From an optimization exercise on the open Yosys and OpenROAD flow, aimed at small area and a short achievable clock period; shortcuts taken in it are not production practice.
At most, simulation tests tie the RTL to the original design; equivalence was not proved.
The series may have gaps, and a smaller design here may also do less where the tests do not look.
Only the layout flow was run in runs 1 and 13; the RTL was not checked for function there.
Power and IR drop assume default switching activity.

Figure 1. Cell sizes after repair (run 1).
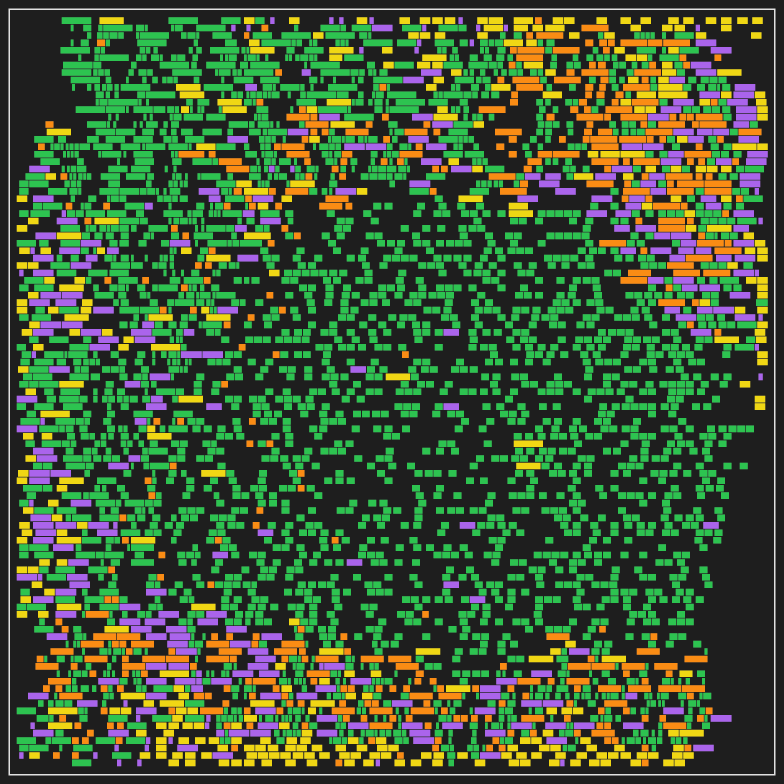
Figure 2. Wires at chosen ports, followed through buffers (run 1).
Scale bar: 100 um.
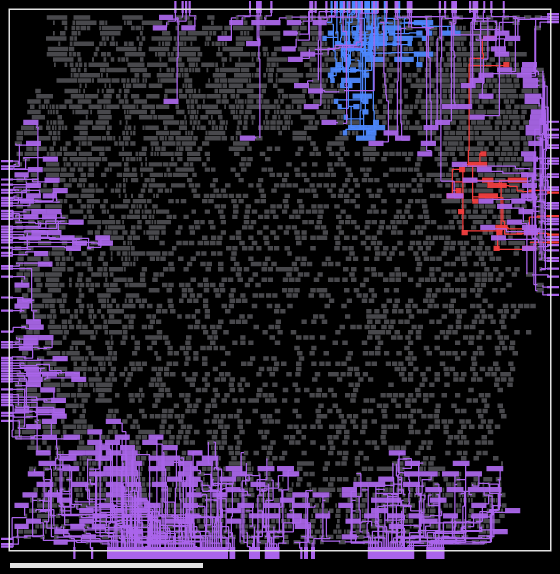
Figure 3. Routed metal, one colour a layer (run 1).
Scale bar: 100 um.
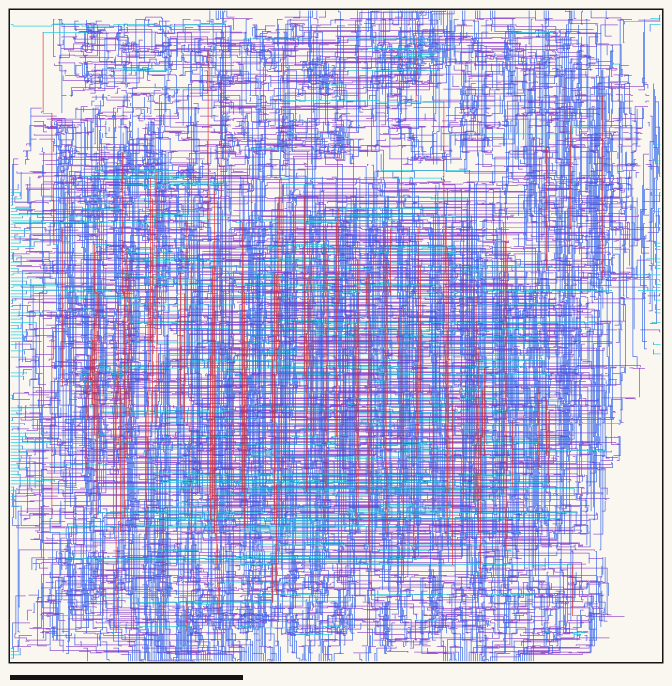
## flow/design.v in outline (module list and top-level ports)
// module CRC32_8gen: 47 lines
// module x2: 3 lines
// module xn2: 3 lines
// module an2: 3 lines
// module ao21: 3 lines
// module add16: 203 lines
// module crc_rest: 1362 lines
// module crc_late: 208 lines
// module PRBS31_Seed_Checker: 124 lines
module PRBS31_Seed_Checker(
    input clock,
    input reset,
    input pulse,
    input [3:0] channel,
    input [15:0] injectErrorCount,
    input [31:0] DataIn,
    output [17:0] shortErrorCount,
    output [127+128:0] dataOut
    );
  // ...
==> flow/flow/run.sh <==
#!/bin/bash
# Layout flow: the standard synthesis unchanged, then the standard layout
# with timing repair aimed at a tighter setup margin (the SDC is unchanged).
set -euo pipefail
bash standard.sh synth > synth.log 2>&1
bash standard.sh SETUP_SLACK_MARGIN=19 finish > layout.log 2>&1
==> flow/standard.sh <==
#!/bin/bash
# synth_recipe.tcl (not shown) runs the flow's synth.tcl, then flattens the netlist and writes it again
# the make line also repeats each setting of config.mk as NAME=value (left out here)
make -C /OpenROAD-flow-scripts/flow DESIGN_CONFIG=/design/flow/config.mk WORK_HOME=/design/flow/orfs CLKGATE_MAP_FILE= SYNTH_SCRIPT=/design/flow/synth_recipe.tcl "${@:-finish}"
==> flow/config.mk <==
export PLATFORM = sky130hd
export DESIGN_NAME = PRBS31_Seed_Checker
export DESIGN_NICKNAME = PRBS31_Seed_Checker
export VERILOG_FILES = /design/flow/design.v
export SDC_FILE = /design/flow/constraint.sdc
export NUM_CORES = 4
export LEC_CHECK = 0
export CAP_MARGIN = 20
export CORE_MARGIN = 2
export CORE_UTILIZATION = 40
export PLACE_DENSITY = 0.6
export SETUP_SLACK_MARGIN = 1.0
export SLEW_MARGIN = 20
export SYNTH_HIERARCHICAL = 1
export SYNTH_MINIMUM_KEEP_SIZE = 0
==> flow/constraint.sdc <==
create_clock -name core_clock -period 25.0 [get_ports {clock}]
set_input_delay 5.0000 -clock core_clock [delete_from_list [all_inputs] [get_ports {clock}]]
set_output_delay 5.0000 -clock core_clock [all_outputs]
set_load 0.01 [all_outputs]
==> out/metrics.csv, run 1 <==
stage,metric,value,unit
detailed_routing,total via count in the routed design,25270,
global_route,maximum number of pins on one net before global-route repair,76,
timing,Max-Slew Margin vs Limit,13.02,%
global_route,GRT busiest layer,met2,
pwr,leakage component of the power,21.42,nW
setup_path,Worst R2R Setup Slack,18200,ps
placed_design,input/output buffers,328,
setup_path,largest fanout on the critical path,4,
clock_network,TritonCTS clock tree,built,
finish,number of nets in the layout,3829,
clock_network,buffer cell driving the clock tree root,sky130_fd_sc_hd__clkbuf_16,
pwr,Sequential Power Share,31.3,%
global_route,GRT Resource Usage Total,38.11,%
finish,number of flip-flops in the largest register,59,
timing,measured slew at the worst slew-check pin,1305,ps
setup_path,number of cells traversed by the worst register-to-register path,20,
pwr,portion of total power attributed to the clock network,29.5,%
timing,share of the clock period used by the worst path,27.83,%
flow_run,Max-Cap Viols,0,
floorplan,Core Region,75700,um2
clock_network,Post-CTS Hold Fix Bufs,0,
detailed_routing,post-route ant nets,0,
finish,fraction of layout instances using a drive strength above 1,27.83,%
finish,highest-count cells in the layout ignoring fill and taps,"sky130_fd_sc_hd__xor2_1, sky130_fd_sc_hd__buf_6, sky130_fd_sc_hd__buf_4, sky130_fd_sc_hd__dfxtp_2, sky130_fd_sc_hd__nor2_1",
clock_network,Skew-Pair Late Insertion Delay,630,ps
logic_synthesis,Ys Warns,7,
logic_synthesis,average size of a mapped cell,9.514,um2
global_route,GR met2 Demand/Resource,57.63,%
floorplan,IO Pins,329,
placed_design,Post-DP HPWL,124.0,mm
floorplan,Die Area,78380,um2
global_route,overflow left after global routing,0,
floorplan,horizontal die dimension,280.0,um
detailed_routing,average detailed-routed wire length per instance,32.34,um
timing,worst setup skew after layout,33.86,ps
outcome,run status,timing/DRC/antenna clean,
pwr,pwr dens,64.09,nW/um2
detailed_routing,sum of routed wire length over all layers,153.5,mm
pwr,switching power summed over all nets,0.9577,mW
floorplan,initial core utilization,40.24,%
detailed_routing,number of vias per cell,5.323,
setup_path,category of the most critical setup path,in2reg,
About Figure 1:
[drive 6 and up] yellow | cells: 354 | share: 9.4% | most used: buf_6
[drive 2] purple | cells: 294 | share: 7.8% | most used: dfxtp_2
[drive 3 to 4] orange | cells: 400 | share: 11% | most used: buf_4
[drive 1 or less] green | cells: 2718 | share: 72% | most used: xor2_1

About Figure 2:
[`dataOut`] purple | direction: output | edge: 128 south, 56 west, 38 north, 34 east | end cells: 256 | wire: 11600 um
[`channel`] red | direction: input | edge: east | end cells: 20 | wire: 443 um
[`injectErrorCount`] blue | direction: input | edge: north | end cells: 63 | wire: 1090 um

About Figure 3:
[met1] purple | wire length: 64.2 mm
[met2] blue | wire length: 65.8 mm
[met3] cyan | wire length: 14400 um
[met4] red | wire length: 9000 um

## run 1: critical path: stages
cell and delay [ps]:
sky130_fd_sc_hd__buf_12 110, sky130_fd_sc_hd__xor2_4 150, sky130_fd_sc_hd__a21o_1 230, sky130_fd_sc_hd__buf_4 140, sky130_fd_sc_hd__a21o_4 200, sky130_fd_sc_hd__a21o_4 220
sky130_fd_sc_hd__xor2_4 240, sky130_fd_sc_hd__xor2_4 260, sky130_fd_sc_hd__xor2_4 270, sky130_fd_sc_hd__xor2_4 270, sky130_fd_sc_hd__xor2_1 190, sky130_fd_sc_hd__xor2_1 170
## run 1: what timing repair did
item	4_1_cts	5_1_grt
gates resized for setup	1811	147
gates cloned	0	2
pin swaps	57	47
setup endpoints to repair	375	354
setup buffers	129	42
hold endpoints to repair	0	0
## run 1: power groups by stage
stage	clock network (mW)	logic, mW	registers, mW
final	0.760	1.01	0.806
after global routing	0.795	1.09	0.809
after CTS	0.770	0.963	0.805
after detailed placement	0	0.929	0.817
after global placement	0	0.925	0.818
after floorplan	0	0.816	0.816
## run 1: stage by stage
step,std cells,hold WS [ps],power [mW]
2_1_floorplan,3202,405.3,1.631
3_3_place_gp,4484,479.9,1.743
3_5_place_dp,4484,483.3,1.746
4_1_cts,4700,416.9,2.539
5_1_grt,4744,418.5,2.693
6_report,4747,410.3,2.580
## run 1: per-layer routing
layer  up-vias  wire length [um]
met1     12340             64230
li1      11230                 -
met3       357             14430
met4         0              8998
met5         -                 0
met2      1346             65850
## run 1: cell type report
class,instances,area [um2],area share [%]
flip-flops and latches,437,9575,23.79
inverters,55,210.2,0.5222
clock inverters,29,362.8,0.9015
well taps,978,1224,3.040
diodes,3,7.507,0.01865
multi-input cells,2569,21690,53.88
repair buffers,618,5863,14.57
clock buffers,58,1321,3.283
==> run 1 -> run 2 <==
--- a/flow/design.v
+++ b/flow/design.v
@@ -1879,3 +1879,5 @@
 wire [63:0] Data_reg = {Dh, DO};    
-wire        T = |(Data_reg[35:4]^Data_reg[32:1] == Data_reg[63:32]);
+wire        z35_5 = ~|Data_reg[35:5];
+wire        eqz   = ~|Data_reg[63:36] & ~|Data_reg[4:1];
+wire        T = ~(z35_5 & (Data_reg[4] == eqz));
 wire        magic = (Dh == MAGIC);
==> flow/flow/run.sh (replaced) <==
#!/bin/bash
# Layout flow: the standard synthesis unchanged, then the standard layout
# with smaller port buffers and clock buffers, synthesis buffers removed, and
# timing repair aimed at a tighter setup margin (the SDC is unchanged).
set -euo pipefail
bash standard.sh synth > synth.log 2>&1
bash standard.sh SETUP_SLACK_MARGIN=19 REMOVE_ABC_BUFFERS=1 \
  "BUFFER_PORTS_ARGS=-buffer_cell sky130_fd_sc_hd__buf_1" \
  CTS_BUF_LIST=sky130_fd_sc_hd__clkbuf_8 finish > layout.log 2>&1
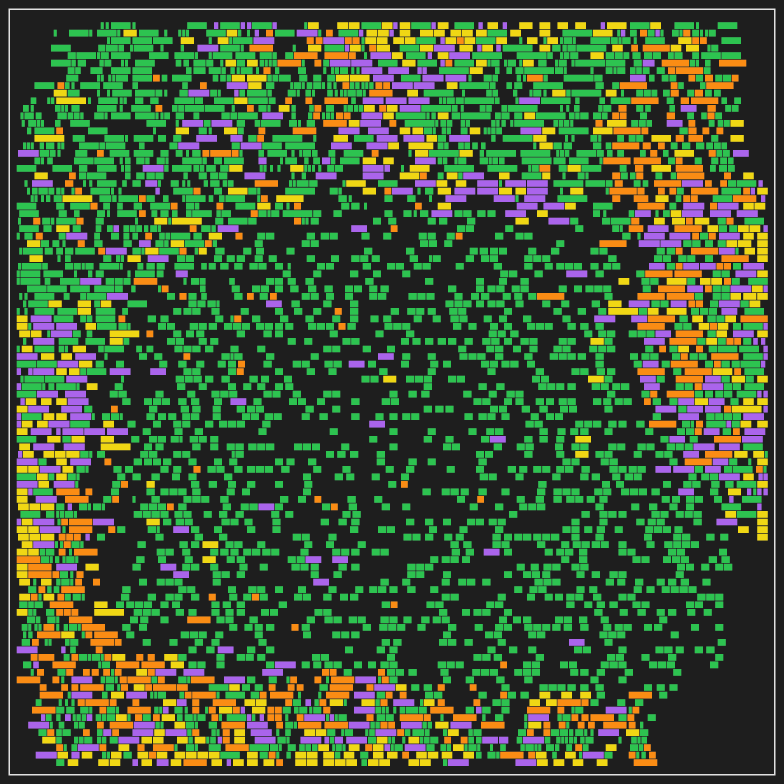
Figure 4: run 2, cell sizes after repair.
[drive 2] purple | cells: 314 | share: 8.4% | most used: dfxtp_2
[drive 1 or less] green | cells: 2640 | share: 71% | most used: xor2_1
[drive 6 and up] yellow | cells: 367 | share: 9.9% | most used: buf_6
[drive 3 to 4] orange | cells: 402 | share: 11% | most used: buf_4

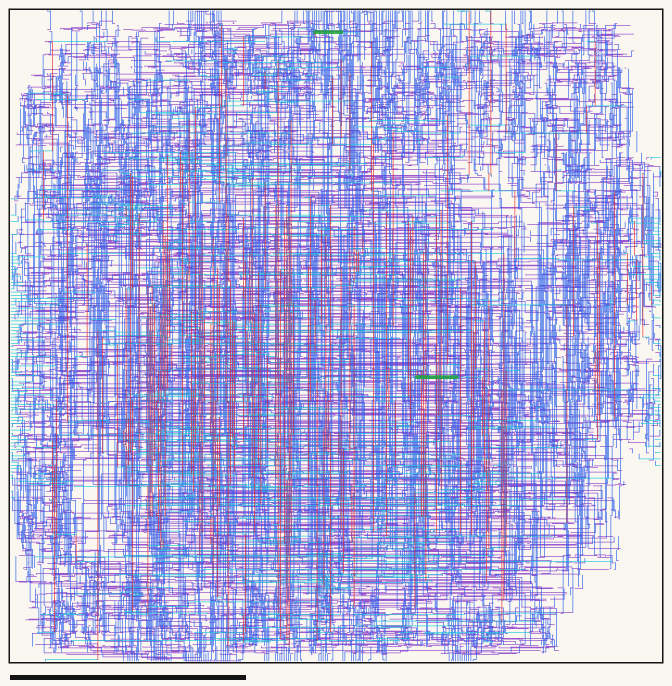
Figure 5: run 2, routed metal, one colour a layer.
Scale bar: 100 um.
[met5] green | wire length: 27.6 um
[met1] purple | wire length: 64.1 mm
[met4] red | wire length: 10200 um
[met2] blue | wire length: 66.9 mm
[met3] cyan | wire length: 11700 um

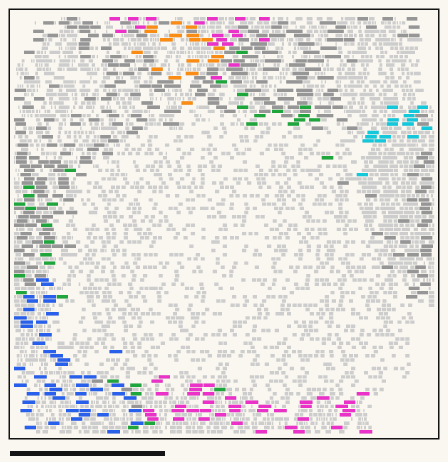
Figure 6: run 2, sequential cells coloured by netlist name.
Scale bar: 100 um. Other sequential cells in the stronger grey, the rest of the logic in the fainter grey.
[`oBE`] green | sequential cells: 32 | where: widely spread
[`oTS`] blue | sequential cells: 48 | where: south-west
[`oEC`] magenta | sequential cells: 59
[`ECL`] orange | sequential cells: 18 | where: north
[`omatch`] cyan | sequential cells: 16 | where: north-east

==> run 2 against run 1 <==
Net effect: still clean; clock skew is 1.6 ps higher; register-to-register slack lost 130 ps; non-clock buffer count increased by 9; cell area down 2.8%; largest power group unchanged; highest routed layer is now met5.
==> out/metrics.csv, run 2 <==
stage,metric,value,unit
finish,fraction of layout instances using a drive strength above 1,29.09,%
setup_path,family with the most delay on the worst path,XOR/XNOR gates,
detailed_routing,sum of routed wire length over all layers,153.0,mm
global_route,number of antenna violations at the first check in global routing,5,
timing,worst setup skew after layout,35.48,ps
setup_path,crit-path max cell delay,880,ps
detailed_routing,average detailed-routed wire length per instance,32.63,um
timing,Max-Slew Margin vs Limit,16.44,%
placed_design,input/output buffers,328,
pwr,pwr dens,64.28,nW/um2
logic_synthesis,average size of a mapped cell,9.598,um2
detailed_routing,total via count in the routed design,24480,
setup_path,Bufs and invs on worst path,0,
clock_network,TritonCTS clock tree,built,
setup_path,crit-path most repeated cell,sky130_fd_sc_hd__xor2_1,
global_route,overflow left after global routing,0,
floorplan,Die Area,76320,um2
timing,Hold WS,487.8,ps
clock_network,buffer cell driving the clock tree root,sky130_fd_sc_hd__clkbuf_8,
flow_run,Max-Cap Viols,0,
finish,total area of multi-input combinational cells,20870,um2
pwr,"Power, Total",2.514,mW
pwr,leakage component of the power,21.05,nW
global_route,GR met2 Demand/Resource,59.93,%
timing,share of the clock period used by the worst path,27.74,%
finish,highest-count cells in the layout ignoring fill and taps,"sky130_fd_sc_hd__xor2_1, sky130_fd_sc_hd__buf_4, sky130_fd_sc_hd__buf_6, sky130_fd_sc_hd__nor2_1, sky130_fd_sc_hd__dfxtp_2",
floorplan,IO Pins,329,
clock_network,Skew-Pair Late Insertion Delay,710,ps
global_route,GRT busiest layer,met2,
timing,measured slew at the worst slew-check pin,1252,ps
setup_path,largest fanout on the critical path,5,
setup_path,"Cell Chain, Critical Path",ha_1 -> ha_1 -> and4_1 -> nand2_1 -> nor3_1 -> and2_1 -> nand2_1 -> xor2_1 -> nor2_1 -> xor2_1 -> xor2_1 -> xor2_1 -> xor2_1 -> xor2_1 -> xor2_1 -> xnor2_1 -> xor2_1 -> xor2_1 -> xor2_1 -> xor2_1,
global_route,maximum number of pins on one net before global-route repair,73,
setup_path,number of gates on the worst path with buffers counted,20,
finish,Reg area,9558,um2
global_route,GRT Resource Usage Total,38.98,%
logic_synthesis,mapped cell area,29650,um2
floorplan,horizontal die dimension,276.3,um
setup_path,Worst Path Arrival,7530,ps
clock_network,clk sinks,437,
setup_path,number of cells traversed by the worst register-to-register path,20,
floorplan,Core Region,73210,um2
placed_design,Post-DP HPWL,122.6,mm
detailed_routing,number of vias per cell,5.222,
pwr,maximum ir drop on the vdd rail,0.00006311,V
global_route,via count of the first global-routing pass,24070,
setup_path,category of the most critical setup path,reg2reg,
outcome,run status,timing/DRC/antenna clean,
finish,number of nets in the layout,3765,
setup_path,cell at the slowest stage of the critical path,sky130_fd_sc_hd__xor2_1,
floorplan,initial core utilization,40.50,%
detailed_routing,post-route ant nets,0,
setup_path,Worst R2R Setup Slack,18070,ps
clock_network,number of buffers inserted during clock tree synthesis,75,
finish,number of flip-flops in the largest register,59,
logic_synthesis,Ys Warns,7,
[run 2: per-layer routing]
layer | vias to the layer above | routed length, um
met5 | - | 27
met4 | 4 | 10200
met3 | 357 | 11720
met2 | 1186 | 66940
met1 | 12030 | 64070
li1 | 10900 | -
[run 2: worst reg2reg max path, cell delays in order, from the launching register on]
cell	delay (ps)
sky130_fd_sc_hd__dfxtp_1	520
sky130_fd_sc_hd__ha_1	270
sky130_fd_sc_hd__ha_1	220
sky130_fd_sc_hd__and4_1	360
sky130_fd_sc_hd__nand2_1	100
sky130_fd_sc_hd__nor3_1	360
sky130_fd_sc_hd__and2_1	340
sky130_fd_sc_hd__nand2_1	110
sky130_fd_sc_hd__xor2_1	150
sky130_fd_sc_hd__nor2_1	360
sky130_fd_sc_hd__xor2_1	880
sky130_fd_sc_hd__xor2_1	760
sky130_fd_sc_hd__xor2_1	240
sky130_fd_sc_hd__xor2_1	190
sky130_fd_sc_hd__xor2_1	650
sky130_fd_sc_hd__xor2_1	170
sky130_fd_sc_hd__xnor2_1	290
sky130_fd_sc_hd__xor2_1	240
sky130_fd_sc_hd__xor2_1	230
sky130_fd_sc_hd__xor2_1	220
sky130_fd_sc_hd__xor2_1	180
[run 2: area by class of cell]
type                       instances  share of cell area [%]
clock buffer                      92                   3.238
timing repair buffer             627                   14.21
tap                              959                   3.068
inverter                          45                  0.4415
sequential                       437                   24.44
multi-input combinational       2479                   53.36
clock inverter                    43                   1.206
antenna                            5                 0.03199
[run 2: report_power, final]
| part | total [mW] | switching, mW | internal, mW |
|---|---|---|---|
| sequential | 0.795 | 0.0348 | 0.760 |
| clock | 0.761 | 0.329 | 0.432 |
| combinational | 0.958 | 0.567 | 0.391 |
[run 2: repair_timing]
| item | CTS | global route |
|---|---|---|
| setup endpoints to repair | 348 | 320 |
| hold buffers | 0 | 0 |
| pin swaps | 58 | 29 |
| setup buffers | 135 | 34 |
| gates resized for setup | 892 | 163 |
| gates cloned | 0 | 1 |
[run 2: stage by stage]
step | cell area (um2) | worst slack (ps) | cells | utilization, %
floorplan | 28820 | 17000 | 2961 | -
global placement | 32260 | 16080 | 4376 | 44.07
detailed placement | 32290 | 16110 | 4377 | 44.11
CTS | 38080 | 18190 | 4647 | 52.02
global route | 39100 | 17990 | 4683 | 53.41
finish | 39110 | 18070 | 4687 | 53.42
Figure 7. Cell placement (run 2).
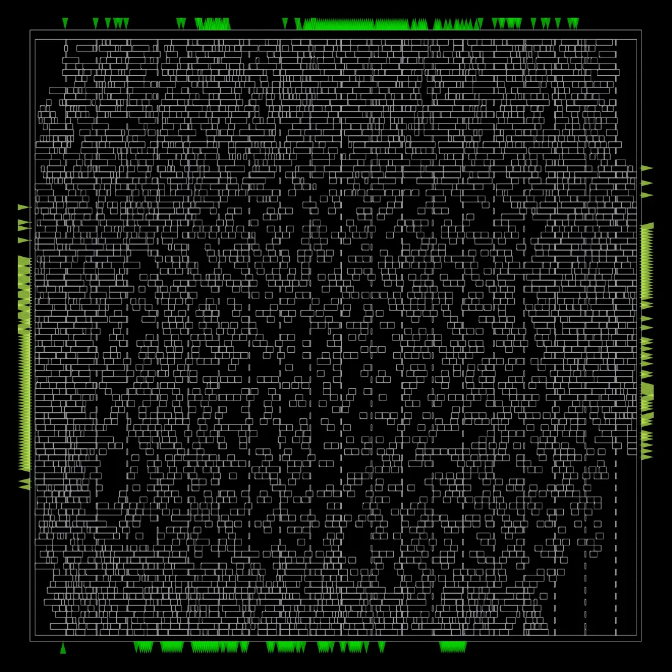

==> run 2 -> run 3 <==
--- a/flow/flow/run.sh
+++ b/flow/flow/run.sh
@@ -6,3 +6,3 @@
 bash standard.sh synth > synth.log 2>&1
-bash standard.sh SETUP_SLACK_MARGIN=19 REMOVE_ABC_BUFFERS=1 \
+bash standard.sh SETUP_SLACK_MARGIN=18.5 REMOVE_ABC_BUFFERS=1 \
   "BUFFER_PORTS_ARGS=-buffer_cell sky130_fd_sc_hd__buf_1" \
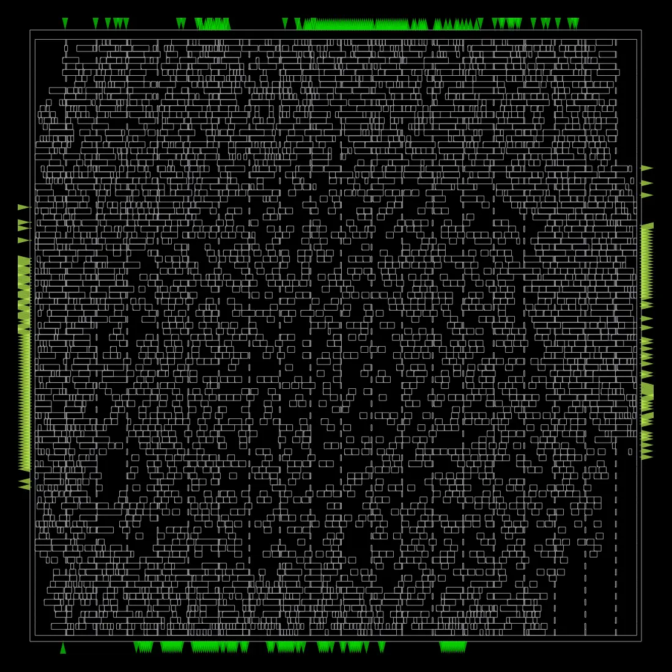
Figure 8: run 3, cell placement.
core utilization of the finished layout: 49.29%
row cnt: 99
Core Region: 73210 um2
Non-Filler Instances: 4580

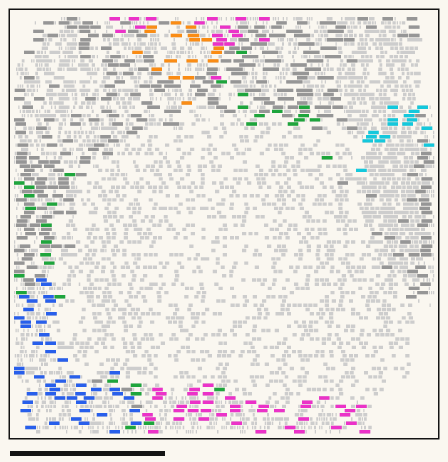
Figure 9: run 3, sequential cells coloured by netlist name.
Scale bar: 100 um. Other sequential cells in the stronger grey, the rest of the logic in the fainter grey.
[`oTS`] blue | sequential cells: 48 | where: south-west
[`ECL`] orange | sequential cells: 18 | where: north
[`oEC`] magenta | sequential cells: 59
[`oBE`] green | sequential cells: 32 | where: widely spread
[`omatch`] cyan | sequential cells: 16 | where: north-east
not coloured: 264

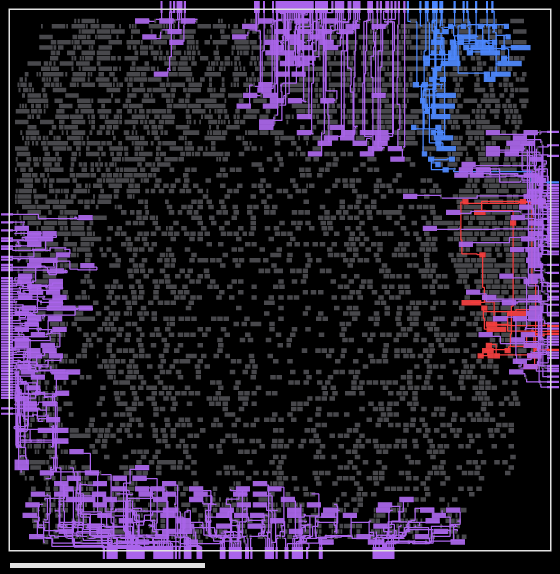
Figure 10: run 3, wires at chosen ports, followed through buffers.
Scale bar: 100 um.
[`channel`] red | direction: input | edge: east | end cells: 20 | wire: 559 um
[`injectErrorCount`] blue | direction: input | edge: 15 north, 1 east | end cells: 63 | wire: 1020 um
[`dataOut`] purple | direction: output | edge: 79 south, 63 north, 60 west, 54 east | end cells: 256 | wire: 10100 um

==> run 3 against run 2 <==
Net effect: synthesized area is the same; critical endpoint unchanged; worst setup slack lost 4.3 ps; power shrank 1.5%; hold slack lost 27 ps; sequential cell count is the same; critical path type unchanged; die area is the same; largest power group unchanged; first-iteration DRC count shrank 5.0%.
==> out/metrics.csv, run 3 <==
stage,metric,value,unit
outcome,run status,timing/DRC/antenna clean,
setup_path,cell at the slowest stage of the critical path,sky130_fd_sc_hd__xor2_1,
global_route,maximum number of pins on one net before global-route repair,73,
global_route,via count of the first global-routing pass,23170,
flow_run,Max-Cap Viols,0,
placed_design,input/output buffers,328,
global_route,GRT Resource Usage Total,37.99,%
detailed_routing,average detailed-routed wire length per instance,32.43,um
finish,number of nets in the layout,3660,
setup_path,Worst Path Arrival,7540,ps
placed_design,Inst Count DP,4377,
setup_path,"Cell Chain, Critical Path",ha_1 -> ha_1 -> and4_1 -> nand2_1 -> nor3_1 -> and2_1 -> nand2_1 -> xor2_1 -> nor2_1 -> xor2_1 -> xor2_1 -> xor2_1 -> xor2_1 -> xor2_1 -> xor2_1 -> xnor2_1 -> xor2_1 -> xor2_1 -> xor2_2 -> xor2_1,
setup_path,number of gates on the worst path with buffers counted,20,
floorplan,horizontal die dimension,276.3,um
placed_design,Post-DP HPWL,122.6,mm
floorplan,Die Area,76320,um2
setup_path,number of cells traversed by the worst register-to-register path,20,
logic_synthesis,Ys Warns,7,
timing,share of the clock period used by the worst path,27.76,%
logic_synthesis,mapped cell area,29650,um2
pwr,pwr dens,68.62,nW/um2
finish,number of flip-flops in the largest register,59,
setup_path,category of the most critical setup path,reg2reg,
setup_path,Bufs and invs on worst path,0,
setup_path,crit-path max cell delay,830,ps
setup_path,Worst R2R Setup Slack,18060,ps
setup_path,crit-path most repeated cell,sky130_fd_sc_hd__xor2_1,
clock_network,buffer cell driving the clock tree root,sky130_fd_sc_hd__clkbuf_8,
floorplan,initial core utilization,40.50,%
clock_network,TritonCTS clock tree,built,
logic_synthesis,average size of a mapped cell,9.598,um2
pwr,maximum ir drop on the vdd rail,0.00006312,V
timing,worst setup skew after layout,31.70,ps
detailed_routing,post-route ant nets,0,
timing,measured slew at the worst slew-check pin,1276,ps
pwr,"Power, Total",2.476,mW
clock_network,clk sinks,437,
timing,Setup WS post-layout,18060,ps
setup_path,largest fanout on the critical path,5,
pwr,leakage component of the power,19.04,nW
clock_network,number of buffers inserted during clock tree synthesis,75,
setup_path,family with the most delay on the worst path,XOR/XNOR gates,
finish,highest-count cells in the layout ignoring fill and taps,"sky130_fd_sc_hd__xor2_1, sky130_fd_sc_hd__dfxtp_1, sky130_fd_sc_hd__buf_1, sky130_fd_sc_hd__nor2_1, sky130_fd_sc_hd__buf_4",
## run 3: worst register-to-register path, cell delays in order (launching register included)
cell and delay [ps]:
sky130_fd_sc_hd__dfxtp_1 520, sky130_fd_sc_hd__ha_1 270, sky130_fd_sc_hd__ha_1 230, sky130_fd_sc_hd__and4_1 370, sky130_fd_sc_hd__nand2_1 110, sky130_fd_sc_hd__nor3_1 360, sky130_fd_sc_hd__and2_1 330, sky130_fd_sc_hd__nand2_1 100
sky130_fd_sc_hd__xor2_1 150, sky130_fd_sc_hd__nor2_1 360, sky130_fd_sc_hd__xor2_1 830, sky130_fd_sc_hd__xor2_1 740, sky130_fd_sc_hd__xor2_1 230, sky130_fd_sc_hd__xor2_1 180, sky130_fd_sc_hd__xor2_1 690, sky130_fd_sc_hd__xor2_1 170
sky130_fd_sc_hd__xnor2_1 340, sky130_fd_sc_hd__xor2_1 210, sky130_fd_sc_hd__xor2_1 290, sky130_fd_sc_hd__xor2_2 180, sky130_fd_sc_hd__xor2_1 170
## run 3: stage by stage
stage	cell area, um2	utilization [%]
3_3_place_gp	32260	44.07
4_1_cts	35460	48.44
6_report	36080	49.29
5_1_grt	36080	49.28
3_5_place_dp	32290	44.11
2_1_floorplan	28820	-
## run 3: where the power goes
group	switching (mW)	leakage, nW	internal [mW]
logic	0.565	14.5	0.359
clock network	0.328	0.957	0.432
registers	0.0310	3.57	0.762
total	0.924	19.0	1.55
## run 3: layout make-up
type                       instances  area [um2]  share of cell area, %
tap                              959        1200                  3.325
antenna                            3       7.507                0.02080
multi-input combinational       2479       20870                  57.84
timing repair buffer             522        2974                  8.242
clock inverter                    43       471.7                  1.307
sequential                       437        9125                  25.29
inverter                          45       168.9                 0.4681
clock buffer                      92        1266                  3.509
## run 3: what timing repair did
item,4_1_cts,5_1_grt
pin swaps,55,26
setup buffers,49,15
hold buffers,0,0
resized for setup,171,63
endpoints found under the setup margin,41,34
cloned,0,0
## run 3: metal layers
layer,track usage (%),wire (um),up-vias
li1,-,-,10680
met1,50.49,63900,11630
met2,57.95,64030,1114
met3,7.673,11150,332
met4,20.43,9434,2
met5,0,12,-
==> run 3 -> run 4 <==
--- a/flow/flow/run.sh
+++ b/flow/flow/run.sh
@@ -6,3 +6,3 @@
 bash standard.sh synth > synth.log 2>&1
-bash standard.sh SETUP_SLACK_MARGIN=18.5 REMOVE_ABC_BUFFERS=1 \
+bash standard.sh SETUP_SLACK_MARGIN=18 REMOVE_ABC_BUFFERS=1 \
   "BUFFER_PORTS_ARGS=-buffer_cell sky130_fd_sc_hd__buf_1" \
--- a/flow/config.mk
+++ b/flow/config.mk
@@ -9,4 +9,4 @@
 export CORE_MARGIN = 2
-export CORE_UTILIZATION = 40
-export PLACE_DENSITY = 0.6
+export CORE_UTILIZATION = 65
+export PLACE_DENSITY = 0.8
 export SETUP_SLACK_MARGIN = 1.0
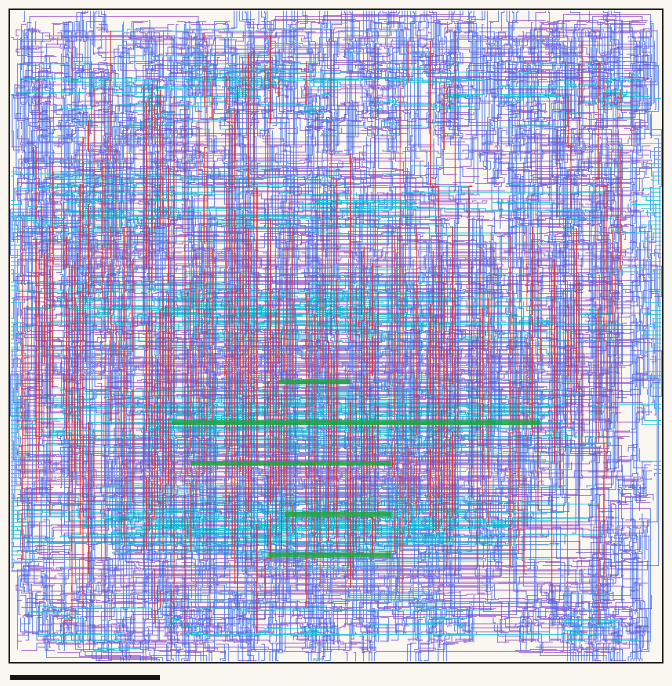
Figure 11: run 4, routed metal, one colour a layer.
Scale bar: 50 um.
[met1] purple | wire length: 47.3 mm
[met5] green | wire length: 282 um
[met4] red | wire length: 13900 um
[met2] blue | wire length: 53.6 mm
[met3] cyan | wire length: 20.9 mm

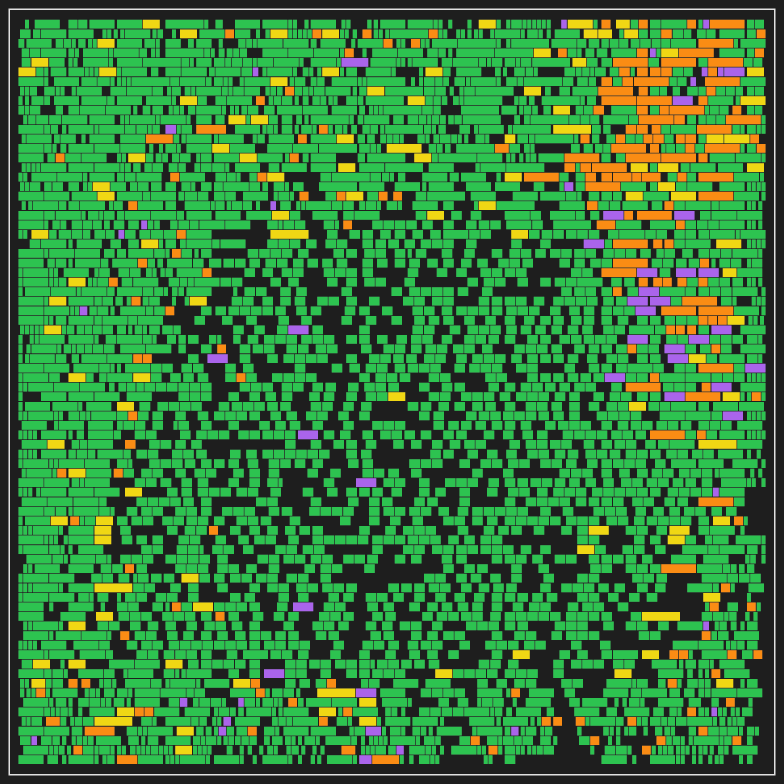
Figure 12: run 4, cell sizes after repair.
[drive 1 or less] green | cells: 3181 | share: 90% | most used: xor2_1
[drive 6 and up] yellow | cells: 110 | share: 3.1% | most used: clkbuf_8
[drive 3 to 4] orange | cells: 197 | share: 5.6% | most used: buf_4
[drive 2] purple | cells: 55 | share: 1.6% | most used: xor2_2

==> run 4 against run 3 <==
Net effect: hold slack improved by 36 ps; critical endpoint is now R[6]; register-to-register slack got worse by 320 ps; non-clock buffer count fell by 66; clock skew rose by 12 ps; worst setup slack got worse by 320 ps; via count rose by 12%; cell area fell by 4.2%.
==> out/metrics.csv, run 4 <==
stage,metric,value,unit
global_route,GRT Resource Usage Total,54.68,%
timing,share of the clock period used by the worst path,29.03,%
detailed_routing,total via count in the routed design,26560,
pwr,Sequential Power Share,32.9,%
detailed_routing,sum of routed wire length over all layers,136.1,mm
clock_network,TritonCTS clock tree,built,
floorplan,Die Area,47340,um2
global_route,number of antenna violations at the first check in global routing,4,
floorplan,horizontal die dimension,217.6,um
pwr,Pint,1.494,mW
setup_path,Worst Path Arrival,7860,ps
timing,worst setup skew after layout,43.29,ps
clock_network,buffer cell driving the clock tree root,sky130_fd_sc_hd__clkbuf_8,
pwr,part of the total power dissipated in combinational logic,37.9,%
finish,fraction of layout instances using a drive strength above 1,10.22,%
pwr,net switching share of the total power,38.34,%
floorplan,IO Pins,329,
setup_path,number of cells traversed by the worst register-to-register path,22,
clock_network,clk sinks,437,
placed_design,pre-CTS setup slack,16020,ps
timing,measured slew at the worst slew-check pin,1307,ps
setup_path,Worst R2R Setup Slack,17740,ps
detailed_routing,number of vias per cell,6.405,
outcome,run status,timing/DRC/antenna clean,
pwr,switching power summed over all nets,0.9290,mW
placed_design,Inst Count DP,3970,
timing,Max-Slew Margin vs Limit,12.57,%
pwr,leakage component of the power,18.55,nW
timing,Setup WS post-layout,17740,ps
clock_network,Skew-Pair Late Insertion Delay,720,ps
floorplan,Core Region,45190,um2
global_route,via count of the first global-routing pass,25030,
setup_path,category of the most critical setup path,in2reg,
finish,Non-Filler Instances,4147,
pwr,portion of total power attributed to the clock network,29.2,%
logic_synthesis,average size of a mapped cell,9.598,um2
placed_design,area after detailed placement,31440,um2
finish,number of flip-flops in the largest register,59,
finish,highest-count cells in the layout ignoring fill and taps,"sky130_fd_sc_hd__xor2_1, sky130_fd_sc_hd__dfxtp_1, sky130_fd_sc_hd__buf_1, sky130_fd_sc_hd__nor2_1, sky130_fd_sc_hd__buf_4",
finish,number of nets in the layout,3589,
finish,final instance area,34550,um2
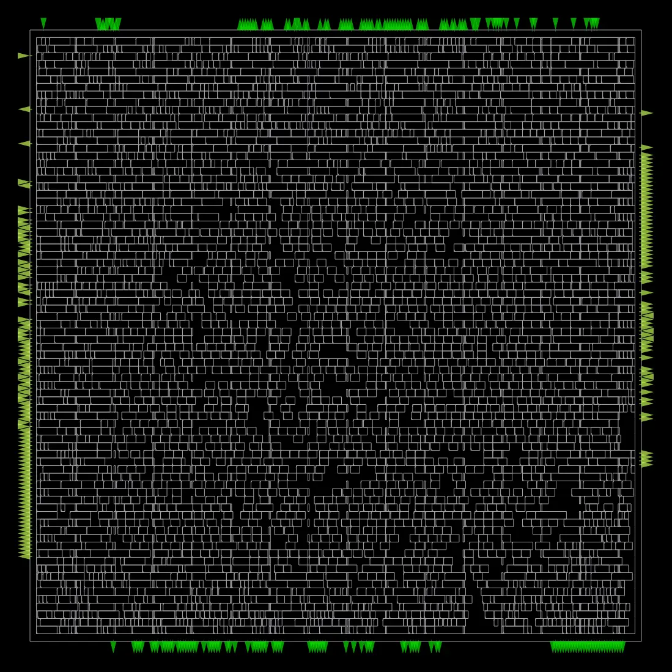
Figure 13: run 4, cell placement.
total number of sequential cells: 437
row cnt: 78
num tapcells: 600
core utilization of the finished layout: 76.47%

## run 4: cell types whose count changed in the layout (fill, tap and decap cells not counted), sizes merged
cell | before | now
buf | 522 | 452
clkinvlp | 1 | 2
bufinv | 9 | 7
clkinv | 11 | 16
clkbuf | 92 | 89
inv | 67 | 61
diode | 3 | 4
## run 4: stage by stage
stage	total power, mW	util (%)
2_1_floorplan	1.391	-
3_3_place_gp	1.585	69.55
3_5_place_dp	1.620	69.57
4_1_cts	2.329	74.91
5_1_grt	2.489	76.44
6_report	2.423	76.47
## run 4: metal layers
layer  GRT usage (%)  vias to the layer above  wire length [um]
met5           2.708                        -               282
met4           41.96                       10             13900
met3           28.47                      826             20930
met2           75.67                     2527             53600
met1           63.18                    12640             47350
li1                -                    10560                 -
## run 4: critical path, stage by stage
cell and delay, ps:
sky130_fd_sc_hd__buf_4 150, sky130_fd_sc_hd__xor2_4 170, sky130_fd_sc_hd__a21o_1 190, sky130_fd_sc_hd__a21o_1 220, sky130_fd_sc_hd__a21o_4 190, sky130_fd_sc_hd__buf_4 150
sky130_fd_sc_hd__xor2_4 580, sky130_fd_sc_hd__xor2_4 330, sky130_fd_sc_hd__xor2_1 240, sky130_fd_sc_hd__xor2_1 220, sky130_fd_sc_hd__xor2_1 200, sky130_fd_sc_hd__xor2_1 200
## run 4: repair_timing
action,4_1_cts,5_1_grt
setup endpoints to repair,30,29
gates cloned,0,0
hold buffers,0,0
gates resized for setup,72,105
pin swaps,22,51
setup buffers,27,19
hold endpoints to repair,0,0
## run 4: power by group through the flow
stage | combinational, mW | clock [mW] | sequential [mW]
finish | 0.918 | 0.707 | 0.798
CTS | 0.838 | 0.699 | 0.792
global placement | 0.780 | 0 | 0.805
floorplan | 0.576 | 0 | 0.815
global route | 0.959 | 0.731 | 0.799
detailed placement | 0.813 | 0 | 0.807
## run 4: layout make-up
cell class                 instances  area (um2)
inverter                          45       168.9
timing repair buffer             456        2345
fill                            3042       10630
clock buffer                      85        1170
multi-input combinational       2479       20580
clock inverter                    41       417.9
tap                              600       750.7
antenna                            4       10.01
sequential                       437        9114
==> run 4 -> run 5 <==
--- a/flow/config.mk
+++ b/flow/config.mk
@@ -9,4 +9,4 @@
 export CORE_MARGIN = 2
-export CORE_UTILIZATION = 65
-export PLACE_DENSITY = 0.8
+export CORE_UTILIZATION = 50
+export PLACE_DENSITY = 0.7
 export SETUP_SLACK_MARGIN = 1.0
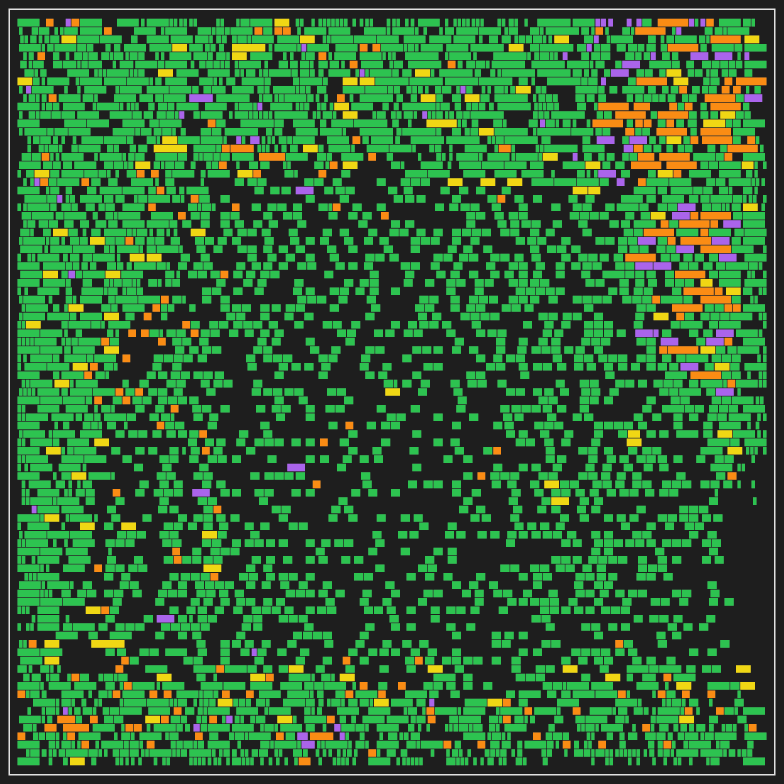
Figure 14: run 5, cell sizes after repair.
Setup WS post-layout: 18040 ps
final instance area: 34610 um2

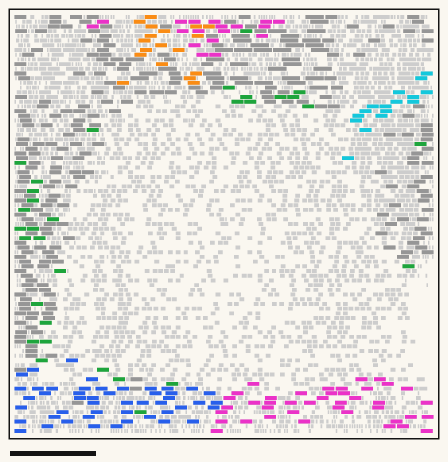
Figure 15: run 5, sequential cells coloured by netlist name.
Scale bar: 50 um. Other sequential cells in the stronger grey, the rest of the logic in the fainter grey.
[`oBE`] green | sequential cells: 32 | where: widely spread
[`omatch`] cyan | sequential cells: 16 | where: north-east
[`oEC`] magenta | sequential cells: 59
[`ECL`] orange | sequential cells: 18
[`oTS`] blue | sequential cells: 48 | where: south-west

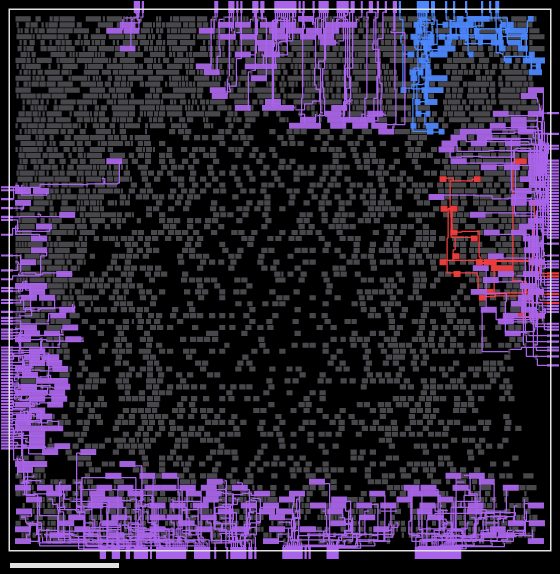
Figure 16: run 5, wires at chosen ports, followed through buffers.
Scale bar: 50 um.
IO Pins: 329
input/output buffers: 328

==> run 5 against run 4 <==
Net effect: clock-buffer cell count rose by 2; via count fell by 9.1%; cell area grew 0.17%; sequential power down 0.5%; worst setup slack better by 300 ps; critical path type unchanged.
==> out/metrics.csv, run 5 <==
stage,metric,value,unit
global_route,number of antenna violations at the first check in global routing,5,
floorplan,Die Area,61260,um2
timing,share of the clock period used by the worst path,27.84,%
setup_path,category of the most critical setup path,in2reg,
clock_network,buffer cell driving the clock tree root,sky130_fd_sc_hd__clkbuf_8,
global_route,via count of the first global-routing pass,22930,
clock_network,Skew-Pair Late Insertion Delay,690,ps
pwr,pwr dens,67.39,nW/um2
clock_network,TritonCTS clock tree,built,
setup_path,Worst R2R Setup Slack,18140,ps
placed_design,Post-DP HPWL,115.2,mm
setup_path,number of cells traversed by the worst register-to-register path,21,
logic_synthesis,average size of a mapped cell,9.598,um2
detailed_routing,total via count in the routed design,24150,
floorplan,Core Region,58800,um2
clock_network,number of buffers inserted during clock tree synthesis,74,
detailed_routing,number of vias per cell,5.546,
finish,fraction of layout instances using a drive strength above 1,10.21,%
finish,core utilization of the finished layout,58.86,%
setup_path,"Cell Chain, Critical Path",clkbuf_4 -> xor2_4 -> a21o_1 -> a21o_1 -> a21o_4 -> a21o_1 -> xor2_4 -> xor2_1 -> buf_4 -> xor2_4 -> xor2_4 -> xor2_1 -> xor2_1,
pwr,maximum ir drop on the vdd rail,0.00008876,V
floorplan,horizontal die dimension,247.5,um
outcome,run status,timing/DRC/antenna clean,
setup_path,largest fanout on the critical path,4,
timing,Max-Slew Margin vs Limit,15.33,%
detailed_routing,post-route ant nets,0,
flow_run,Max-Cap Viols,0,
setup_path,crit-path most repeated cell,sky130_fd_sc_hd__xor2_4,
finish,number of flip-flops in the largest register,59,
floorplan,row cnt,89,
timing,worst setup skew after layout,44.34,ps
global_route,overflow left after global routing,0,
detailed_routing,average detailed-routed wire length per instance,32.21,um
logic_synthesis,mapped cell area,29650,um2
timing,measured slew at the worst slew-check pin,1266,ps
detailed_routing,sum of routed wire length over all layers,140.2,mm
clock_network,clk sinks,437,
pwr,leakage component of the power,18.60,nW
finish,highest-count cells in the layout ignoring fill and taps,"sky130_fd_sc_hd__xor2_1, sky130_fd_sc_hd__dfxtp_1, sky130_fd_sc_hd__buf_1, sky130_fd_sc_hd__nor2_1, sky130_fd_sc_hd__buf_4",
global_route,GRT Resource Usage Total,45.06,%
setup_path,cell at the slowest stage of the critical path,sky130_fd_sc_hd__xor2_4,
## run 5: final cells by class
class                           instances  area [um2]  area share (%)
Antenna cell                            5       12.51         0.03615
Tap cell                              773       967.2           2.795
Timing Repair Buffer                  482        2447           7.071
Multi-Input combinational cell       2479       20370           58.87
Sequential cell                       437        9114           26.33
Clock inverter                         46       329.1          0.9508
Inverter                               45       168.9          0.4881
Clock buffer                           87        1197           3.460
## run 5: per-stage QoR
stage / instance area (um2) / hold WS [ps] / power [mW] / setup WS [ps] / cells
finish: 34610 / 366.9 / 2.332 / 18040 / 4354
global placement: 31970 / 336.0 / 1.626 / 16080 / 4186
detailed placement: 31970 / 353.1 / 1.637 / 16040 / 4186
CTS: 34240 / 367.7 / 2.312 / 17980 / 4340
floorplan: 28820 / 403.4 / 1.391 / 17000 / 2961
global route: 34600 / 374.9 / 2.433 / 17930 / 4350
## run 5: critical path, delay by kind of cell
family / cells / cell delay [ps]
buffers and inverters: 2 / 350
AO/OA/AOI/OAI: 4 / 820
XOR/XNOR: 7 / 1360
## run 5: metal layers
metal / GRT usage [%] / up-vias / wire (um)
li1: - / 10640 / -
met1: 59.48 / 11670 / 57450
met2: 65.72 / 1463 / 58520
met3: 11.15 / 379 / 13660
met4: 28.44 / 2 / 10600
met5: 0 / - / 13
## run 5: timing repair
item	4_1_cts	5_1_grt
setup endpoints to repair	29	24
setup buffers	21	8
gates resized for setup	71	40
hold buffers	0	0
pin swaps	21	19
## run 5: where the power goes
group | internal (mW) | switching (mW) | total (mW)
Clock | 0.353 | 0.313 | 0.667
Sequential | 0.762 | 0.0317 | 0.794
Combinational | 0.337 | 0.535 | 0.872
==> run 5 -> run 6 <==
--- a/flow/config.mk
+++ b/flow/config.mk
@@ -9,4 +9,5 @@
 export CORE_MARGIN = 2
-export CORE_UTILIZATION = 50
-export PLACE_DENSITY = 0.7
+export CORE_UTILIZATION = 40
+export GPL_TIMING_DRIVEN = 0
+export PLACE_DENSITY = 0.6
 export SETUP_SLACK_MARGIN = 1.0
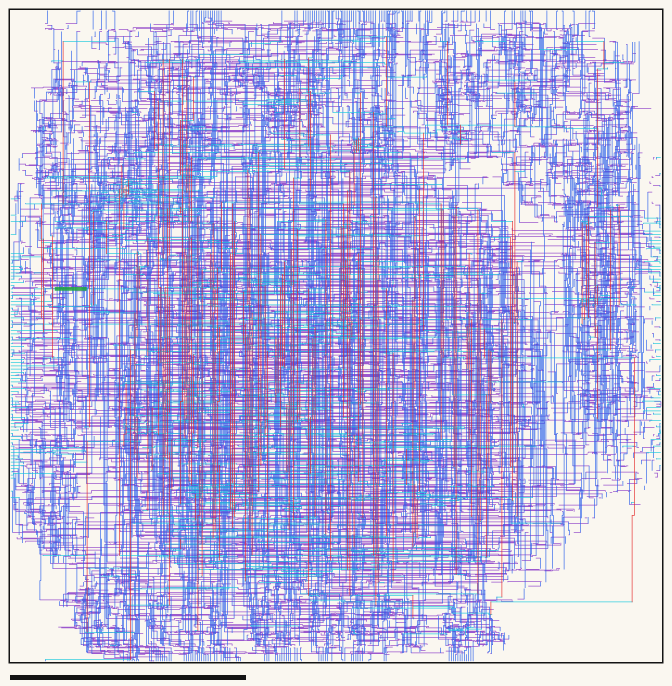
Figure 17: run 6, routed metal, one colour a layer.
Scale bar: 100 um.
[met5] green | wire length: 12.0 um
[met1] purple | wire length: 60.3 mm
[met3] cyan | wire length: 10400 um
[met4] red | wire length: 10100 um
[met2] blue | wire length: 60.9 mm

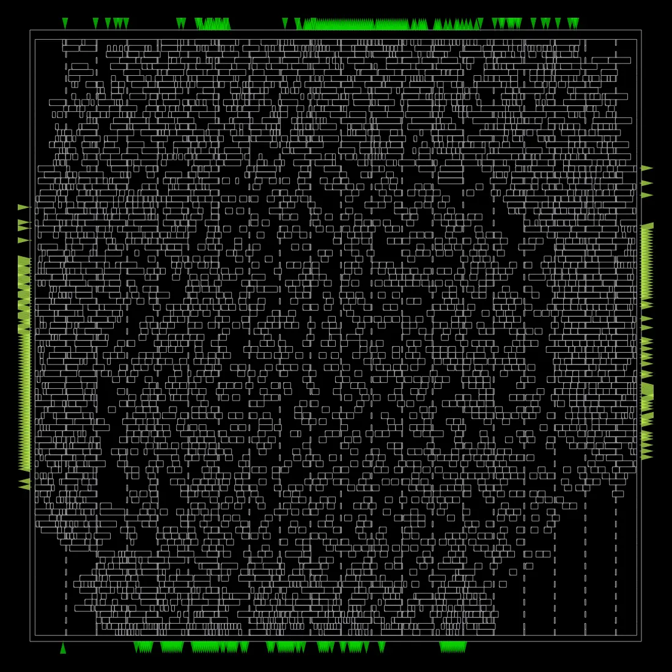
Figure 18: run 6, cell placement.
core utilization of the finished layout: 47.34%
row cnt: 99

==> run 6 against run 5 <==
Net effect: cell count increased by 1.9%; first-iteration DRC count decreased by 14%; hold slack improved by 130 ps; utilization decreased by 12 points; largest cell class unchanged.
==> out/metrics.csv, run 6 <==
stage,metric,value,unit
outcome,run status,timing/DRC/antenna clean,
global_route,GRT Resource Usage Total,36.24,%
finish,number of nets in the layout,3513,
floorplan,IO Pins,329,
setup_path,Worst Path Arrival,7600,ps
setup_path,crit-path most repeated cell,sky130_fd_sc_hd__xor2_1,
detailed_routing,sum of routed wire length over all layers,141.7,mm
finish,fraction of layout instances using a drive strength above 1,8.696,%
setup_path,Startpoint Class,flop,
placed_design,Post-DP HPWL,116.0,mm
finish,highest-count cells in the layout ignoring fill and taps,"sky130_fd_sc_hd__xor2_1, sky130_fd_sc_hd__dfxtp_1, sky130_fd_sc_hd__buf_1, sky130_fd_sc_hd__nor2_1, sky130_fd_sc_hd__xnor2_1",
clock_network,Skew-Pair Late Insertion Delay,690,ps
placed_design,Inst Count DP,4253,
floorplan,Die Area,76320,um2
clock_network,number of buffers inserted during clock tree synthesis,76,
finish,Non-Filler Instances,4436,
timing,share of the clock period used by the worst path,28.04,%
global_route,number of antenna violations at the first check in global routing,5,
setup_path,number of gates on the worst path with buffers counted,18,
setup_path,family with the most delay on the worst path,XOR/XNOR gates,
setup_path,category of the most critical setup path,reg2reg,
timing,worst setup skew after layout,43.73,ps
floorplan,horizontal die dimension,276.3,um
clock_network,Post-CTS Hold Fix Bufs,0,
timing,Max-Slew Margin vs Limit,12.29,%
setup_path,number of cells traversed by the worst register-to-register path,18,
finish,FILL cells,7015,
detailed_routing,number of vias per cell,5.233,
floorplan,initial core utilization,40.50,%
flow_run,Max-Cap Viols,0,
finish,number of flip-flops in the largest register,59,
clock_network,TritonCTS clock tree,built,
clock_network,clk sinks,437,
setup_path,"Cell Chain, Critical Path",ha_1 -> and4_1 -> and4_4 -> nand3_1 -> xor2_1 -> nor2_1 -> xor2_1 -> xor2_1 -> xor2_2 -> xor2_1 -> xor2_1 -> xor2_1 -> xor2_1 -> xor2_1 -> xor2_1 -> xor2_1 -> xor2_1 -> xor2_1,
global_route,maximum number of pins on one net before global-route repair,73,
detailed_routing,average detailed-routed wire length per instance,31.95,um
floorplan,Core Region,73210,um2
setup_path,largest fanout on the critical path,5,
pwr,maximum ir drop on the vdd rail,0.00005084,V
clock_network,number of levels the H-tree was split into,3,
setup_path,cell at the slowest stage of the critical path,sky130_fd_sc_hd__nor2_1,
pwr,pwr dens,70.02,nW/um2
logic_synthesis,Ys Warns,7,
pwr,leakage component of the power,18.18,nW
logic_synthesis,post-synthesis cell count,3089,
detailed_routing,post-route ant nets,0,
global_route,via count of the first global-routing pass,22520,
logic_synthesis,average size of a mapped cell,9.598,um2
clock_network,buffer cell driving the clock tree root,sky130_fd_sc_hd__clkbuf_8,
detailed_routing,total via count in the routed design,23210,
setup_path,WP data required,25580,ps
detailed_routing,Detailed Routing Iterations Pass 1,5,
setup_path,crit-path max cell delay,840,ps
setup_path,Bufs and invs on worst path,0,
global_route,overflow left after global routing,0,
placed_design,input/output buffers,328,
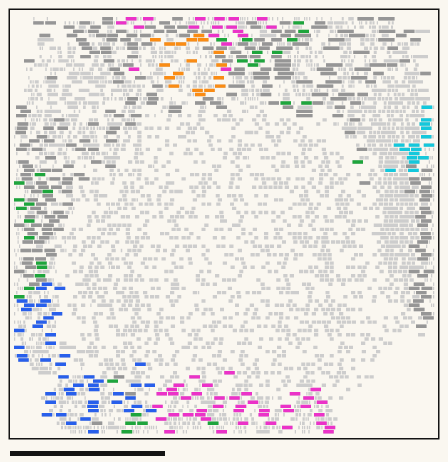
Figure 19: run 6, sequential cells coloured by netlist name.
Scale bar: 100 um. Other sequential cells in the stronger grey, the rest of the logic in the fainter grey.
[`oTS`] blue | sequential cells: 48 | where: south-west
[`omatch`] cyan | sequential cells: 16
[`oBE`] green | sequential cells: 32 | where: widely spread
[`ECL`] orange | sequential cells: 18 | where: north
[`oEC`] magenta | sequential cells: 59

-- run 6: changes by cell type in the layout (fill, tap and decap cells not counted), moves of 7 or more --
| cell | delta |
|---|---|
| sky130_fd_sc_hd__buf_4 | -112 |
| sky130_fd_sc_hd__clkinv_2 | -8 |
| sky130_fd_sc_hd__nor2_1 | -12 |
| sky130_fd_sc_hd__nor2_2 | +11 |
| sky130_fd_sc_hd__xor2_1 | -15 |
| sky130_fd_sc_hd__xor2_2 | +7 |
| sky130_fd_sc_hd__xor2_4 | +8 |
-- run 6: report_power, final --
group	internal [mW]	total, mW	leakage, nW	switching, mW
Sequential	0.762	0.796	3.57	0.0344
Combinational	0.339	0.873	13.7	0.534
Clock	0.434	0.757	0.955	0.323
Total	1.53	2.43	18.2	0.892
-- run 6: area by class of cell --
class                   count  area [um2]  area share [%]
flip-flops and latches    437        9119           26.31
inverters                  45       170.2          0.4910
multi-input cells        2479       20650           59.60
well taps                 959        1200           3.463
clock buffers              92        1266           3.654
diodes                      4       10.01         0.02889
clock inverters            46       496.7           1.433
repair buffers            374        1738           5.015
-- run 6: stage by stage --
| stage | area, um2 | setup slack (ps) | utilization, % | total power, mW | hold WS [ps] |
|---|---|---|---|---|---|
| after floorplan | 28820 | 17000 | - | 1.391 | 403.4 |
| after global placement | 31260 | 14500 | 42.69 | 1.636 | 489.3 |
| after detailed placement | 31470 | 15650 | 42.99 | 1.642 | 489.2 |
| after CTS | 34120 | 18000 | 46.61 | 2.414 | 497.7 |
| after global routing | 34650 | 17920 | 47.33 | 2.544 | 532.8 |
| final | 34650 | 17990 | 47.34 | 2.426 | 499.1 |
-- run 6: routing by layer --
| metal | share of wire (%) | global-route usage (%) | up-vias |
|---|---|---|---|
| met5 | 0.0078 | 0 | - |
| met1 | 43 | 47.91 | 11180 |
| li1 | - | - | 10430 |
| met3 | 7.4 | 6.701 | 373 |
| met2 | 43 | 55.08 | 1228 |
| met4 | 7.1 | 21.62 | 2 |
-- run 6: what timing repair did --
action                     4_1_cts  5_1_grt
pin swaps                       24       20
resized for setup               90       61
setup endpoints to repair       32       26
setup buffers                   24       17
==> run 6 -> run 7 <==
--- a/flow/config.mk
+++ b/flow/config.mk
@@ -10,3 +10,2 @@
 export CORE_UTILIZATION = 40
-export GPL_TIMING_DRIVEN = 0
 export PLACE_DENSITY = 0.6
==> run 7 against run 6 <==
Net effect: clock power is essentially flat; first-iteration DRC count down 9.4%; worst setup slack improved by 92 ps; still clean on timing, DRC and antenna; global-route usage increased by 1.4 points.
==> out/metrics.csv, run 7 <==
stage,metric,value,unit
timing,worst setup skew after layout,38.56,ps
timing,share of the clock period used by the worst path,27.68,%
pwr,part of the total power dissipated in combinational logic,36.3,%
pwr,leakage component of the power,18.77,nW
detailed_routing,Detailed Routing Iterations Pass 1,8,
logic_synthesis,average size of a mapped cell,9.598,um2
finish,highest-count cells in the layout ignoring fill and taps,"sky130_fd_sc_hd__xor2_1, sky130_fd_sc_hd__dfxtp_1, sky130_fd_sc_hd__buf_1, sky130_fd_sc_hd__nor2_1, sky130_fd_sc_hd__buf_4",
detailed_routing,average detailed-routed wire length per instance,32.38,um
pwr,maximum ir drop on the vdd rail,0.00006309,V
global_route,via count of the first global-routing pass,22880,
placed_design,input/output buffers,328,
floorplan,IO Pins,329,
setup_path,Startpoint Class,input port,
pwr,switching power summed over all nets,0.9029,mW
global_route,number of antenna violations at the first check in global routing,2,
setup_path,number of cells traversed by the worst register-to-register path,20,
clock_network,Skew-Pair Late Insertion Delay,710,ps
clock_network,clk sinks,437,
detailed_routing,sum of routed wire length over all layers,147.3,mm
clock_network,number of levels the H-tree was split into,3,
setup_path,largest fanout on the critical path,4,
finish,fraction of layout instances using a drive strength above 1,10.67,%
global_route,overflow left after global routing,0,
floorplan,horizontal die dimension,276.3,um
finish,number of nets in the layout,3630,
global_route,maximum number of pins on one net before global-route repair,73,
detailed_routing,number of vias per cell,5.181,
clock_network,buffer cell driving the clock tree root,sky130_fd_sc_hd__clkbuf_8,
placed_design,Post-DP HPWL,122.6,mm
global_route,GRT Resource Usage Total,37.66,%
flow_run,Max-Cap Viols,0,
outcome,run status,timing/DRC/antenna clean,
floorplan,Core Region,73210,um2
timing,measured slew at the worst slew-check pin,1289,ps
detailed_routing,total via count in the routed design,23570,
floorplan,Die Area,76320,um2
clock_network,number of buffers inserted during clock tree synthesis,75,
pwr,net switching share of the total power,37.05,%
setup_path,Worst R2R Setup Slack,18110,ps
pwr,pwr dens,69.30,nW/um2
finish,number of flip-flops in the largest register,59,
floorplan,initial core utilization,40.50,%
setup_path,crit-path most repeated cell,sky130_fd_sc_hd__a21o_1,
setup_path,category of the most critical setup path,in2reg,
run 7: what timing repair did:
item,4_1_cts,5_1_grt
setup endpoints to repair,29,24
gates cloned,0,0
pin swaps,12,33
resized for setup,61,76
setup buffers,16,19
run 7: per-stage QoR:
| step | power [mW] | area [um2] | utilization (%) | setup WS (ps) | std cells |
|---|---|---|---|---|---|
| 6_report | 2.437 | 35170 | 48.04 | 18080 | 4549 |
| 5_1_grt | 2.546 | 35160 | 48.03 | 17950 | 4548 |
| 4_1_cts | 2.422 | 34660 | 47.34 | 18000 | 4528 |
| 3_5_place_dp | 1.653 | 32290 | 44.11 | 16110 | 4377 |
| 3_3_place_gp | 1.651 | 32260 | 44.07 | 16080 | 4376 |
| 2_1_floorplan | 1.391 | 28820 | - | 17000 | 2961 |
run 7: area by class of cell:
cell class	count	area [um2]
fill	7096	38040
multi-input combinational	2479	20350
sequential	437	9114
timing repair buffer	492	2591
clock buffer	92	1266
tap	959	1200
clock inverter	43	471.7
inverter	45	168.9
antenna	2	5.005
run 7: power by group through the flow:
stage | Combinational (mW) | Clock, mW | Sequential, mW
final | 0.885 | 0.760 | 0.793
after global routing | 0.952 | 0.799 | 0.796
after CTS | 0.862 | 0.767 | 0.793
after detailed placement | 0.845 | 0 | 0.808
after global placement | 0.842 | 0 | 0.808
after floorplan | 0.576 | 0 | 0.815
run 7: metal layers:
metal / GRT usage, % / vias up / part of all wire (%)
met2: 57.12 / 1156 / 43
li1: - / 10660 / -
met1: 49.78 / 11450 / 43
met3: 8.340 / 311 / 7.7
met5: 0 / - / 0.012
met4: 20.40 / 2 / 6.2
run 7: critical path: cells and delay by family:
kind	cells	cell delay, ps
AOI/OAI and AO/OA	4	680
xor gates and xnor gates	6	1140
buffers and inverters	3	520
and+or+nand+nor	1	170
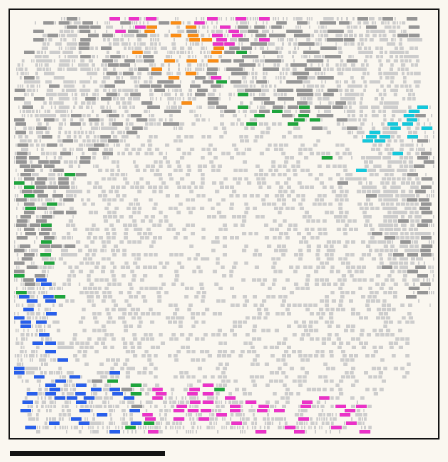
Figure 20: run 7, sequential cells coloured by netlist name.
Scale bar: 100 um. Other sequential cells in the stronger grey, the rest of the logic in the fainter grey.
[`oTS`] blue | sequential cells: 48 | where: south-west
[`oBE`] green | sequential cells: 32 | where: widely spread
[`ECL`] orange | sequential cells: 18 | where: north
[`oEC`] magenta | sequential cells: 59
[`omatch`] cyan | sequential cells: 16 | where: north-east
not coloured: 264

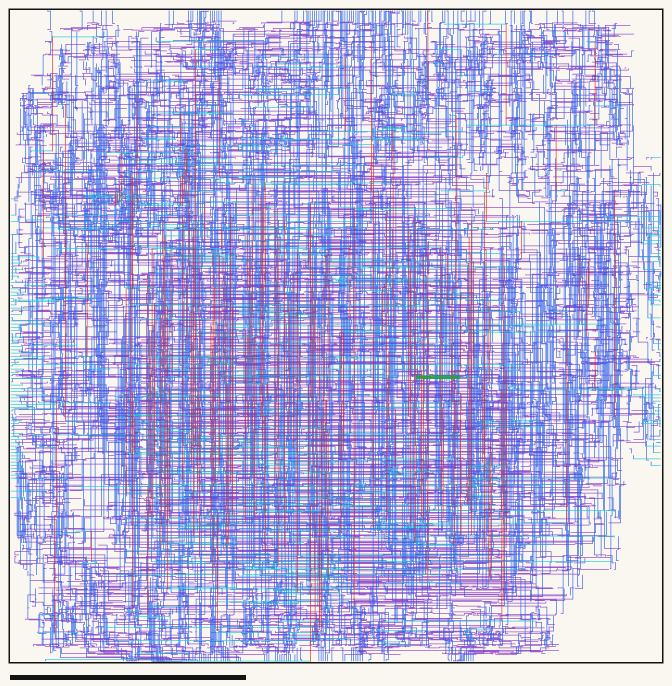
Figure 21: run 7, routed metal, one colour a layer.
Scale bar: 100 um.
[met1] purple | wire length: 63.4 mm
[met5] green | wire length: 17.2 um
[met3] cyan | wire length: 11400 um
[met2] blue | wire length: 63.4 mm
[met4] red | wire length: 9070 um

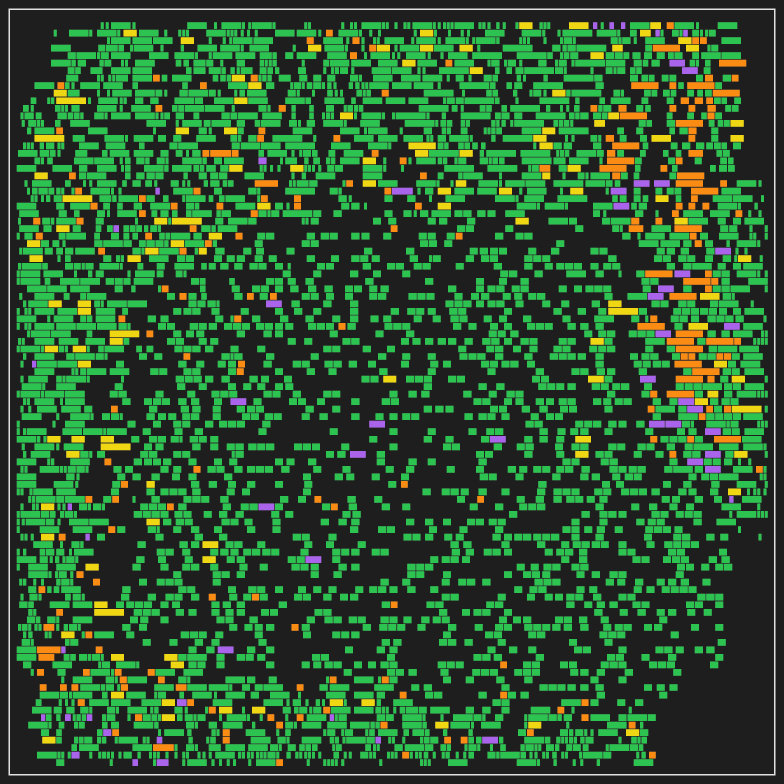
Figure 22: run 7, cell sizes after repair.
[drive 1 or less] green | cells: 3205 | share: 89% | most used: xor2_1
[drive 2] purple | cells: 55 | share: 1.5% | most used: xor2_2
[drive 6 and up] yellow | cells: 119 | share: 3.3% | most used: clkbuf_8
[drive 3 to 4] orange | cells: 209 | share: 5.8% | most used: buf_4

==> run 7 -> run 8 <==
==> flow/flow/run.sh (replaced) <==
#!/bin/bash
# Layout flow: the standard synthesis unchanged, then the standard layout
# with smaller port buffers and clock buffers, synthesis buffers removed,
# free gate sizing, and timing repair aimed at a tighter setup margin (the
# SDC is unchanged).
set -euo pipefail
bash standard.sh synth > synth.log 2>&1
bash standard.sh SETUP_SLACK_MARGIN=18 REMOVE_ABC_BUFFERS=1 MATCH_CELL_FOOTPRINT=0 \
  "BUFFER_PORTS_ARGS=-buffer_cell sky130_fd_sc_hd__buf_1" \
  CTS_BUF_LIST=sky130_fd_sc_hd__clkbuf_8 finish > layout.log 2>&1
==> run 8 against run 7 <==
Net effect: first-iteration DRC count decreased by 3.7%; register-to-register slack got worse by 60 ps; cell count decreased by 0.11%; clock skew decreased by 5.1 ps; worst setup slack got worse by 50 ps; clock power about the same; cell area decreased by 0.14%; largest cell class unchanged; sequential power about the same; non-clock buffer count decreased by 6; largest power group unchanged.
==> out/metrics.csv, run 8 <==
stage,metric,value,unit
timing,Hold WS,503.3,ps
clock_network,number of levels the H-tree was split into,3,
pwr,switching power summed over all nets,0.9018,mW
clock_network,clk sinks,437,
setup_path,Worst Path Arrival,7610,ps
placed_design,input/output buffers,328,
floorplan,horizontal die dimension,276.3,um
pwr,net switching share of the total power,37.05,%
detailed_routing,number of vias per cell,5.180,
pwr,part of the total power dissipated in combinational logic,36.3,%
floorplan,Die Area,76320,um2
pwr,Sequential Power Share,32.6,%
logic_synthesis,post-synthesis cell count,3089,
finish,number of flip-flops in the largest register,59,
detailed_routing,sum of routed wire length over all layers,147.2,mm
finish,number of nets in the layout,3624,
finish,fraction of layout instances using a drive strength above 1,10.61,%
timing,measured slew at the worst slew-check pin,1278,ps
global_route,number of antenna violations at the first check in global routing,2,
timing,worst setup skew after layout,33.47,ps
flow_run,Max-Cap Viols,0,
logic_synthesis,average size of a mapped cell,9.598,um2
finish,Non-Filler Instances,4544,
finish,final instance area,35120,um2
clock_network,TritonCTS clock tree,built,
detailed_routing,post-route ant nets,0,
floorplan,initial core utilization,40.50,%
logic_synthesis,mapped cell area,29650,um2
clock_network,Post-CTS Hold Fix Bufs,0,
outcome,run status,timing/DRC/antenna clean,
## run 8: changes by cell type in the layout (fill, tap and decap cells not counted), moves of 2 or more
| cell | delta |
|---|---|
| sky130_fd_sc_hd__buf_4 | -5 |
| sky130_fd_sc_hd__clkbuf_2 | +2 |
| sky130_fd_sc_hd__buf_2 | -2 |
| sky130_fd_sc_hd__xor2_1 | -2 |
| sky130_fd_sc_hd__xor2_2 | +3 |
## run 8: per-stage QoR
stage | power [mW] | setup slack, ps | util (%)
after global routing | 2.544 | 17950 | 47.96
after global placement | 1.651 | 16080 | 44.07
after floorplan | 1.391 | 17000 | -
after detailed placement | 1.653 | 16110 | 44.11
final | 2.434 | 18030 | 47.97
after CTS | 2.422 | 18000 | 47.35
## run 8: layout make-up
type                    count  share of cell area (%)
multi-input cells        2479                   57.96
flip-flops and latches    437                   25.95
repair buffers            486                   7.215
clock buffers              92                   3.606
well taps                 959                   3.417
clock inverters            43                   1.343
inverters                  45                  0.4810
diodes                      3                 0.02138
## run 8: critical path, stage by stage
cell and delay [ps]:
sky130_fd_sc_hd__clkbuf_2 150, sky130_fd_sc_hd__xor2_2 210, sky130_fd_sc_hd__a21o_1 200, sky130_fd_sc_hd__a21o_1 170
sky130_fd_sc_hd__a21o_1 190, sky130_fd_sc_hd__xor2_2 460, sky130_fd_sc_hd__xor2_2 410, sky130_fd_sc_hd__xor2_1 210
sky130_fd_sc_hd__xor2_1 240, sky130_fd_sc_hd__xor2_1 210, sky130_fd_sc_hd__xor2_1 160
## run 8: repair_timing
action | CTS | global route
endpoints found under the hold margin | 0 | 0
endpoints found under the setup margin | 29 | 24
resized for setup | 61 | 82
buffers inserted | 17 | 12
pin swaps | 12 | 34
## run 8: power by group through the flow
stage	clock network, mW	registers, mW	logic [mW]
2_1_floorplan	0	0.815	0.576
3_3_place_gp	0	0.808	0.842
3_5_place_dp	0	0.808	0.845
4_1_cts	0.767	0.793	0.862
5_1_grt	0.799	0.796	0.950
6_report	0.758	0.793	0.883
## run 8: layer usage
layer	vias up	track usage, %	routed length (um)
li1	10640	-	-
met1	11410	49.78	63480
met2	1162	57.12	63230
met3	325	8.340	11350
met4	2	20.40	9154
met5	-	0	17
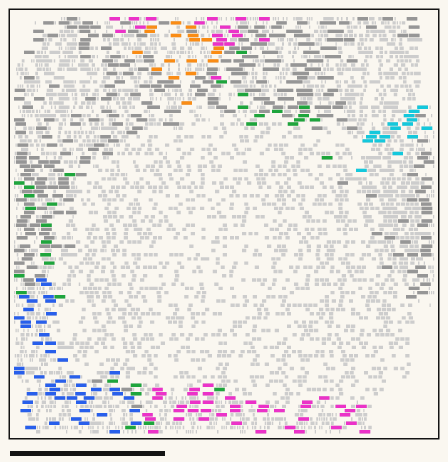
Figure 23: run 8, sequential cells coloured by netlist name.
Scale bar: 100 um. Other sequential cells in the stronger grey, the rest of the logic in the fainter grey.
[`oTS`] blue | sequential cells: 48 | where: south-west
[`omatch`] cyan | sequential cells: 16 | where: north-east
[`oBE`] green | sequential cells: 32 | where: widely spread
[`oEC`] magenta | sequential cells: 59
[`ECL`] orange | sequential cells: 18 | where: north

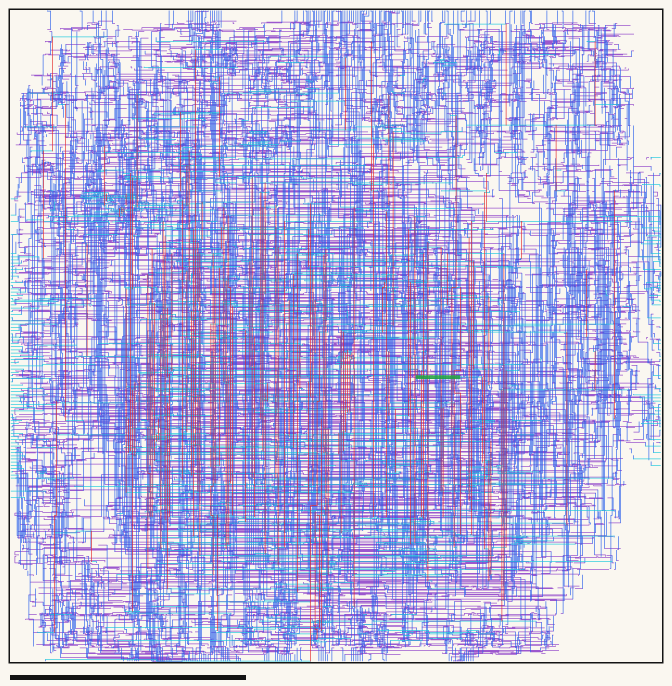
Figure 24: run 8, routed metal, one colour a layer.
Scale bar: 100 um.
[met2] blue | wire length: 63.2 mm
[met1] purple | wire length: 63.5 mm
[met3] cyan | wire length: 11400 um
[met5] green | wire length: 17.2 um
[met4] red | wire length: 9150 um

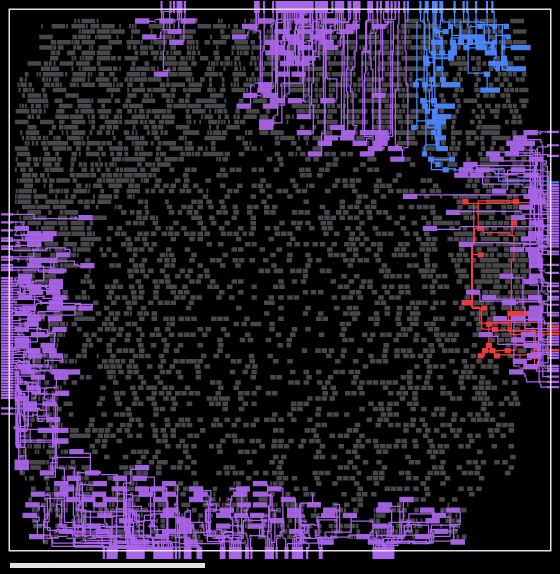
Figure 25: run 8, wires at chosen ports, followed through buffers.
Scale bar: 100 um.

Figure 26. Cell placement (run 8).
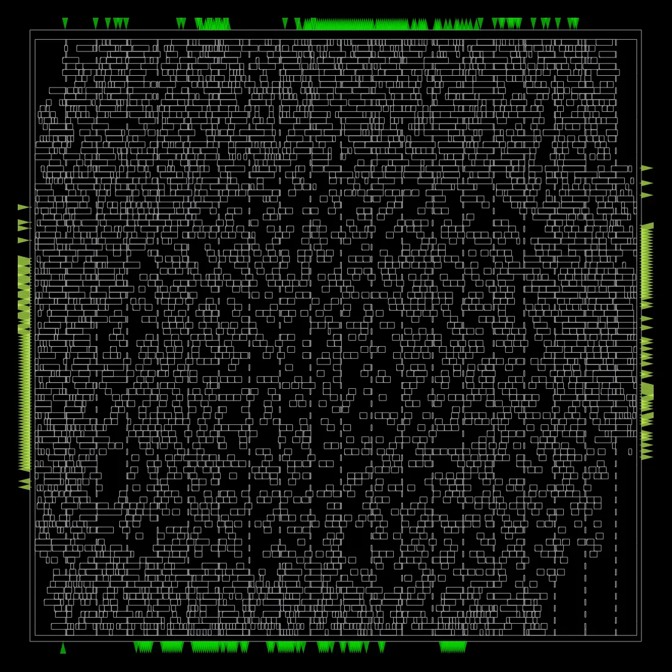

==> run 8 -> run 9 <==
--- a/flow/flow/run.sh
+++ b/flow/flow/run.sh
@@ -7,3 +7,3 @@
 bash standard.sh synth > synth.log 2>&1
-bash standard.sh SETUP_SLACK_MARGIN=18 REMOVE_ABC_BUFFERS=1 MATCH_CELL_FOOTPRINT=0 \
+bash standard.sh SETUP_SLACK_MARGIN=19 REMOVE_ABC_BUFFERS=1 MATCH_CELL_FOOTPRINT=0 \
   "BUFFER_PORTS_ARGS=-buffer_cell sky130_fd_sc_hd__buf_1" \
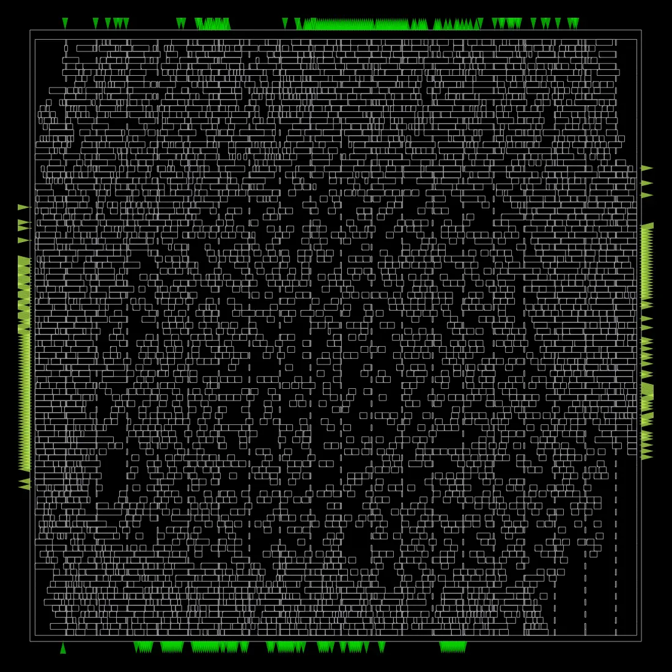
Figure 27: run 9, cell placement.
proportion of cell area occupied by registers: 24.43%
Non-Filler Instances: 4684
num tapcells: 959
core utilization of the finished layout: 53.45%
FILL cells: 6601

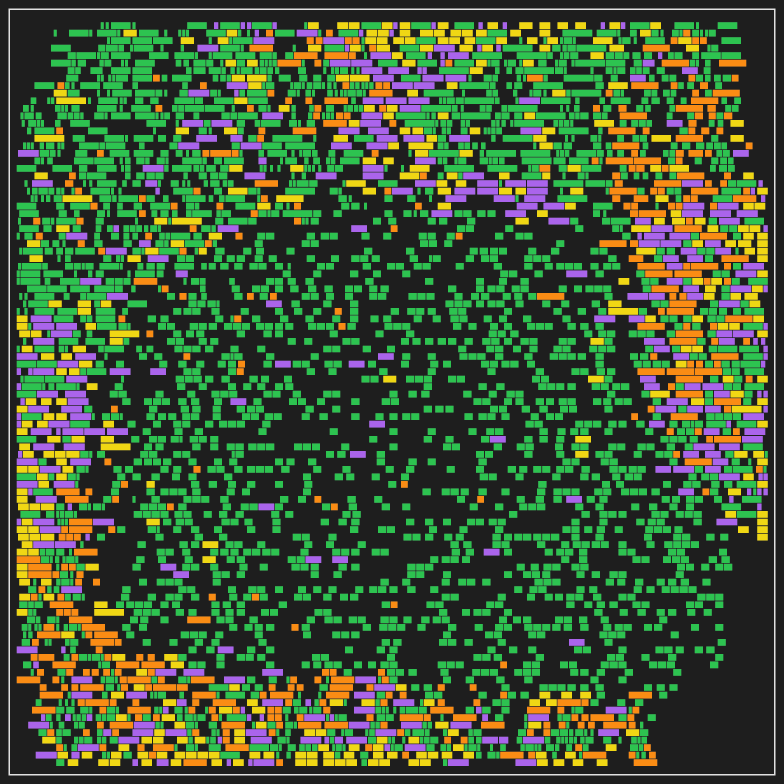
Figure 28: run 9, cell sizes after repair.
[drive 1 or less] green | cells: 2634 | share: 71% | most used: xor2_1
[drive 2] purple | cells: 321 | share: 8.6% | most used: dfxtp_2
[drive 3 to 4] orange | cells: 401 | share: 11% | most used: buf_4
[drive 6 and up] yellow | cells: 366 | share: 9.8% | most used: buf_6

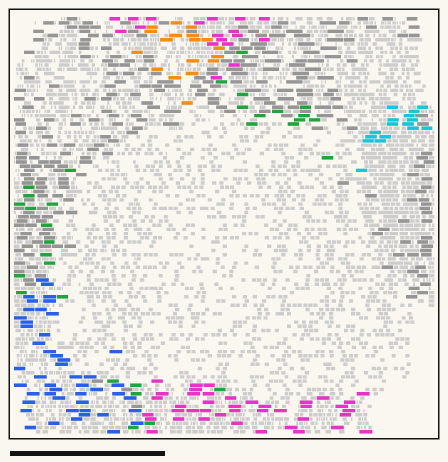
Figure 29: run 9, sequential cells coloured by netlist name.
Scale bar: 100 um. Other sequential cells in the stronger grey, the rest of the logic in the fainter grey.
[`omatch`] cyan | sequential cells: 16 | where: north-east
[`oBE`] green | sequential cells: 32 | where: widely spread
[`oEC`] magenta | sequential cells: 59
[`ECL`] orange | sequential cells: 18 | where: north
[`oTS`] blue | sequential cells: 48 | where: south-west
not coloured: 264

==> run 9 against run 8 <==
Net effect: clock power up 0.7%; still clean on timing, DRC and antenna; synthesized area unchanged; first-iteration DRC count up 3.0%; combinational power up 8.8%; clock-buffer cell count unchanged.
==> out/metrics.csv, run 9 <==
stage,metric,value,unit
floorplan,initial core utilization,40.50,%
setup_path,category of the most critical setup path,in2reg,
pwr,pwr dens,64.39,nW/um2
pwr,leakage component of the power,21.04,nW
setup_path,cell at the slowest stage of the critical path,sky130_fd_sc_hd__xor2_4,
global_route,number of antenna violations at the first check in global routing,4,
floorplan,horizontal die dimension,276.3,um
clock_network,TritonCTS clock tree,built,
clock_network,buffer cell driving the clock tree root,sky130_fd_sc_hd__clkbuf_8,
logic_synthesis,average size of a mapped cell,9.598,um2
logic_synthesis,post-synthesis cell count,3089,
setup_path,largest fanout on the critical path,4,
clock_network,number of levels the H-tree was split into,3,
floorplan,Die Area,76320,um2
global_route,overflow left after global routing,0,
finish,highest-count cells in the layout ignoring fill and taps,"sky130_fd_sc_hd__xor2_1, sky130_fd_sc_hd__buf_4, sky130_fd_sc_hd__buf_6, sky130_fd_sc_hd__nor2_1, sky130_fd_sc_hd__dfxtp_2",
setup_path,number of cells traversed by the worst register-to-register path,20,
flow_run,Max-Cap Viols,0,
detailed_routing,Detailed Routing Iterations Pass 1,8,
global_route,via count of the first global-routing pass,24010,
finish,number of nets in the layout,3764,
setup_path,WP data required,25610,ps
setup_path,Worst Path Arrival,7540,ps
placed_design,input/output buffers,328,
timing,Max-Slew Margin vs Limit,17.68,%
finish,number of flip-flops in the largest register,59,
detailed_routing,post-route ant nets,0,
clock_network,clk sinks,437,
floorplan,row cnt,99,
timing,share of the clock period used by the worst path,27.71,%
timing,worst setup skew after layout,32.18,ps
global_route,GRT Resource Usage Total,38.87,%
detailed_routing,sum of routed wire length over all layers,153.5,mm
placed_design,pre-CTS setup slack,16110,ps
floorplan,Core Region,73210,um2
finish,fraction of layout instances using a drive strength above 1,29.23,%
outcome,run status,timing/DRC/antenna clean,
global_route,maximum number of pins on one net before global-route repair,73,
setup_path,number of gates on the worst path with buffers counted,12,
setup_path,crit-path max cell delay,300,ps
setup_path,Worst R2R Setup Slack,18140,ps
clock_network,number of buffers inserted during clock tree synthesis,75,
detailed_routing,total via count in the routed design,24510,
logic_synthesis,mapped cell area,29650,um2
detailed_routing,number of vias per cell,5.233,
floorplan,IO Pins,329,
timing,Hold WS,495.0,ps
==> run 9: cell count changes in the layout (fill, tap and decap cells not counted), sizes merged <==
cell      change
buf         +140
clkinvlp      +1
clkinv        -1
==> run 9: worst reg2reg max path: cells and delay by family, from the launching register on <==
family	cells	cell delay [ps]
xor+xnor	12	4120
simple gates	6	1610
flops	1	530
fa+ha+maj	2	510
==> run 9: repair_timing <==
action,in CTS,in global routing
buffers inserted,126,42
endpoints found under the hold margin,0,0
pin swaps,55,36
resized for setup,1158,192
setup endpoints to repair,348,319
gates cloned,0,1
hold buffers,0,0
==> run 9: area by class of cell <==
cell class                 instances  area [um2]
fill                            6601       34080
inverter                          45       172.7
sequential                       437        9558
antenna                            3       7.507
tap                              959        1200
clock buffer                      92        1266
clock inverter                    43       471.7
multi-input combinational       2479       20930
timing repair buffer             626        5529
==> run 9: per-stage QoR <==
stage	cells	cell area, um2	total power [mW]	utilization, %
2_1_floorplan	2961	28820	1.391	-
3_3_place_gp	4376	32260	1.651	44.07
3_5_place_dp	4377	32290	1.653	44.11
4_1_cts	4638	37870	2.470	51.73
5_1_grt	4682	39130	2.625	53.44
6_report	4684	39130	2.520	53.45
==> run 9: where the power goes <==
part	switching, mW	leakage, nW	internal, mW
Sequential	0.0351	3.69	0.760
Combinational	0.571	16.4	0.391
Clock	0.331	0.957	0.432
==> run 9: metal layers <==
metal	track usage, %	wire (um)	up-vias	share of wire (%)
met4	21.59	10410	0	6.8
li1	-	-	10870	-
met1	50.85	64480	12040	42
met3	7.664	11540	373	7.5
met2	60.13	67100	1231	44
met5	0	0	-	0
==> run 9 -> run 10 <==
==> flow/flow/run.sh (replaced) <==
#!/bin/bash
# Layout flow: the standard synthesis unchanged, then the standard layout
# with smaller port buffers, synthesis buffers removed, and timing repair
# aimed at a tighter setup margin (the SDC is unchanged).
set -euo pipefail
bash standard.sh synth > synth.log 2>&1
bash standard.sh SETUP_SLACK_MARGIN=18 REMOVE_ABC_BUFFERS=1 \
  "BUFFER_PORTS_ARGS=-buffer_cell sky130_fd_sc_hd__buf_1" finish > layout.log 2>&1
--- a/flow/config.mk
+++ b/flow/config.mk
@@ -10,2 +10,4 @@
 export CORE_UTILIZATION = 40
+export CTS_CLUSTER_DIAMETER = 60
+export CTS_CLUSTER_SIZE = 20
 export PLACE_DENSITY = 0.6
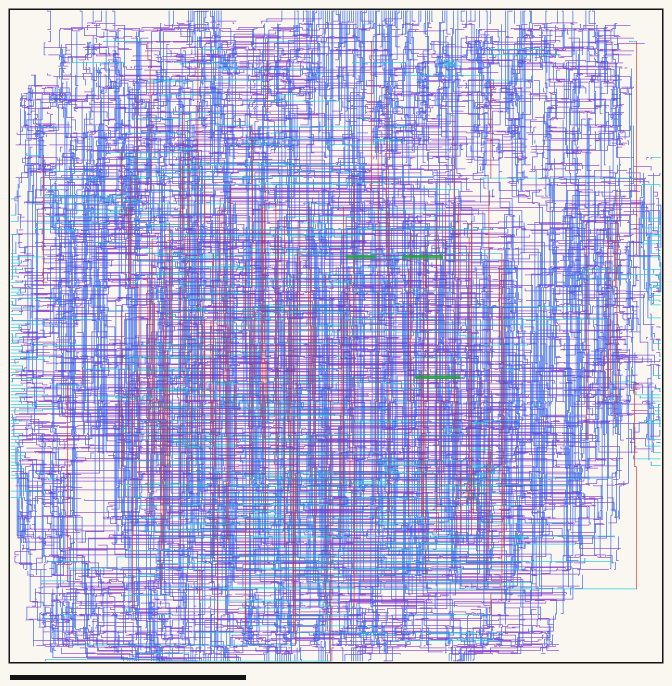
Figure 30: run 10, routed metal, one colour a layer.
Scale bar: 100 um.
[met1] purple | wire length: 62.9 mm
[met5] green | wire length: 44.2 um
[met3] cyan | wire length: 11300 um
[met4] red | wire length: 8500 um
[met2] blue | wire length: 63.9 mm

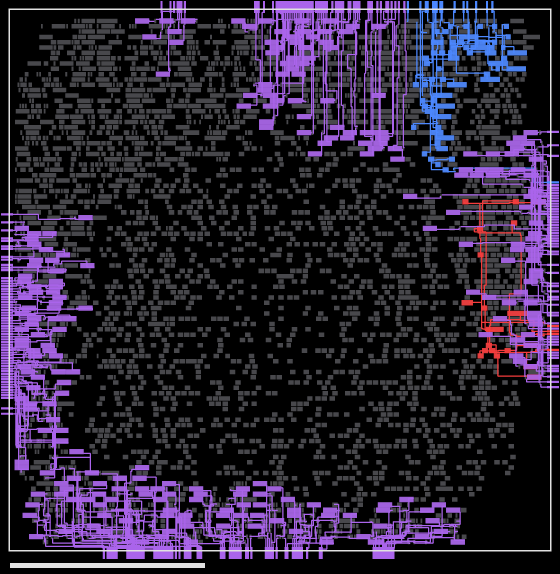
Figure 31: run 10, wires at chosen ports, followed through buffers.
Scale bar: 100 um.
[`dataOut`] purple | direction: output | edge: 79 south, 63 north, 60 west, 54 east | end cells: 256 | wire: 9930 um
[`channel`] red | direction: input | edge: east | end cells: 20 | wire: 541 um
[`injectErrorCount`] blue | direction: input | edge: 15 north, 1 east | end cells: 63 | wire: 999 um

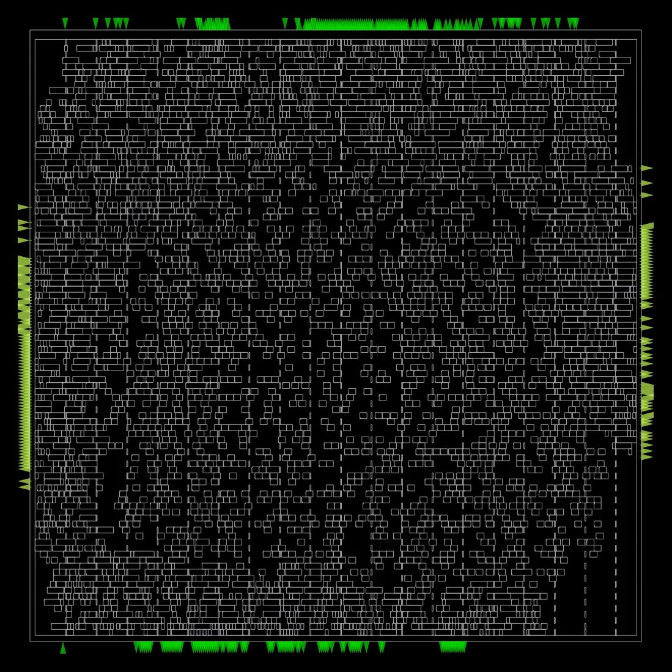
Figure 32: run 10, cell placement.
FILL cells: 7075
proportion of cell area occupied by registers: 26.04%
Non-Filler Instances: 4490
core utilization of the finished layout: 47.81%

==> run 10 against run 9 <==
Net effect: still clean; critical path depth increased by 1; combinational power decreased by 6.5%; clock-buffer cell count decreased by 47; routed wire length decreased by 4.5%; cell area decreased by 11%; critical path type unchanged.
==> out/metrics.csv, run 10 <==
stage,metric,value,unit
global_route,maximum number of pins on one net before global-route repair,73,
floorplan,IO Pins,329,
setup_path,Bufs and invs on worst path,2,
flow_run,Max-Cap Viols,0,
pwr,leakage component of the power,18.55,nW
timing,worst setup skew after layout,32.48,ps
setup_path,largest fanout on the critical path,4,
setup_path,Worst R2R Setup Slack,18020,ps
detailed_routing,number of vias per cell,5.188,
timing,share of the clock period used by the worst path,27.98,%
setup_path,"Cell Chain, Critical Path",buf_12 -> xor2_4 -> a21o_1 -> a21o_1 -> a21o_1 -> a21o_1 -> xor2_1 -> buf_4 -> xor2_4 -> xor2_4 -> xor2_4 -> xor2_2 -> xor2_1,
floorplan,horizontal die dimension,276.3,um
placed_design,Inst Count DP,4377,
global_route,overflow left after global routing,0,
setup_path,Startpoint Class,input port,
finish,number of flip-flops in the largest register,59,
clock_network,buffer cell driving the clock tree root,sky130_fd_sc_hd__clkbuf_16,
clock_network,clk sinks,437,
setup_path,Worst Path Arrival,7500,ps
detailed_routing,Detailed Routing Iterations Pass 1,6,
logic_synthesis,mapped cell area,29650,um2
placed_design,Post-DP HPWL,122.6,mm
finish,final instance area,35000,um2
timing,measured slew at the worst slew-check pin,1275,ps
detailed_routing,average detailed-routed wire length per instance,32.66,um
outcome,run status,timing/DRC/antenna clean,
global_route,GRT Resource Usage Total,37.39,%
setup_path,family with the most delay on the worst path,XOR/XNOR gates,
logic_synthesis,post-synthesis cell count,3089,
## run 10: area by class of cell
cell class | count | area, um2
Clock buffer | 45 | 1050
Inverter | 45 | 168.9
Fill cell | 7075 | 38210
Tap cell | 959 | 1200
Multi-Input combinational cell | 2479 | 20440
Antenna cell | 3 | 7.507
Timing Repair Buffer | 498 | 2655
Clock inverter | 24 | 361.6
Sequential cell | 437 | 9114
## run 10: what timing repair did
item,in CTS,in global routing
setup endpoints to repair,31,29
hold buffers,0,0
pin swaps,16,29
gates resized for setup,78,86
buffers inserted,24,17
## run 10: power by group
part / total, mW / internal [mW] / switching, mW / leakage, nW
clock network: 0.665 / 0.351 / 0.315 / 0.686
registers: 0.791 / 0.761 / 0.0306 / 3.57
logic: 0.899 / 0.345 / 0.554 / 14.3
total: 2.36 / 1.46 / 0.899 / 18.6
## run 10: metal layers
metal | track usage, % | up-vias | share of wire (%)
li1 | - | 10570 | -
met1 | 50.15 | 11310 | 43
met2 | 57.63 | 1112 | 44
met3 | 7.005 | 292 | 7.7
met4 | 18.45 | 6 | 5.8
met5 | 0 | - | 0.030
## run 10: metrics by stage
stage | hold slack, ps | power (mW) | utilization, %
2_1_floorplan | 403.4 | 1.391 | -
3_3_place_gp | 488.7 | 1.651 | 44.07
3_5_place_dp | 471.6 | 1.653 | 44.11
4_1_cts | 477.8 | 2.337 | 47.10
5_1_grt | 508.2 | 2.459 | 47.80
6_report | 480.6 | 2.355 | 47.81
## run 10: worst reg2reg max path, stage by stage, from the launching register on
cell and delay, ps:
sky130_fd_sc_hd__dfxtp_1 420, sky130_fd_sc_hd__ha_1 240, sky130_fd_sc_hd__and4_1 270, sky130_fd_sc_hd__and4_4 320, sky130_fd_sc_hd__nand2_4 80, sky130_fd_sc_hd__nor3_4 360
sky130_fd_sc_hd__nand2_2 140, sky130_fd_sc_hd__or3_1 380, sky130_fd_sc_hd__a21oi_2 130, sky130_fd_sc_hd__buf_4 270, sky130_fd_sc_hd__xor2_1 840, sky130_fd_sc_hd__xor2_1 850
sky130_fd_sc_hd__xor2_1 630, sky130_fd_sc_hd__xor2_1 260, sky130_fd_sc_hd__xor2_1 190, sky130_fd_sc_hd__xor2_1 360, sky130_fd_sc_hd__xnor2_1 250, sky130_fd_sc_hd__xor2_1 210
sky130_fd_sc_hd__xor2_1 280, sky130_fd_sc_hd__xor2_2 190, sky130_fd_sc_hd__xor2_1 200
==> run 10 -> run 11 <==
==> flow/flow/run.sh (replaced) <==
#!/bin/bash
# Layout flow: the standard synthesis unchanged, then the standard layout
# with smaller port buffers and clock buffers, no clock-tree dummy loads,
# synthesis buffers removed, and timing repair aimed at a tighter setup
# margin (the SDC is unchanged).
set -euo pipefail
bash standard.sh synth > synth.log 2>&1
bash standard.sh SETUP_SLACK_MARGIN=18 REMOVE_ABC_BUFFERS=1 \
  "BUFFER_PORTS_ARGS=-buffer_cell sky130_fd_sc_hd__buf_1" \
  "CTS_ARGS=-sink_clustering_enable -repair_clock_nets -dont_use_dummy_load -buf_list sky130_fd_sc_hd__clkbuf_8" \
  finish > layout.log 2>&1
--- a/flow/config.mk
+++ b/flow/config.mk
@@ -10,4 +10,2 @@
 export CORE_UTILIZATION = 40
-export CTS_CLUSTER_DIAMETER = 60
-export CTS_CLUSTER_SIZE = 20
 export PLACE_DENSITY = 0.6
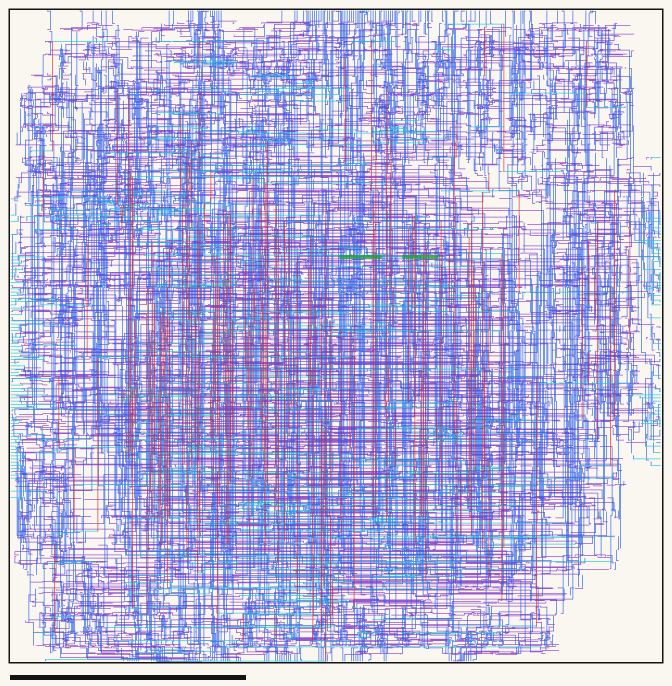
Figure 33: run 11, routed metal, one colour a layer.
Scale bar: 100 um.
[met2] blue | wire length: 63.3 mm
[met4] red | wire length: 9110 um
[met5] green | wire length: 30.4 um
[met1] purple | wire length: 63.3 mm
[met3] cyan | wire length: 11200 um

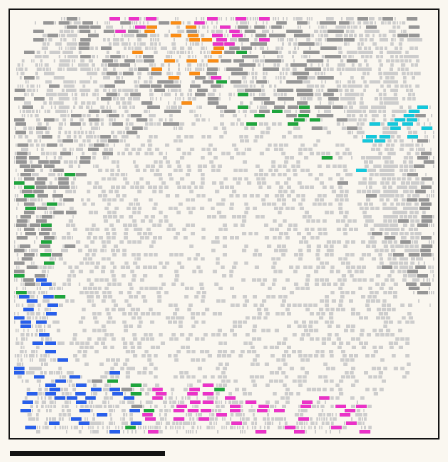
Figure 34: run 11, sequential cells coloured by netlist name.
Scale bar: 100 um. Other sequential cells in the stronger grey, the rest of the logic in the fainter grey.
[`oTS`] blue | sequential cells: 48 | where: south-west
[`oEC`] magenta | sequential cells: 59
[`ECL`] orange | sequential cells: 18 | where: north
[`oBE`] green | sequential cells: 32 | where: widely spread
[`omatch`] cyan | sequential cells: 16 | where: north-east

==> run 11 against run 10 <==
Net effect: still clean; largest cell class unchanged; first-iteration DRC count is 0.55% higher; clock power shrank 19%; largest power group unchanged; critical path type unchanged; critical endpoint unchanged; power shrank 5.6%; clock skew is 62 ps higher; sequential power hardly changed; maximum frequency hardly changed; critical path depth stayed put; utilization shrank 0.49 points; combinational power fell by 0.8%; synthesized area did not move.
==> out/metrics.csv, run 11 <==
stage,metric,value,unit
outcome,run status,timing/DRC/antenna clean,
timing,worst setup skew after layout,94.58,ps
floorplan,horizontal die dimension,276.3,um
clock_network,number of buffers inserted during clock tree synthesis,75,
clock_network,buffer cell driving the clock tree root,sky130_fd_sc_hd__clkbuf_8,
logic_synthesis,mapped cell area,29650,um2
global_route,number of antenna violations at the first check in global routing,2,
global_route,maximum number of pins on one net before global-route repair,73,
floorplan,Core Region,73210,um2
logic_synthesis,post-synthesis cell count,3089,
placed_design,Post-DP HPWL,122.6,mm
pwr,pwr dens,64.17,nW/um2
detailed_routing,average detailed-routed wire length per instance,32.70,um
placed_design,Inst Count DP,4377,
setup_path,WP data required,25550,ps
detailed_routing,number of vias per cell,5.228,
timing,share of the clock period used by the worst path,28.00,%
clock_network,number of levels the H-tree was split into,3,
setup_path,number of cells traversed by the worst register-to-register path,20,
floorplan,IO Pins,329,
finish,number of nets in the layout,3637,
finish,number of flip-flops in the largest register,59,
setup_path,Worst R2R Setup Slack,18070,ps
global_route,overflow left after global routing,0,
finish,Non-Filler Instances,4496,
global_route,GRT Resource Usage Total,37.61,%
clock_network,TritonCTS clock tree,built,
flow_run,Max-Cap Viols,0,
setup_path,Startpoint Class,input port,
logic_synthesis,Ys Warns,7,
floorplan,initial core utilization,40.50,%
timing,measured slew at the worst slew-check pin,1284,ps
finish,fraction of layout instances using a drive strength above 1,10.10,%
detailed_routing,sum of routed wire length over all layers,147.0,mm
global_route,via count of the first global-routing pass,22720,
setup_path,Worst Path Arrival,7550,ps
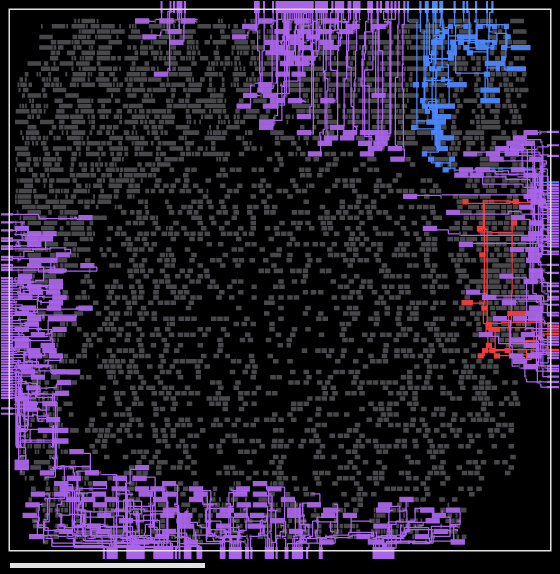
Figure 35: run 11, wires at chosen ports, followed through buffers.
Scale bar: 100 um.

run 11: critical path, stage by stage:
cell                     delay (ps)
sky130_fd_sc_hd__buf_8          110
sky130_fd_sc_hd__xor2_4         160
sky130_fd_sc_hd__a21o_1         230
sky130_fd_sc_hd__a21o_1         180
sky130_fd_sc_hd__a21o_1         190
sky130_fd_sc_hd__a21o_1         170
sky130_fd_sc_hd__xor2_1         150
sky130_fd_sc_hd__buf_4          200
sky130_fd_sc_hd__xor2_4         290
sky130_fd_sc_hd__buf_6          170
sky130_fd_sc_hd__xor2_4         290
sky130_fd_sc_hd__xor2_2         190
sky130_fd_sc_hd__xor2_1         200
run 11: repair_timing:
action                     in CTS  in global routing
setup buffers                  18                 24
pin swaps                      15                 40
gates resized for setup        67                102
setup endpoints to repair      30                 28
run 11: layout make-up:
cell class / instances / area (um2) / area share (%)
inverters: 45 / 168.9 / 0.4877
clock buffers: 75 / 1032 / 2.980
flip-flops and latches: 437 / 9114 / 26.31
multi-input cells: 2479 / 20430 / 58.99
diodes: 2 / 5.005 / 0.01445
well taps: 959 / 1200 / 3.464
repair buffers: 499 / 2686 / 7.756
run 11: routing by layer:
| layer | vias to the layer above | routed length (um) | track usage [%] | part of all wire, % |
|---|---|---|---|---|
| li1 | 10610 | - | - | - |
| met1 | 11380 | 63340 | 50.05 | 43 |
| met2 | 1174 | 63310 | 57.17 | 43 |
| met3 | 338 | 11210 | 7.926 | 7.6 |
| met4 | 4 | 9106 | 19.92 | 6.2 |
| met5 | - | 30 | 0 | 0.020 |
run 11: per-stage QoR:
step | util (%) | instance area (um2) | hold WS (ps) | setup slack (ps)
6_report | 47.31 | 34640 | 503.7 | 18000
5_1_grt | 47.31 | 34630 | 522.7 | 17870
4_1_cts | 46.45 | 34010 | 505.2 | 17940
3_5_place_dp | 44.11 | 32290 | 471.6 | 16110
3_3_place_gp | 44.07 | 32260 | 488.7 | 16080
2_1_floorplan | - | 28820 | 403.4 | 17000
run 11: power by group:
group / total [mW] / leakage, nW / switching, mW / internal, mW
Sequential: 0.793 / 3.57 / 0.0305 / 0.762
Clock: 0.537 / 0.539 / 0.274 / 0.264
Combinational: 0.892 / 14.3 / 0.547 / 0.345
Total: 2.22 / 18.4 / 0.852 / 1.37
==> run 11 -> run 12 <==
--- a/flow/config.mk
+++ b/flow/config.mk
@@ -9,4 +9,4 @@
 export CORE_MARGIN = 2
-export CORE_UTILIZATION = 40
-export PLACE_DENSITY = 0.6
+export CORE_UTILIZATION = 50
+export PLACE_DENSITY = 0.7
 export SETUP_SLACK_MARGIN = 1.0
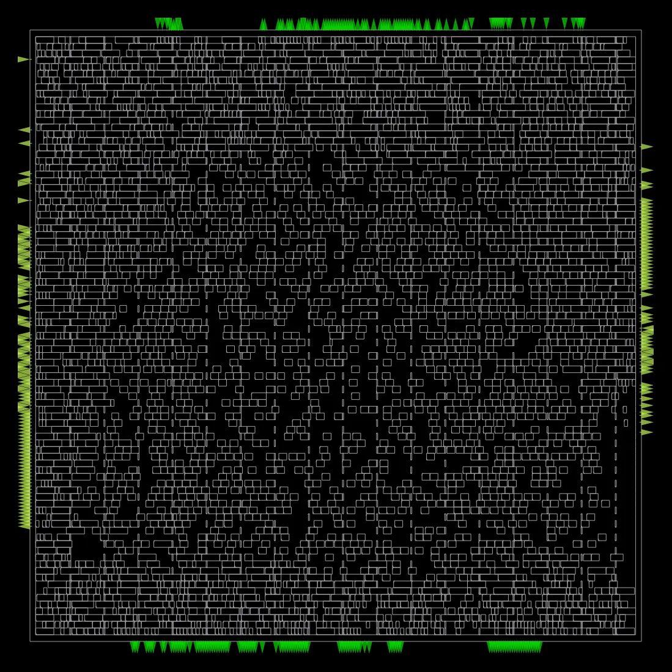
Figure 36: run 12, cell placement.
core utilization of the finished layout: 58.17%
proportion of cell area occupied by registers: 26.65%
FILL cells: 5239

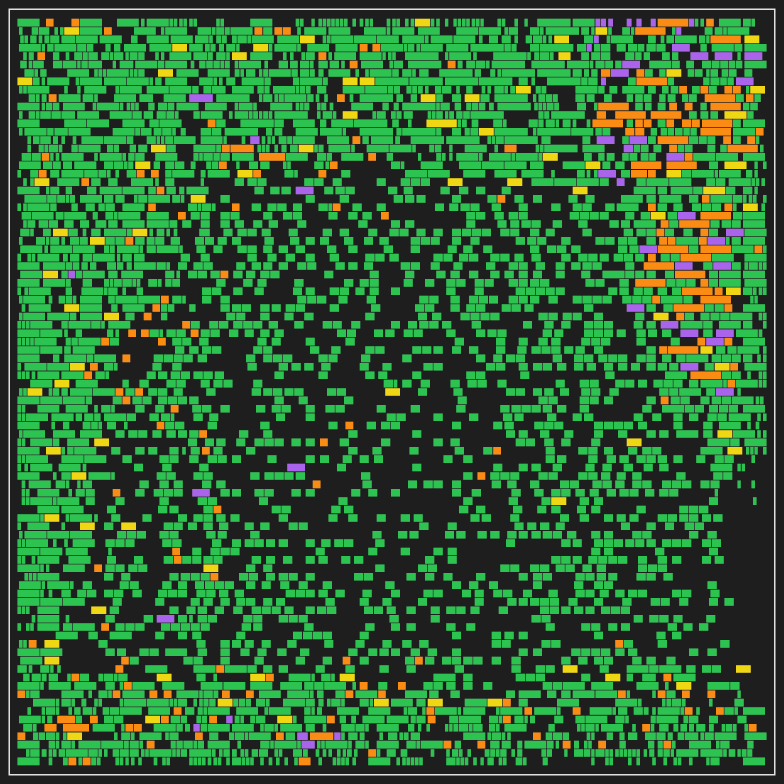
Figure 37: run 12, cell sizes after repair.
[drive 2] purple | cells: 49 | share: 1.4% | most used: xor2_2
[drive 3 to 4] orange | cells: 206 | share: 5.8% | most used: buf_4
[drive 1 or less] green | cells: 3195 | share: 90% | most used: xor2_1
[drive 6 and up] yellow | cells: 81 | share: 2.3% | most used: clkbuf_8

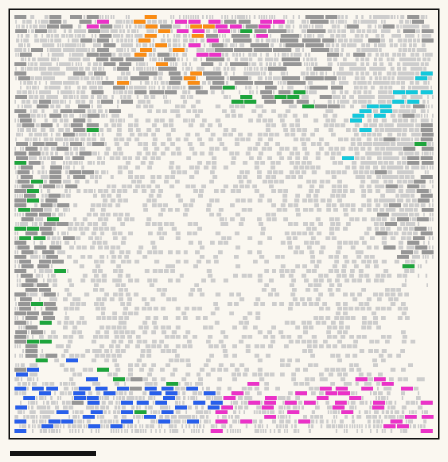
Figure 38: run 12, sequential cells coloured by netlist name.
Scale bar: 50 um. Other sequential cells in the stronger grey, the rest of the logic in the fainter grey.
[`omatch`] cyan | sequential cells: 16 | where: north-east
[`oEC`] magenta | sequential cells: 59
[`oTS`] blue | sequential cells: 48 | where: south-west
[`ECL`] orange | sequential cells: 18
[`oBE`] green | sequential cells: 32 | where: widely spread

==> run 12 against run 11 <==
Net effect: non-clock buffer count decreased by 3; via count increased by 3.1%; register-to-register slack about the same; sequential share of layout area increased by 0.33 points; critical path depth unchanged; cell count decreased by 4.2%.
==> out/metrics.csv, run 12 <==
stage,metric,value,unit
setup_path,Startpoint Class,input port,
setup_path,largest fanout on the critical path,4,
pwr,switching power summed over all nets,0.8383,mW
logic_synthesis,Ys Warns,7,
global_route,number of antenna violations at the first check in global routing,5,
timing,share of the clock period used by the worst path,27.96,%
detailed_routing,average detailed-routed wire length per instance,32.60,um
global_route,met1 track demand over resource in global routing,59.75,%
clock_network,Skew-Pair Late Insertion Delay,700,ps
floorplan,Core Region,58800,um2
placed_design,Post-DP HPWL,115.2,mm
setup_path,WP data required,25580,ps
detailed_routing,sum of routed wire length over all layers,140.4,mm
flow_run,Max-Cap Viols,0,
global_route,GR met2 Demand/Resource,64.37,%
clock_network,TritonCTS clock tree,built,
global_route,GRT busiest layer,met2,
timing,Hold WS,370.2,ps
logic_synthesis,average size of a mapped cell,9.598,um2
detailed_routing,total via count in the routed design,24240,
global_route,GRT Resource Usage Total,45.11,%
floorplan,horizontal die dimension,247.5,um
detailed_routing,number of vias per cell,5.628,
detailed_routing,post-route ant nets,0,
setup_path,number of cells traversed by the worst register-to-register path,21,
setup_path,Worst R2R Setup Slack,18080,ps
global_route,via count of the first global-routing pass,22820,
clock_network,number of buffers inserted during clock tree synthesis,74,
setup_path,crit-path most repeated cell,sky130_fd_sc_hd__xor2_1,
pwr,part of the total power dissipated in combinational logic,40.1,%
timing,Max-Slew Margin vs Limit,14.82,%
setup_path,family with the most delay on the worst path,XOR/XNOR gates,
setup_path,crit-path max cell delay,260,ps
finish,highest-count cells in the layout ignoring fill and taps,"sky130_fd_sc_hd__xor2_1, sky130_fd_sc_hd__dfxtp_1, sky130_fd_sc_hd__buf_1, sky130_fd_sc_hd__nor2_1, sky130_fd_sc_hd__buf_4",
timing,worst setup skew after layout,76.85,ps
floorplan,Die Area,61260,um2
global_route,maximum number of pins on one net before global-route repair,73,
pwr,portion of total power attributed to the clock network,23.8,%
floorplan,initial core utilization,50.43,%
global_route,met3 track utilization from global routing,11.17,%
timing,measured slew at the worst slew-check pin,1273,ps
detailed_routing,Detailed Routing Iterations Pass 1,5,
outcome,run status,timing/DRC/antenna clean,
global_route,overflow left after global routing,0,
finish,number of nets in the layout,3633,
setup_path,number of gates on the worst path with buffers counted,13,
finish,number of flip-flops in the largest register,59,
-- run 12: through the flow --
step	area [um2]	power (mW)	worst slack, ps	util (%)	std cells
finish	34200	2.201	18010	58.17	4307
global route	34200	2.297	17940	58.16	4305
CTS	33730	2.170	17840	57.37	4284
detailed placement	31970	1.637	16040	54.38	4186
global placement	31970	1.626	16080	54.38	4186
floorplan	28820	1.391	17000	-	2961
-- run 12: layout make-up --
cell class                 count  area [um2]
tap                          773       967.2
clock buffer                  74        1018
fill                        5239       24590
inverter                      45       168.9
timing repair buffer         496        2582
sequential                   437        9114
antenna                        3       7.507
multi-input combinational   2479       20340
-- run 12: timing repair --
action / 4_1_cts / 5_1_grt
pin swaps: 19 / 27
setup buffers: 24 / 19
hold buffers: 0 / 0
resized for setup: 68 / 46
endpoints found under the setup margin: 29 / 26
-- run 12: power groups by stage --
stage / sequential [mW] / combinational (mW) / clock (mW)
2_1_floorplan: 0.815 / 0.576 / 0
3_3_place_gp: 0.809 / 0.818 / 0
3_5_place_dp: 0.809 / 0.829 / 0
4_1_cts: 0.794 / 0.846 / 0.530
5_1_grt: 0.797 / 0.945 / 0.555
6_report: 0.795 / 0.883 / 0.524
-- run 12: layer usage --
metal / share of wire [%] / up-vias
met1: 41 / 11740
li1: - / 10600
met4: 8.3 / 2
met2: 41 / 1471
met3: 9.9 / 431
met5: 0.0085 / -
Figure 39. Wires at chosen ports, followed through buffers (run 12).
Scale bar: 50 um.
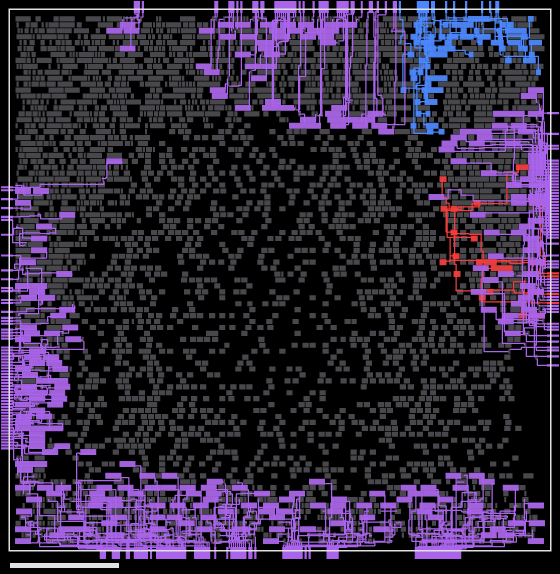

==> run 12 -> run 13 <==
--- a/flow/design.v
+++ b/flow/design.v
@@ -1863,3 +1863,2 @@
 reg [31:0] R;            
-reg [5:0]  popR;         
 reg        errR;         
@@ -1869,3 +1868,4 @@
 reg [15:0] omatch;
-reg [31:0] oDE, oDO, oBE;
+reg [31:0] oDE, oDO;
+reg        osv;          
 reg [58:0] oEC;
@@ -1883,7 +1883,6 @@
 wire        magic = (Dh == MAGIC);
+wire [31:0] diff = seeds ^ Dh;
 wire        anyerr = |diff;
 wire        relink = (Q == {16'd0, injectErrorCount});
-wire [31:0] diff = seeds ^ Dh;
-wire [5:0]  pop = diff[0] + diff[1] + diff[2] + diff[3] + diff[4] + diff[5] + diff[6] + diff[7] + diff[8] + diff[9] + diff[10] + diff[11] + diff[12] + diff[13] + diff[14] + diff[15] + diff[16] + diff[17] + diff[18] + diff[19] + diff[20] + diff[21] + diff[22] + diff[23] + diff[24] + diff[25] + diff[26] + diff[27] + diff[28] + diff[29] + diff[30] + diff[31];
-wire [5:0]  count = sv ? popR : 6'd0;
+wire [5:0]  count = BE[0] + BE[1] + BE[2] + BE[3] + BE[4] + BE[5] + BE[6] + BE[7] + BE[8] + BE[9] + BE[10] + BE[11] + BE[12] + BE[13] + BE[14] + BE[15] + BE[16] + BE[17] + BE[18] + BE[19] + BE[20] + BE[21] + BE[22] + BE[23] + BE[24] + BE[25] + BE[26] + BE[27] + BE[28] + BE[29] + BE[30] + BE[31];
 wire [18:0] ecsum = {1'b0, ECL} + {13'd0, count};
@@ -1893,3 +1892,2 @@
     DO <= rd ? 32'd0 : Dh;
-    popR <= pop;
     errR <= anyerr;
@@ -1954,5 +1952,6 @@
     oDO <= DO;
-    oBE <= BE;
+    osv <= sv;
     oEC <= EC;
 end
+wire [31:0] oBE = osv ? (oDE ^ oDO) : 32'd0;
 assign dataOut = {oEF, och, oTS, omatch, oDE, oDO, oBE, oEC, R};
==> flow/flow/run.sh (replaced) <==
#!/bin/bash
# Layout flow: the standard synthesis unchanged, then the standard layout
# with smaller port buffers and clock buffers, synthesis buffers removed, and
# timing repair aimed at a tighter setup margin (the SDC is unchanged).
set -euo pipefail
bash standard.sh synth > synth.log 2>&1
bash standard.sh SETUP_SLACK_MARGIN=18 REMOVE_ABC_BUFFERS=1 \
  "BUFFER_PORTS_ARGS=-buffer_cell sky130_fd_sc_hd__buf_1" \
  CTS_BUF_LIST=sky130_fd_sc_hd__clkbuf_8 finish > layout.log 2>&1
--- a/flow/config.mk
+++ b/flow/config.mk
@@ -9,4 +9,4 @@
 export CORE_MARGIN = 2
-export CORE_UTILIZATION = 50
-export PLACE_DENSITY = 0.7
+export CORE_UTILIZATION = 40
+export PLACE_DENSITY = 0.6
 export SETUP_SLACK_MARGIN = 1.0
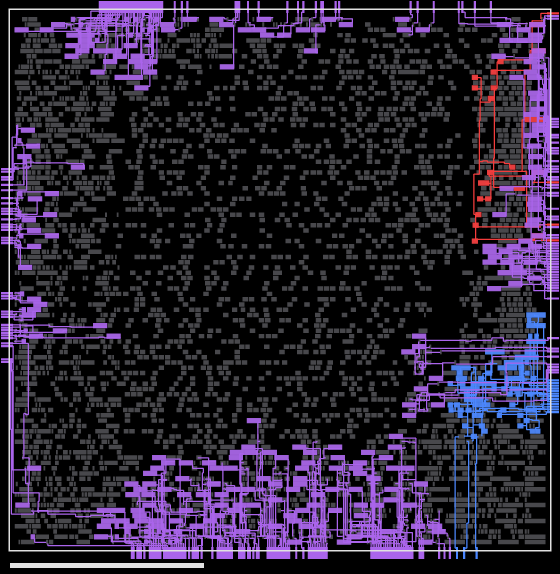
Figure 40: run 13, wires at chosen ports, followed through buffers.
Scale bar: 100 um.

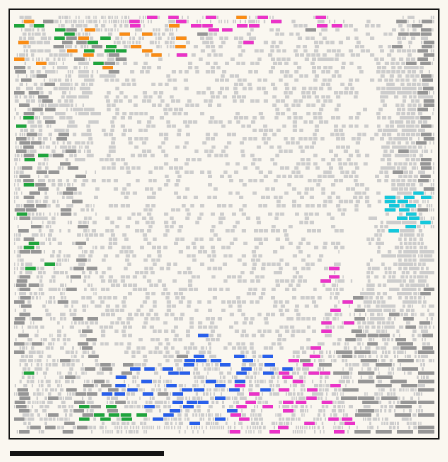
Figure 41: run 13, sequential cells coloured by netlist name.
Scale bar: 100 um. Other sequential cells in the stronger grey, the rest of the logic in the fainter grey.
Reg area: 8374 um2
core utilization of the finished layout: 47.78%
power attributed to sequential cells: 0.723 mW

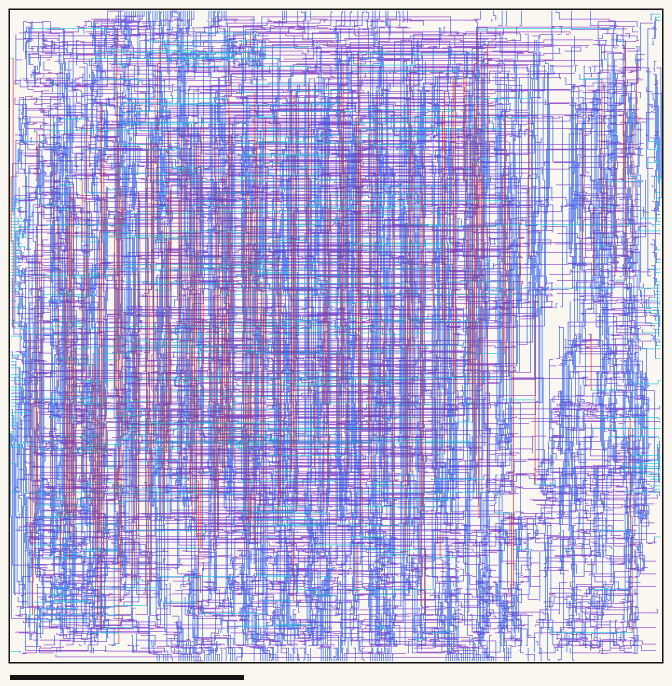
Figure 42: run 13, routed metal, one colour a layer.
Scale bar: 100 um.
[met4] red | wire length: 14300 um
[met2] blue | wire length: 73.1 mm
[met1] purple | wire length: 62.5 mm
[met3] cyan | wire length: 9040 um

==> run 13 against run 12 <==
Net effect: first-iteration DRC count shrank 26%; worst setup slack gained 45 ps; clock-buffer cell count grew 11; maximum frequency grew 0.65%; clock skew grew 2.6 ps; sequential power shrank 9.1%; non-clock buffer count grew 36; largest cell class unchanged; highest routed layer is now met4.
==> out/metrics.csv, run 13 <==
stage,metric,value,unit
outcome,run status,timing/DRC/antenna clean,
detailed_routing,average detailed-routed wire length per instance,33.75,um
floorplan,initial core utilization,40.38,%
pwr,part of the total power dissipated in combinational logic,35.3,%
setup_path,"Cell Chain, Critical Path",buf_8 -> and2_4 -> a21o_1 -> a21o_1 -> a21o_4 -> a21o_1 -> xor2_4 -> xor2_4 -> xor2_4 -> buf_4 -> buf_4 -> xor2_1 -> xor2_1,
logic_synthesis,average size of a mapped cell,9.250,um2
pwr,switching power summed over all nets,0.8025,mW
setup_path,Startpoint Class,input port,
clock_network,number of buffers inserted during clock tree synthesis,71,
logic_synthesis,Ys Warns,7,
finish,number of flip-flops in the largest register,59,
timing,Setup WS post-layout,18060,ps
pwr,Sequential Power Share,34.3,%
detailed_routing,total via count in the routed design,24710,
setup_path,family with the most delay on the worst path,XOR/XNOR gates,
detailed_routing,Detail Route met2 WL,73.15,mm
finish,highest-count cells in the layout ignoring fill and taps,"sky130_fd_sc_hd__xor2_1, sky130_fd_sc_hd__dfxtp_1, sky130_fd_sc_hd__buf_1, sky130_fd_sc_hd__nor2_1, sky130_fd_sc_hd__buf_4",
logic_synthesis,post-synthesis cell count,3250,
placed_design,input/output buffers,328,
detailed_routing,number of vias per cell,5.245,
setup_path,cell at the slowest stage of the critical path,sky130_fd_sc_hd__xor2_4,
global_route,GRT Resource Usage Total,40.14,%
setup_path,WP data required,25600,ps
detailed_routing,routed metal-1 wire length,62.46,mm
pwr,Pint,1.304,mW
logic_synthesis,mapped cell area,30060,um2
timing,share of the clock period used by the worst path,27.78,%
pwr,pwr dens,59.23,nW/um2
setup_path,number of cells traversed by the worst register-to-register path,21,
setup_path,Bufs and invs on worst path,3,
clock_network,Skew-Pair Late Insertion Delay,720,ps
pwr,net switching share of the total power,38.09,%
clock_network,buffer cell driving the clock tree root,sky130_fd_sc_hd__clkbuf_8,
timing,worst setup skew after layout,79.49,ps
detailed_routing,total length of routed met3 wires,9.044,mm
finish,number of nets in the layout,3791,
detailed_routing,max layer used,met4,
floorplan,horizontal die dimension,278.1,um
floorplan,Core Region,74450,um2
pwr,maximum ir drop on the vdd rail,0.00004427,V
global_route,number of antenna violations at the first check in global routing,1,
timing,Max-Slew Margin vs Limit,12.19,%
placed_design,Post-DP HPWL,132.1,mm
floorplan,IO Pins,329,
setup_path,largest fanout on the critical path,4,
[run 13: repair_timing]
action                                  4_1_cts  5_1_grt
endpoints found under the setup margin       72       36
setup buffers                                19       30
pin swaps                                    18       34
resized for setup                            71       99
[run 13: per-stage QoR]
stage | instances | area (um2) | power (mW) | utilization (%) | hold WS [ps]
final | 4710 | 35570 | 2.107 | 47.78 | 437.1
after global routing | 4709 | 35570 | 2.184 | 47.77 | 443.0
after CTS | 4678 | 34860 | 2.097 | 46.83 | 425.9
after detailed placement | 4536 | 32750 | 1.443 | 43.99 | 457.8
after global placement | 4536 | 32750 | 1.443 | 43.98 | 456.6
after floorplan | 3084 | 29110 | 1.199 | - | 401.6
[run 13: power groups by stage]
| stage | combinational, mW | clock [mW] | sequential (mW) |
|---|---|---|---|
| 5_1_grt | 0.785 | 0.673 | 0.726 |
| 3_5_place_dp | 0.706 | 0 | 0.736 |
| 4_1_cts | 0.722 | 0.653 | 0.723 |
| 3_3_place_gp | 0.706 | 0 | 0.737 |
| 2_1_floorplan | 0.451 | 0 | 0.748 |
| 6_report | 0.744 | 0.640 | 0.723 |
[run 13: area by class of cell]
type | count | area, um2
Fill cell | 7246 | 38880
Multi-Input combinational cell | 2621 | 21410
Sequential cell | 400 | 8374
Timing Repair Buffer | 532 | 2897
Tap cell | 969 | 1212
Clock buffer | 85 | 1170
Clock inverter | 38 | 264.0
Inverter | 63 | 239.0
Antenna cell | 2 | 5.005
[run 13: worst reg2reg max path, stage by stage (launching register included)]
cell	delay, ps
sky130_fd_sc_hd__dfxtp_1	420
sky130_fd_sc_hd__ha_1	250
sky130_fd_sc_hd__and4_1	260
sky130_fd_sc_hd__and3_1	400
sky130_fd_sc_hd__nor4bb_1	350
sky130_fd_sc_hd__buf_4	240
sky130_fd_sc_hd__nand4_1	130
sky130_fd_sc_hd__xor2_1	160
sky130_fd_sc_hd__nor2_1	420
sky130_fd_sc_hd__xor2_2	510
sky130_fd_sc_hd__xor2_1	550
sky130_fd_sc_hd__xor2_1	630
sky130_fd_sc_hd__xor2_1	300
sky130_fd_sc_hd__xor2_1	630
sky130_fd_sc_hd__xor2_1	260
sky130_fd_sc_hd__xor2_1	190
sky130_fd_sc_hd__xor2_1	230
sky130_fd_sc_hd__xor2_1	200
sky130_fd_sc_hd__xor2_1	190
sky130_fd_sc_hd__xor2_1	210
sky130_fd_sc_hd__xor2_1	200
sky130_fd_sc_hd__xor2_1	140

==> layout pictures side by side <==
Routed metal, one colour a layer.
image #1
Scale bar: 100 um.
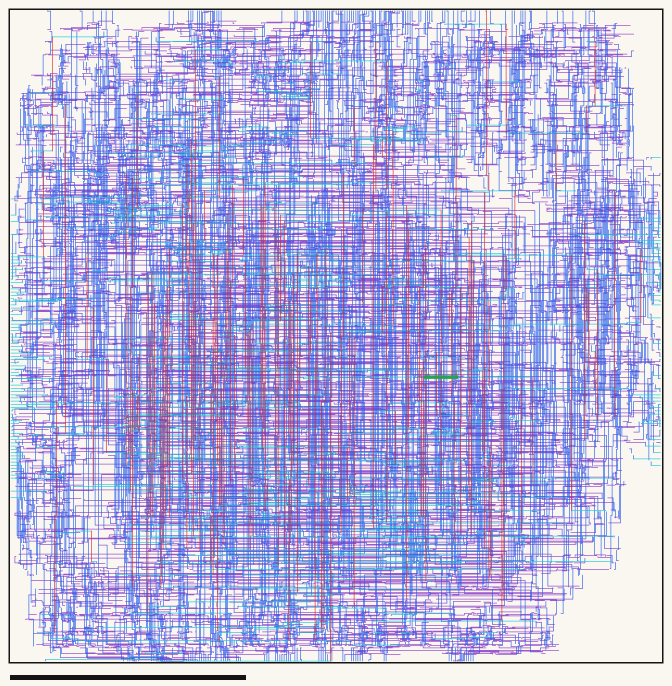
image #2
Scale bar: 50 um.
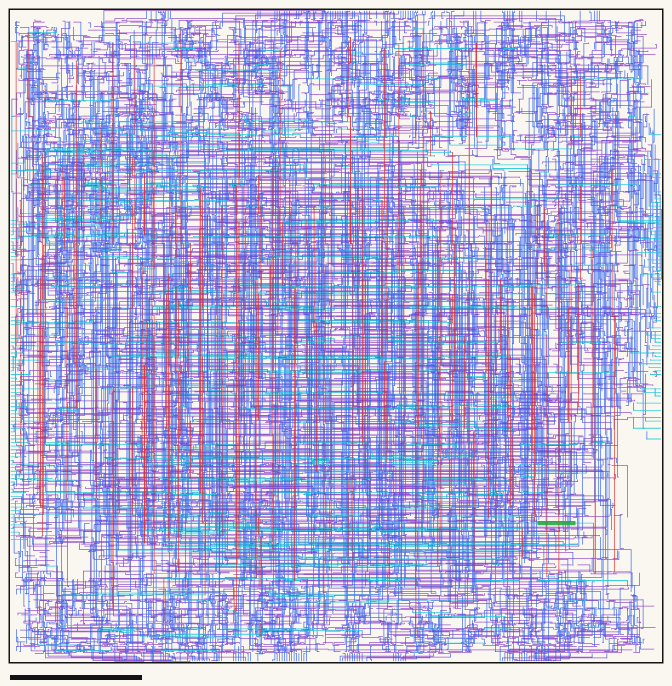
The one with the largest die is image #1.
image #1 -> run 3
image #2 -> run 12


## Gallery

Wires at chosen ports, followed through buffers.
(a)
Scale bar: 100 um.
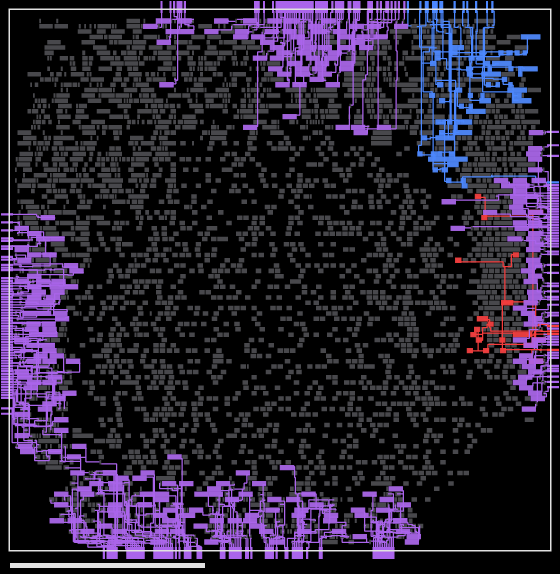
(b)
Scale bar: 50 um.
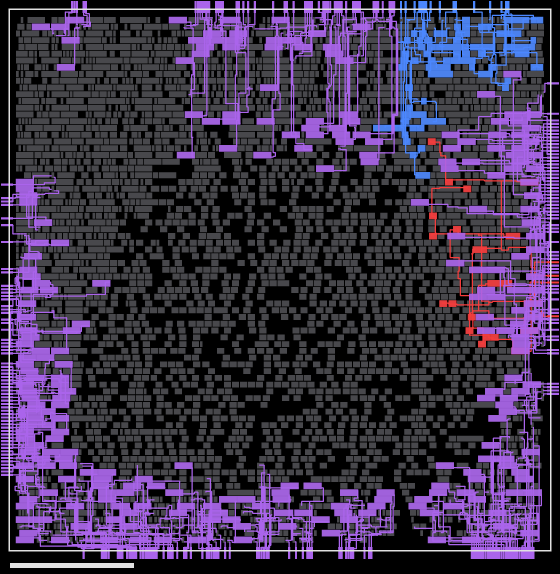
| from | picture |
|---|---|
| run 6 | (a) |
| run 4 | (b) |

re-timing with driven ports:
The flow's constraints put no driver on any port. The routed layouts listed below were extracted and timed again, unchanged, in two steps. Step 1, drivers: a clkbuf_16 drives clock and a buf_2 each remaining input, both assumed. Step 2 times the ports against the registers' clock, not the clock port: input delays grow and output delays shrink by t, the midpoint of the rising clock arrivals with the driver on. Slacks: ideal / step 1 / step 2; pairs: ideal / step 1.
| run | t (ns) | slack for setup (ns) | hold slack, ns |
|---|---|---|---|
| run 1 | 0.683 | 18.043 / 18.062 / 17.379 | 0.410 / 0.410 / 0.410 |
| run 2 | 0.759 | 18.065 / 18.065 / 17.329 | 0.488 / 0.488 / 0.488 |
| run 3 | 0.747 | 18.061 / 18.061 / 17.331 | 0.460 / 0.460 / 0.460 |
| run 4 | 0.752 | 17.742 / 17.743 / 17.030 | 0.497 / 0.497 / 0.497 |
| run 5 | 0.738 | 18.040 / 18.084 / 17.345 | 0.367 / 0.367 / 0.367 |
| run 6 | 0.742 | 17.989 / 17.989 / 17.322 | 0.499 / 0.499 / 0.499 |
| run 7 | 0.748 | 18.081 / 18.105 / 17.373 | 0.504 / 0.504 / 0.504 |
| run 8 | 0.751 | 18.031 / 18.052 / 17.320 | 0.503 / 0.503 / 0.503 |
| run 9 | 0.765 | 18.073 / 18.089 / 17.324 | 0.495 / 0.495 / 0.495 |
| run 10 | 0.646 | 18.005 / 18.008 / 17.362 | 0.481 / 0.481 / 0.481 |
| run 11 | 0.719 | 18.001 / 18.018 / 17.300 | 0.504 / 0.504 / 0.504 |
| run 12 | 0.726 | 18.010 / 18.052 / 17.325 | 0.370 / 0.370 / 0.370 |
| run 13 | 0.748 | 18.055 / 18.055 / 17.307 | 0.437 / 0.437 / 0.437 |
After both steps every run listed still meets setup and hold. For run 9, which loses most, drivers alone change the setup slack by +0.016 ns; drivers and shift together by -0.749 ns.
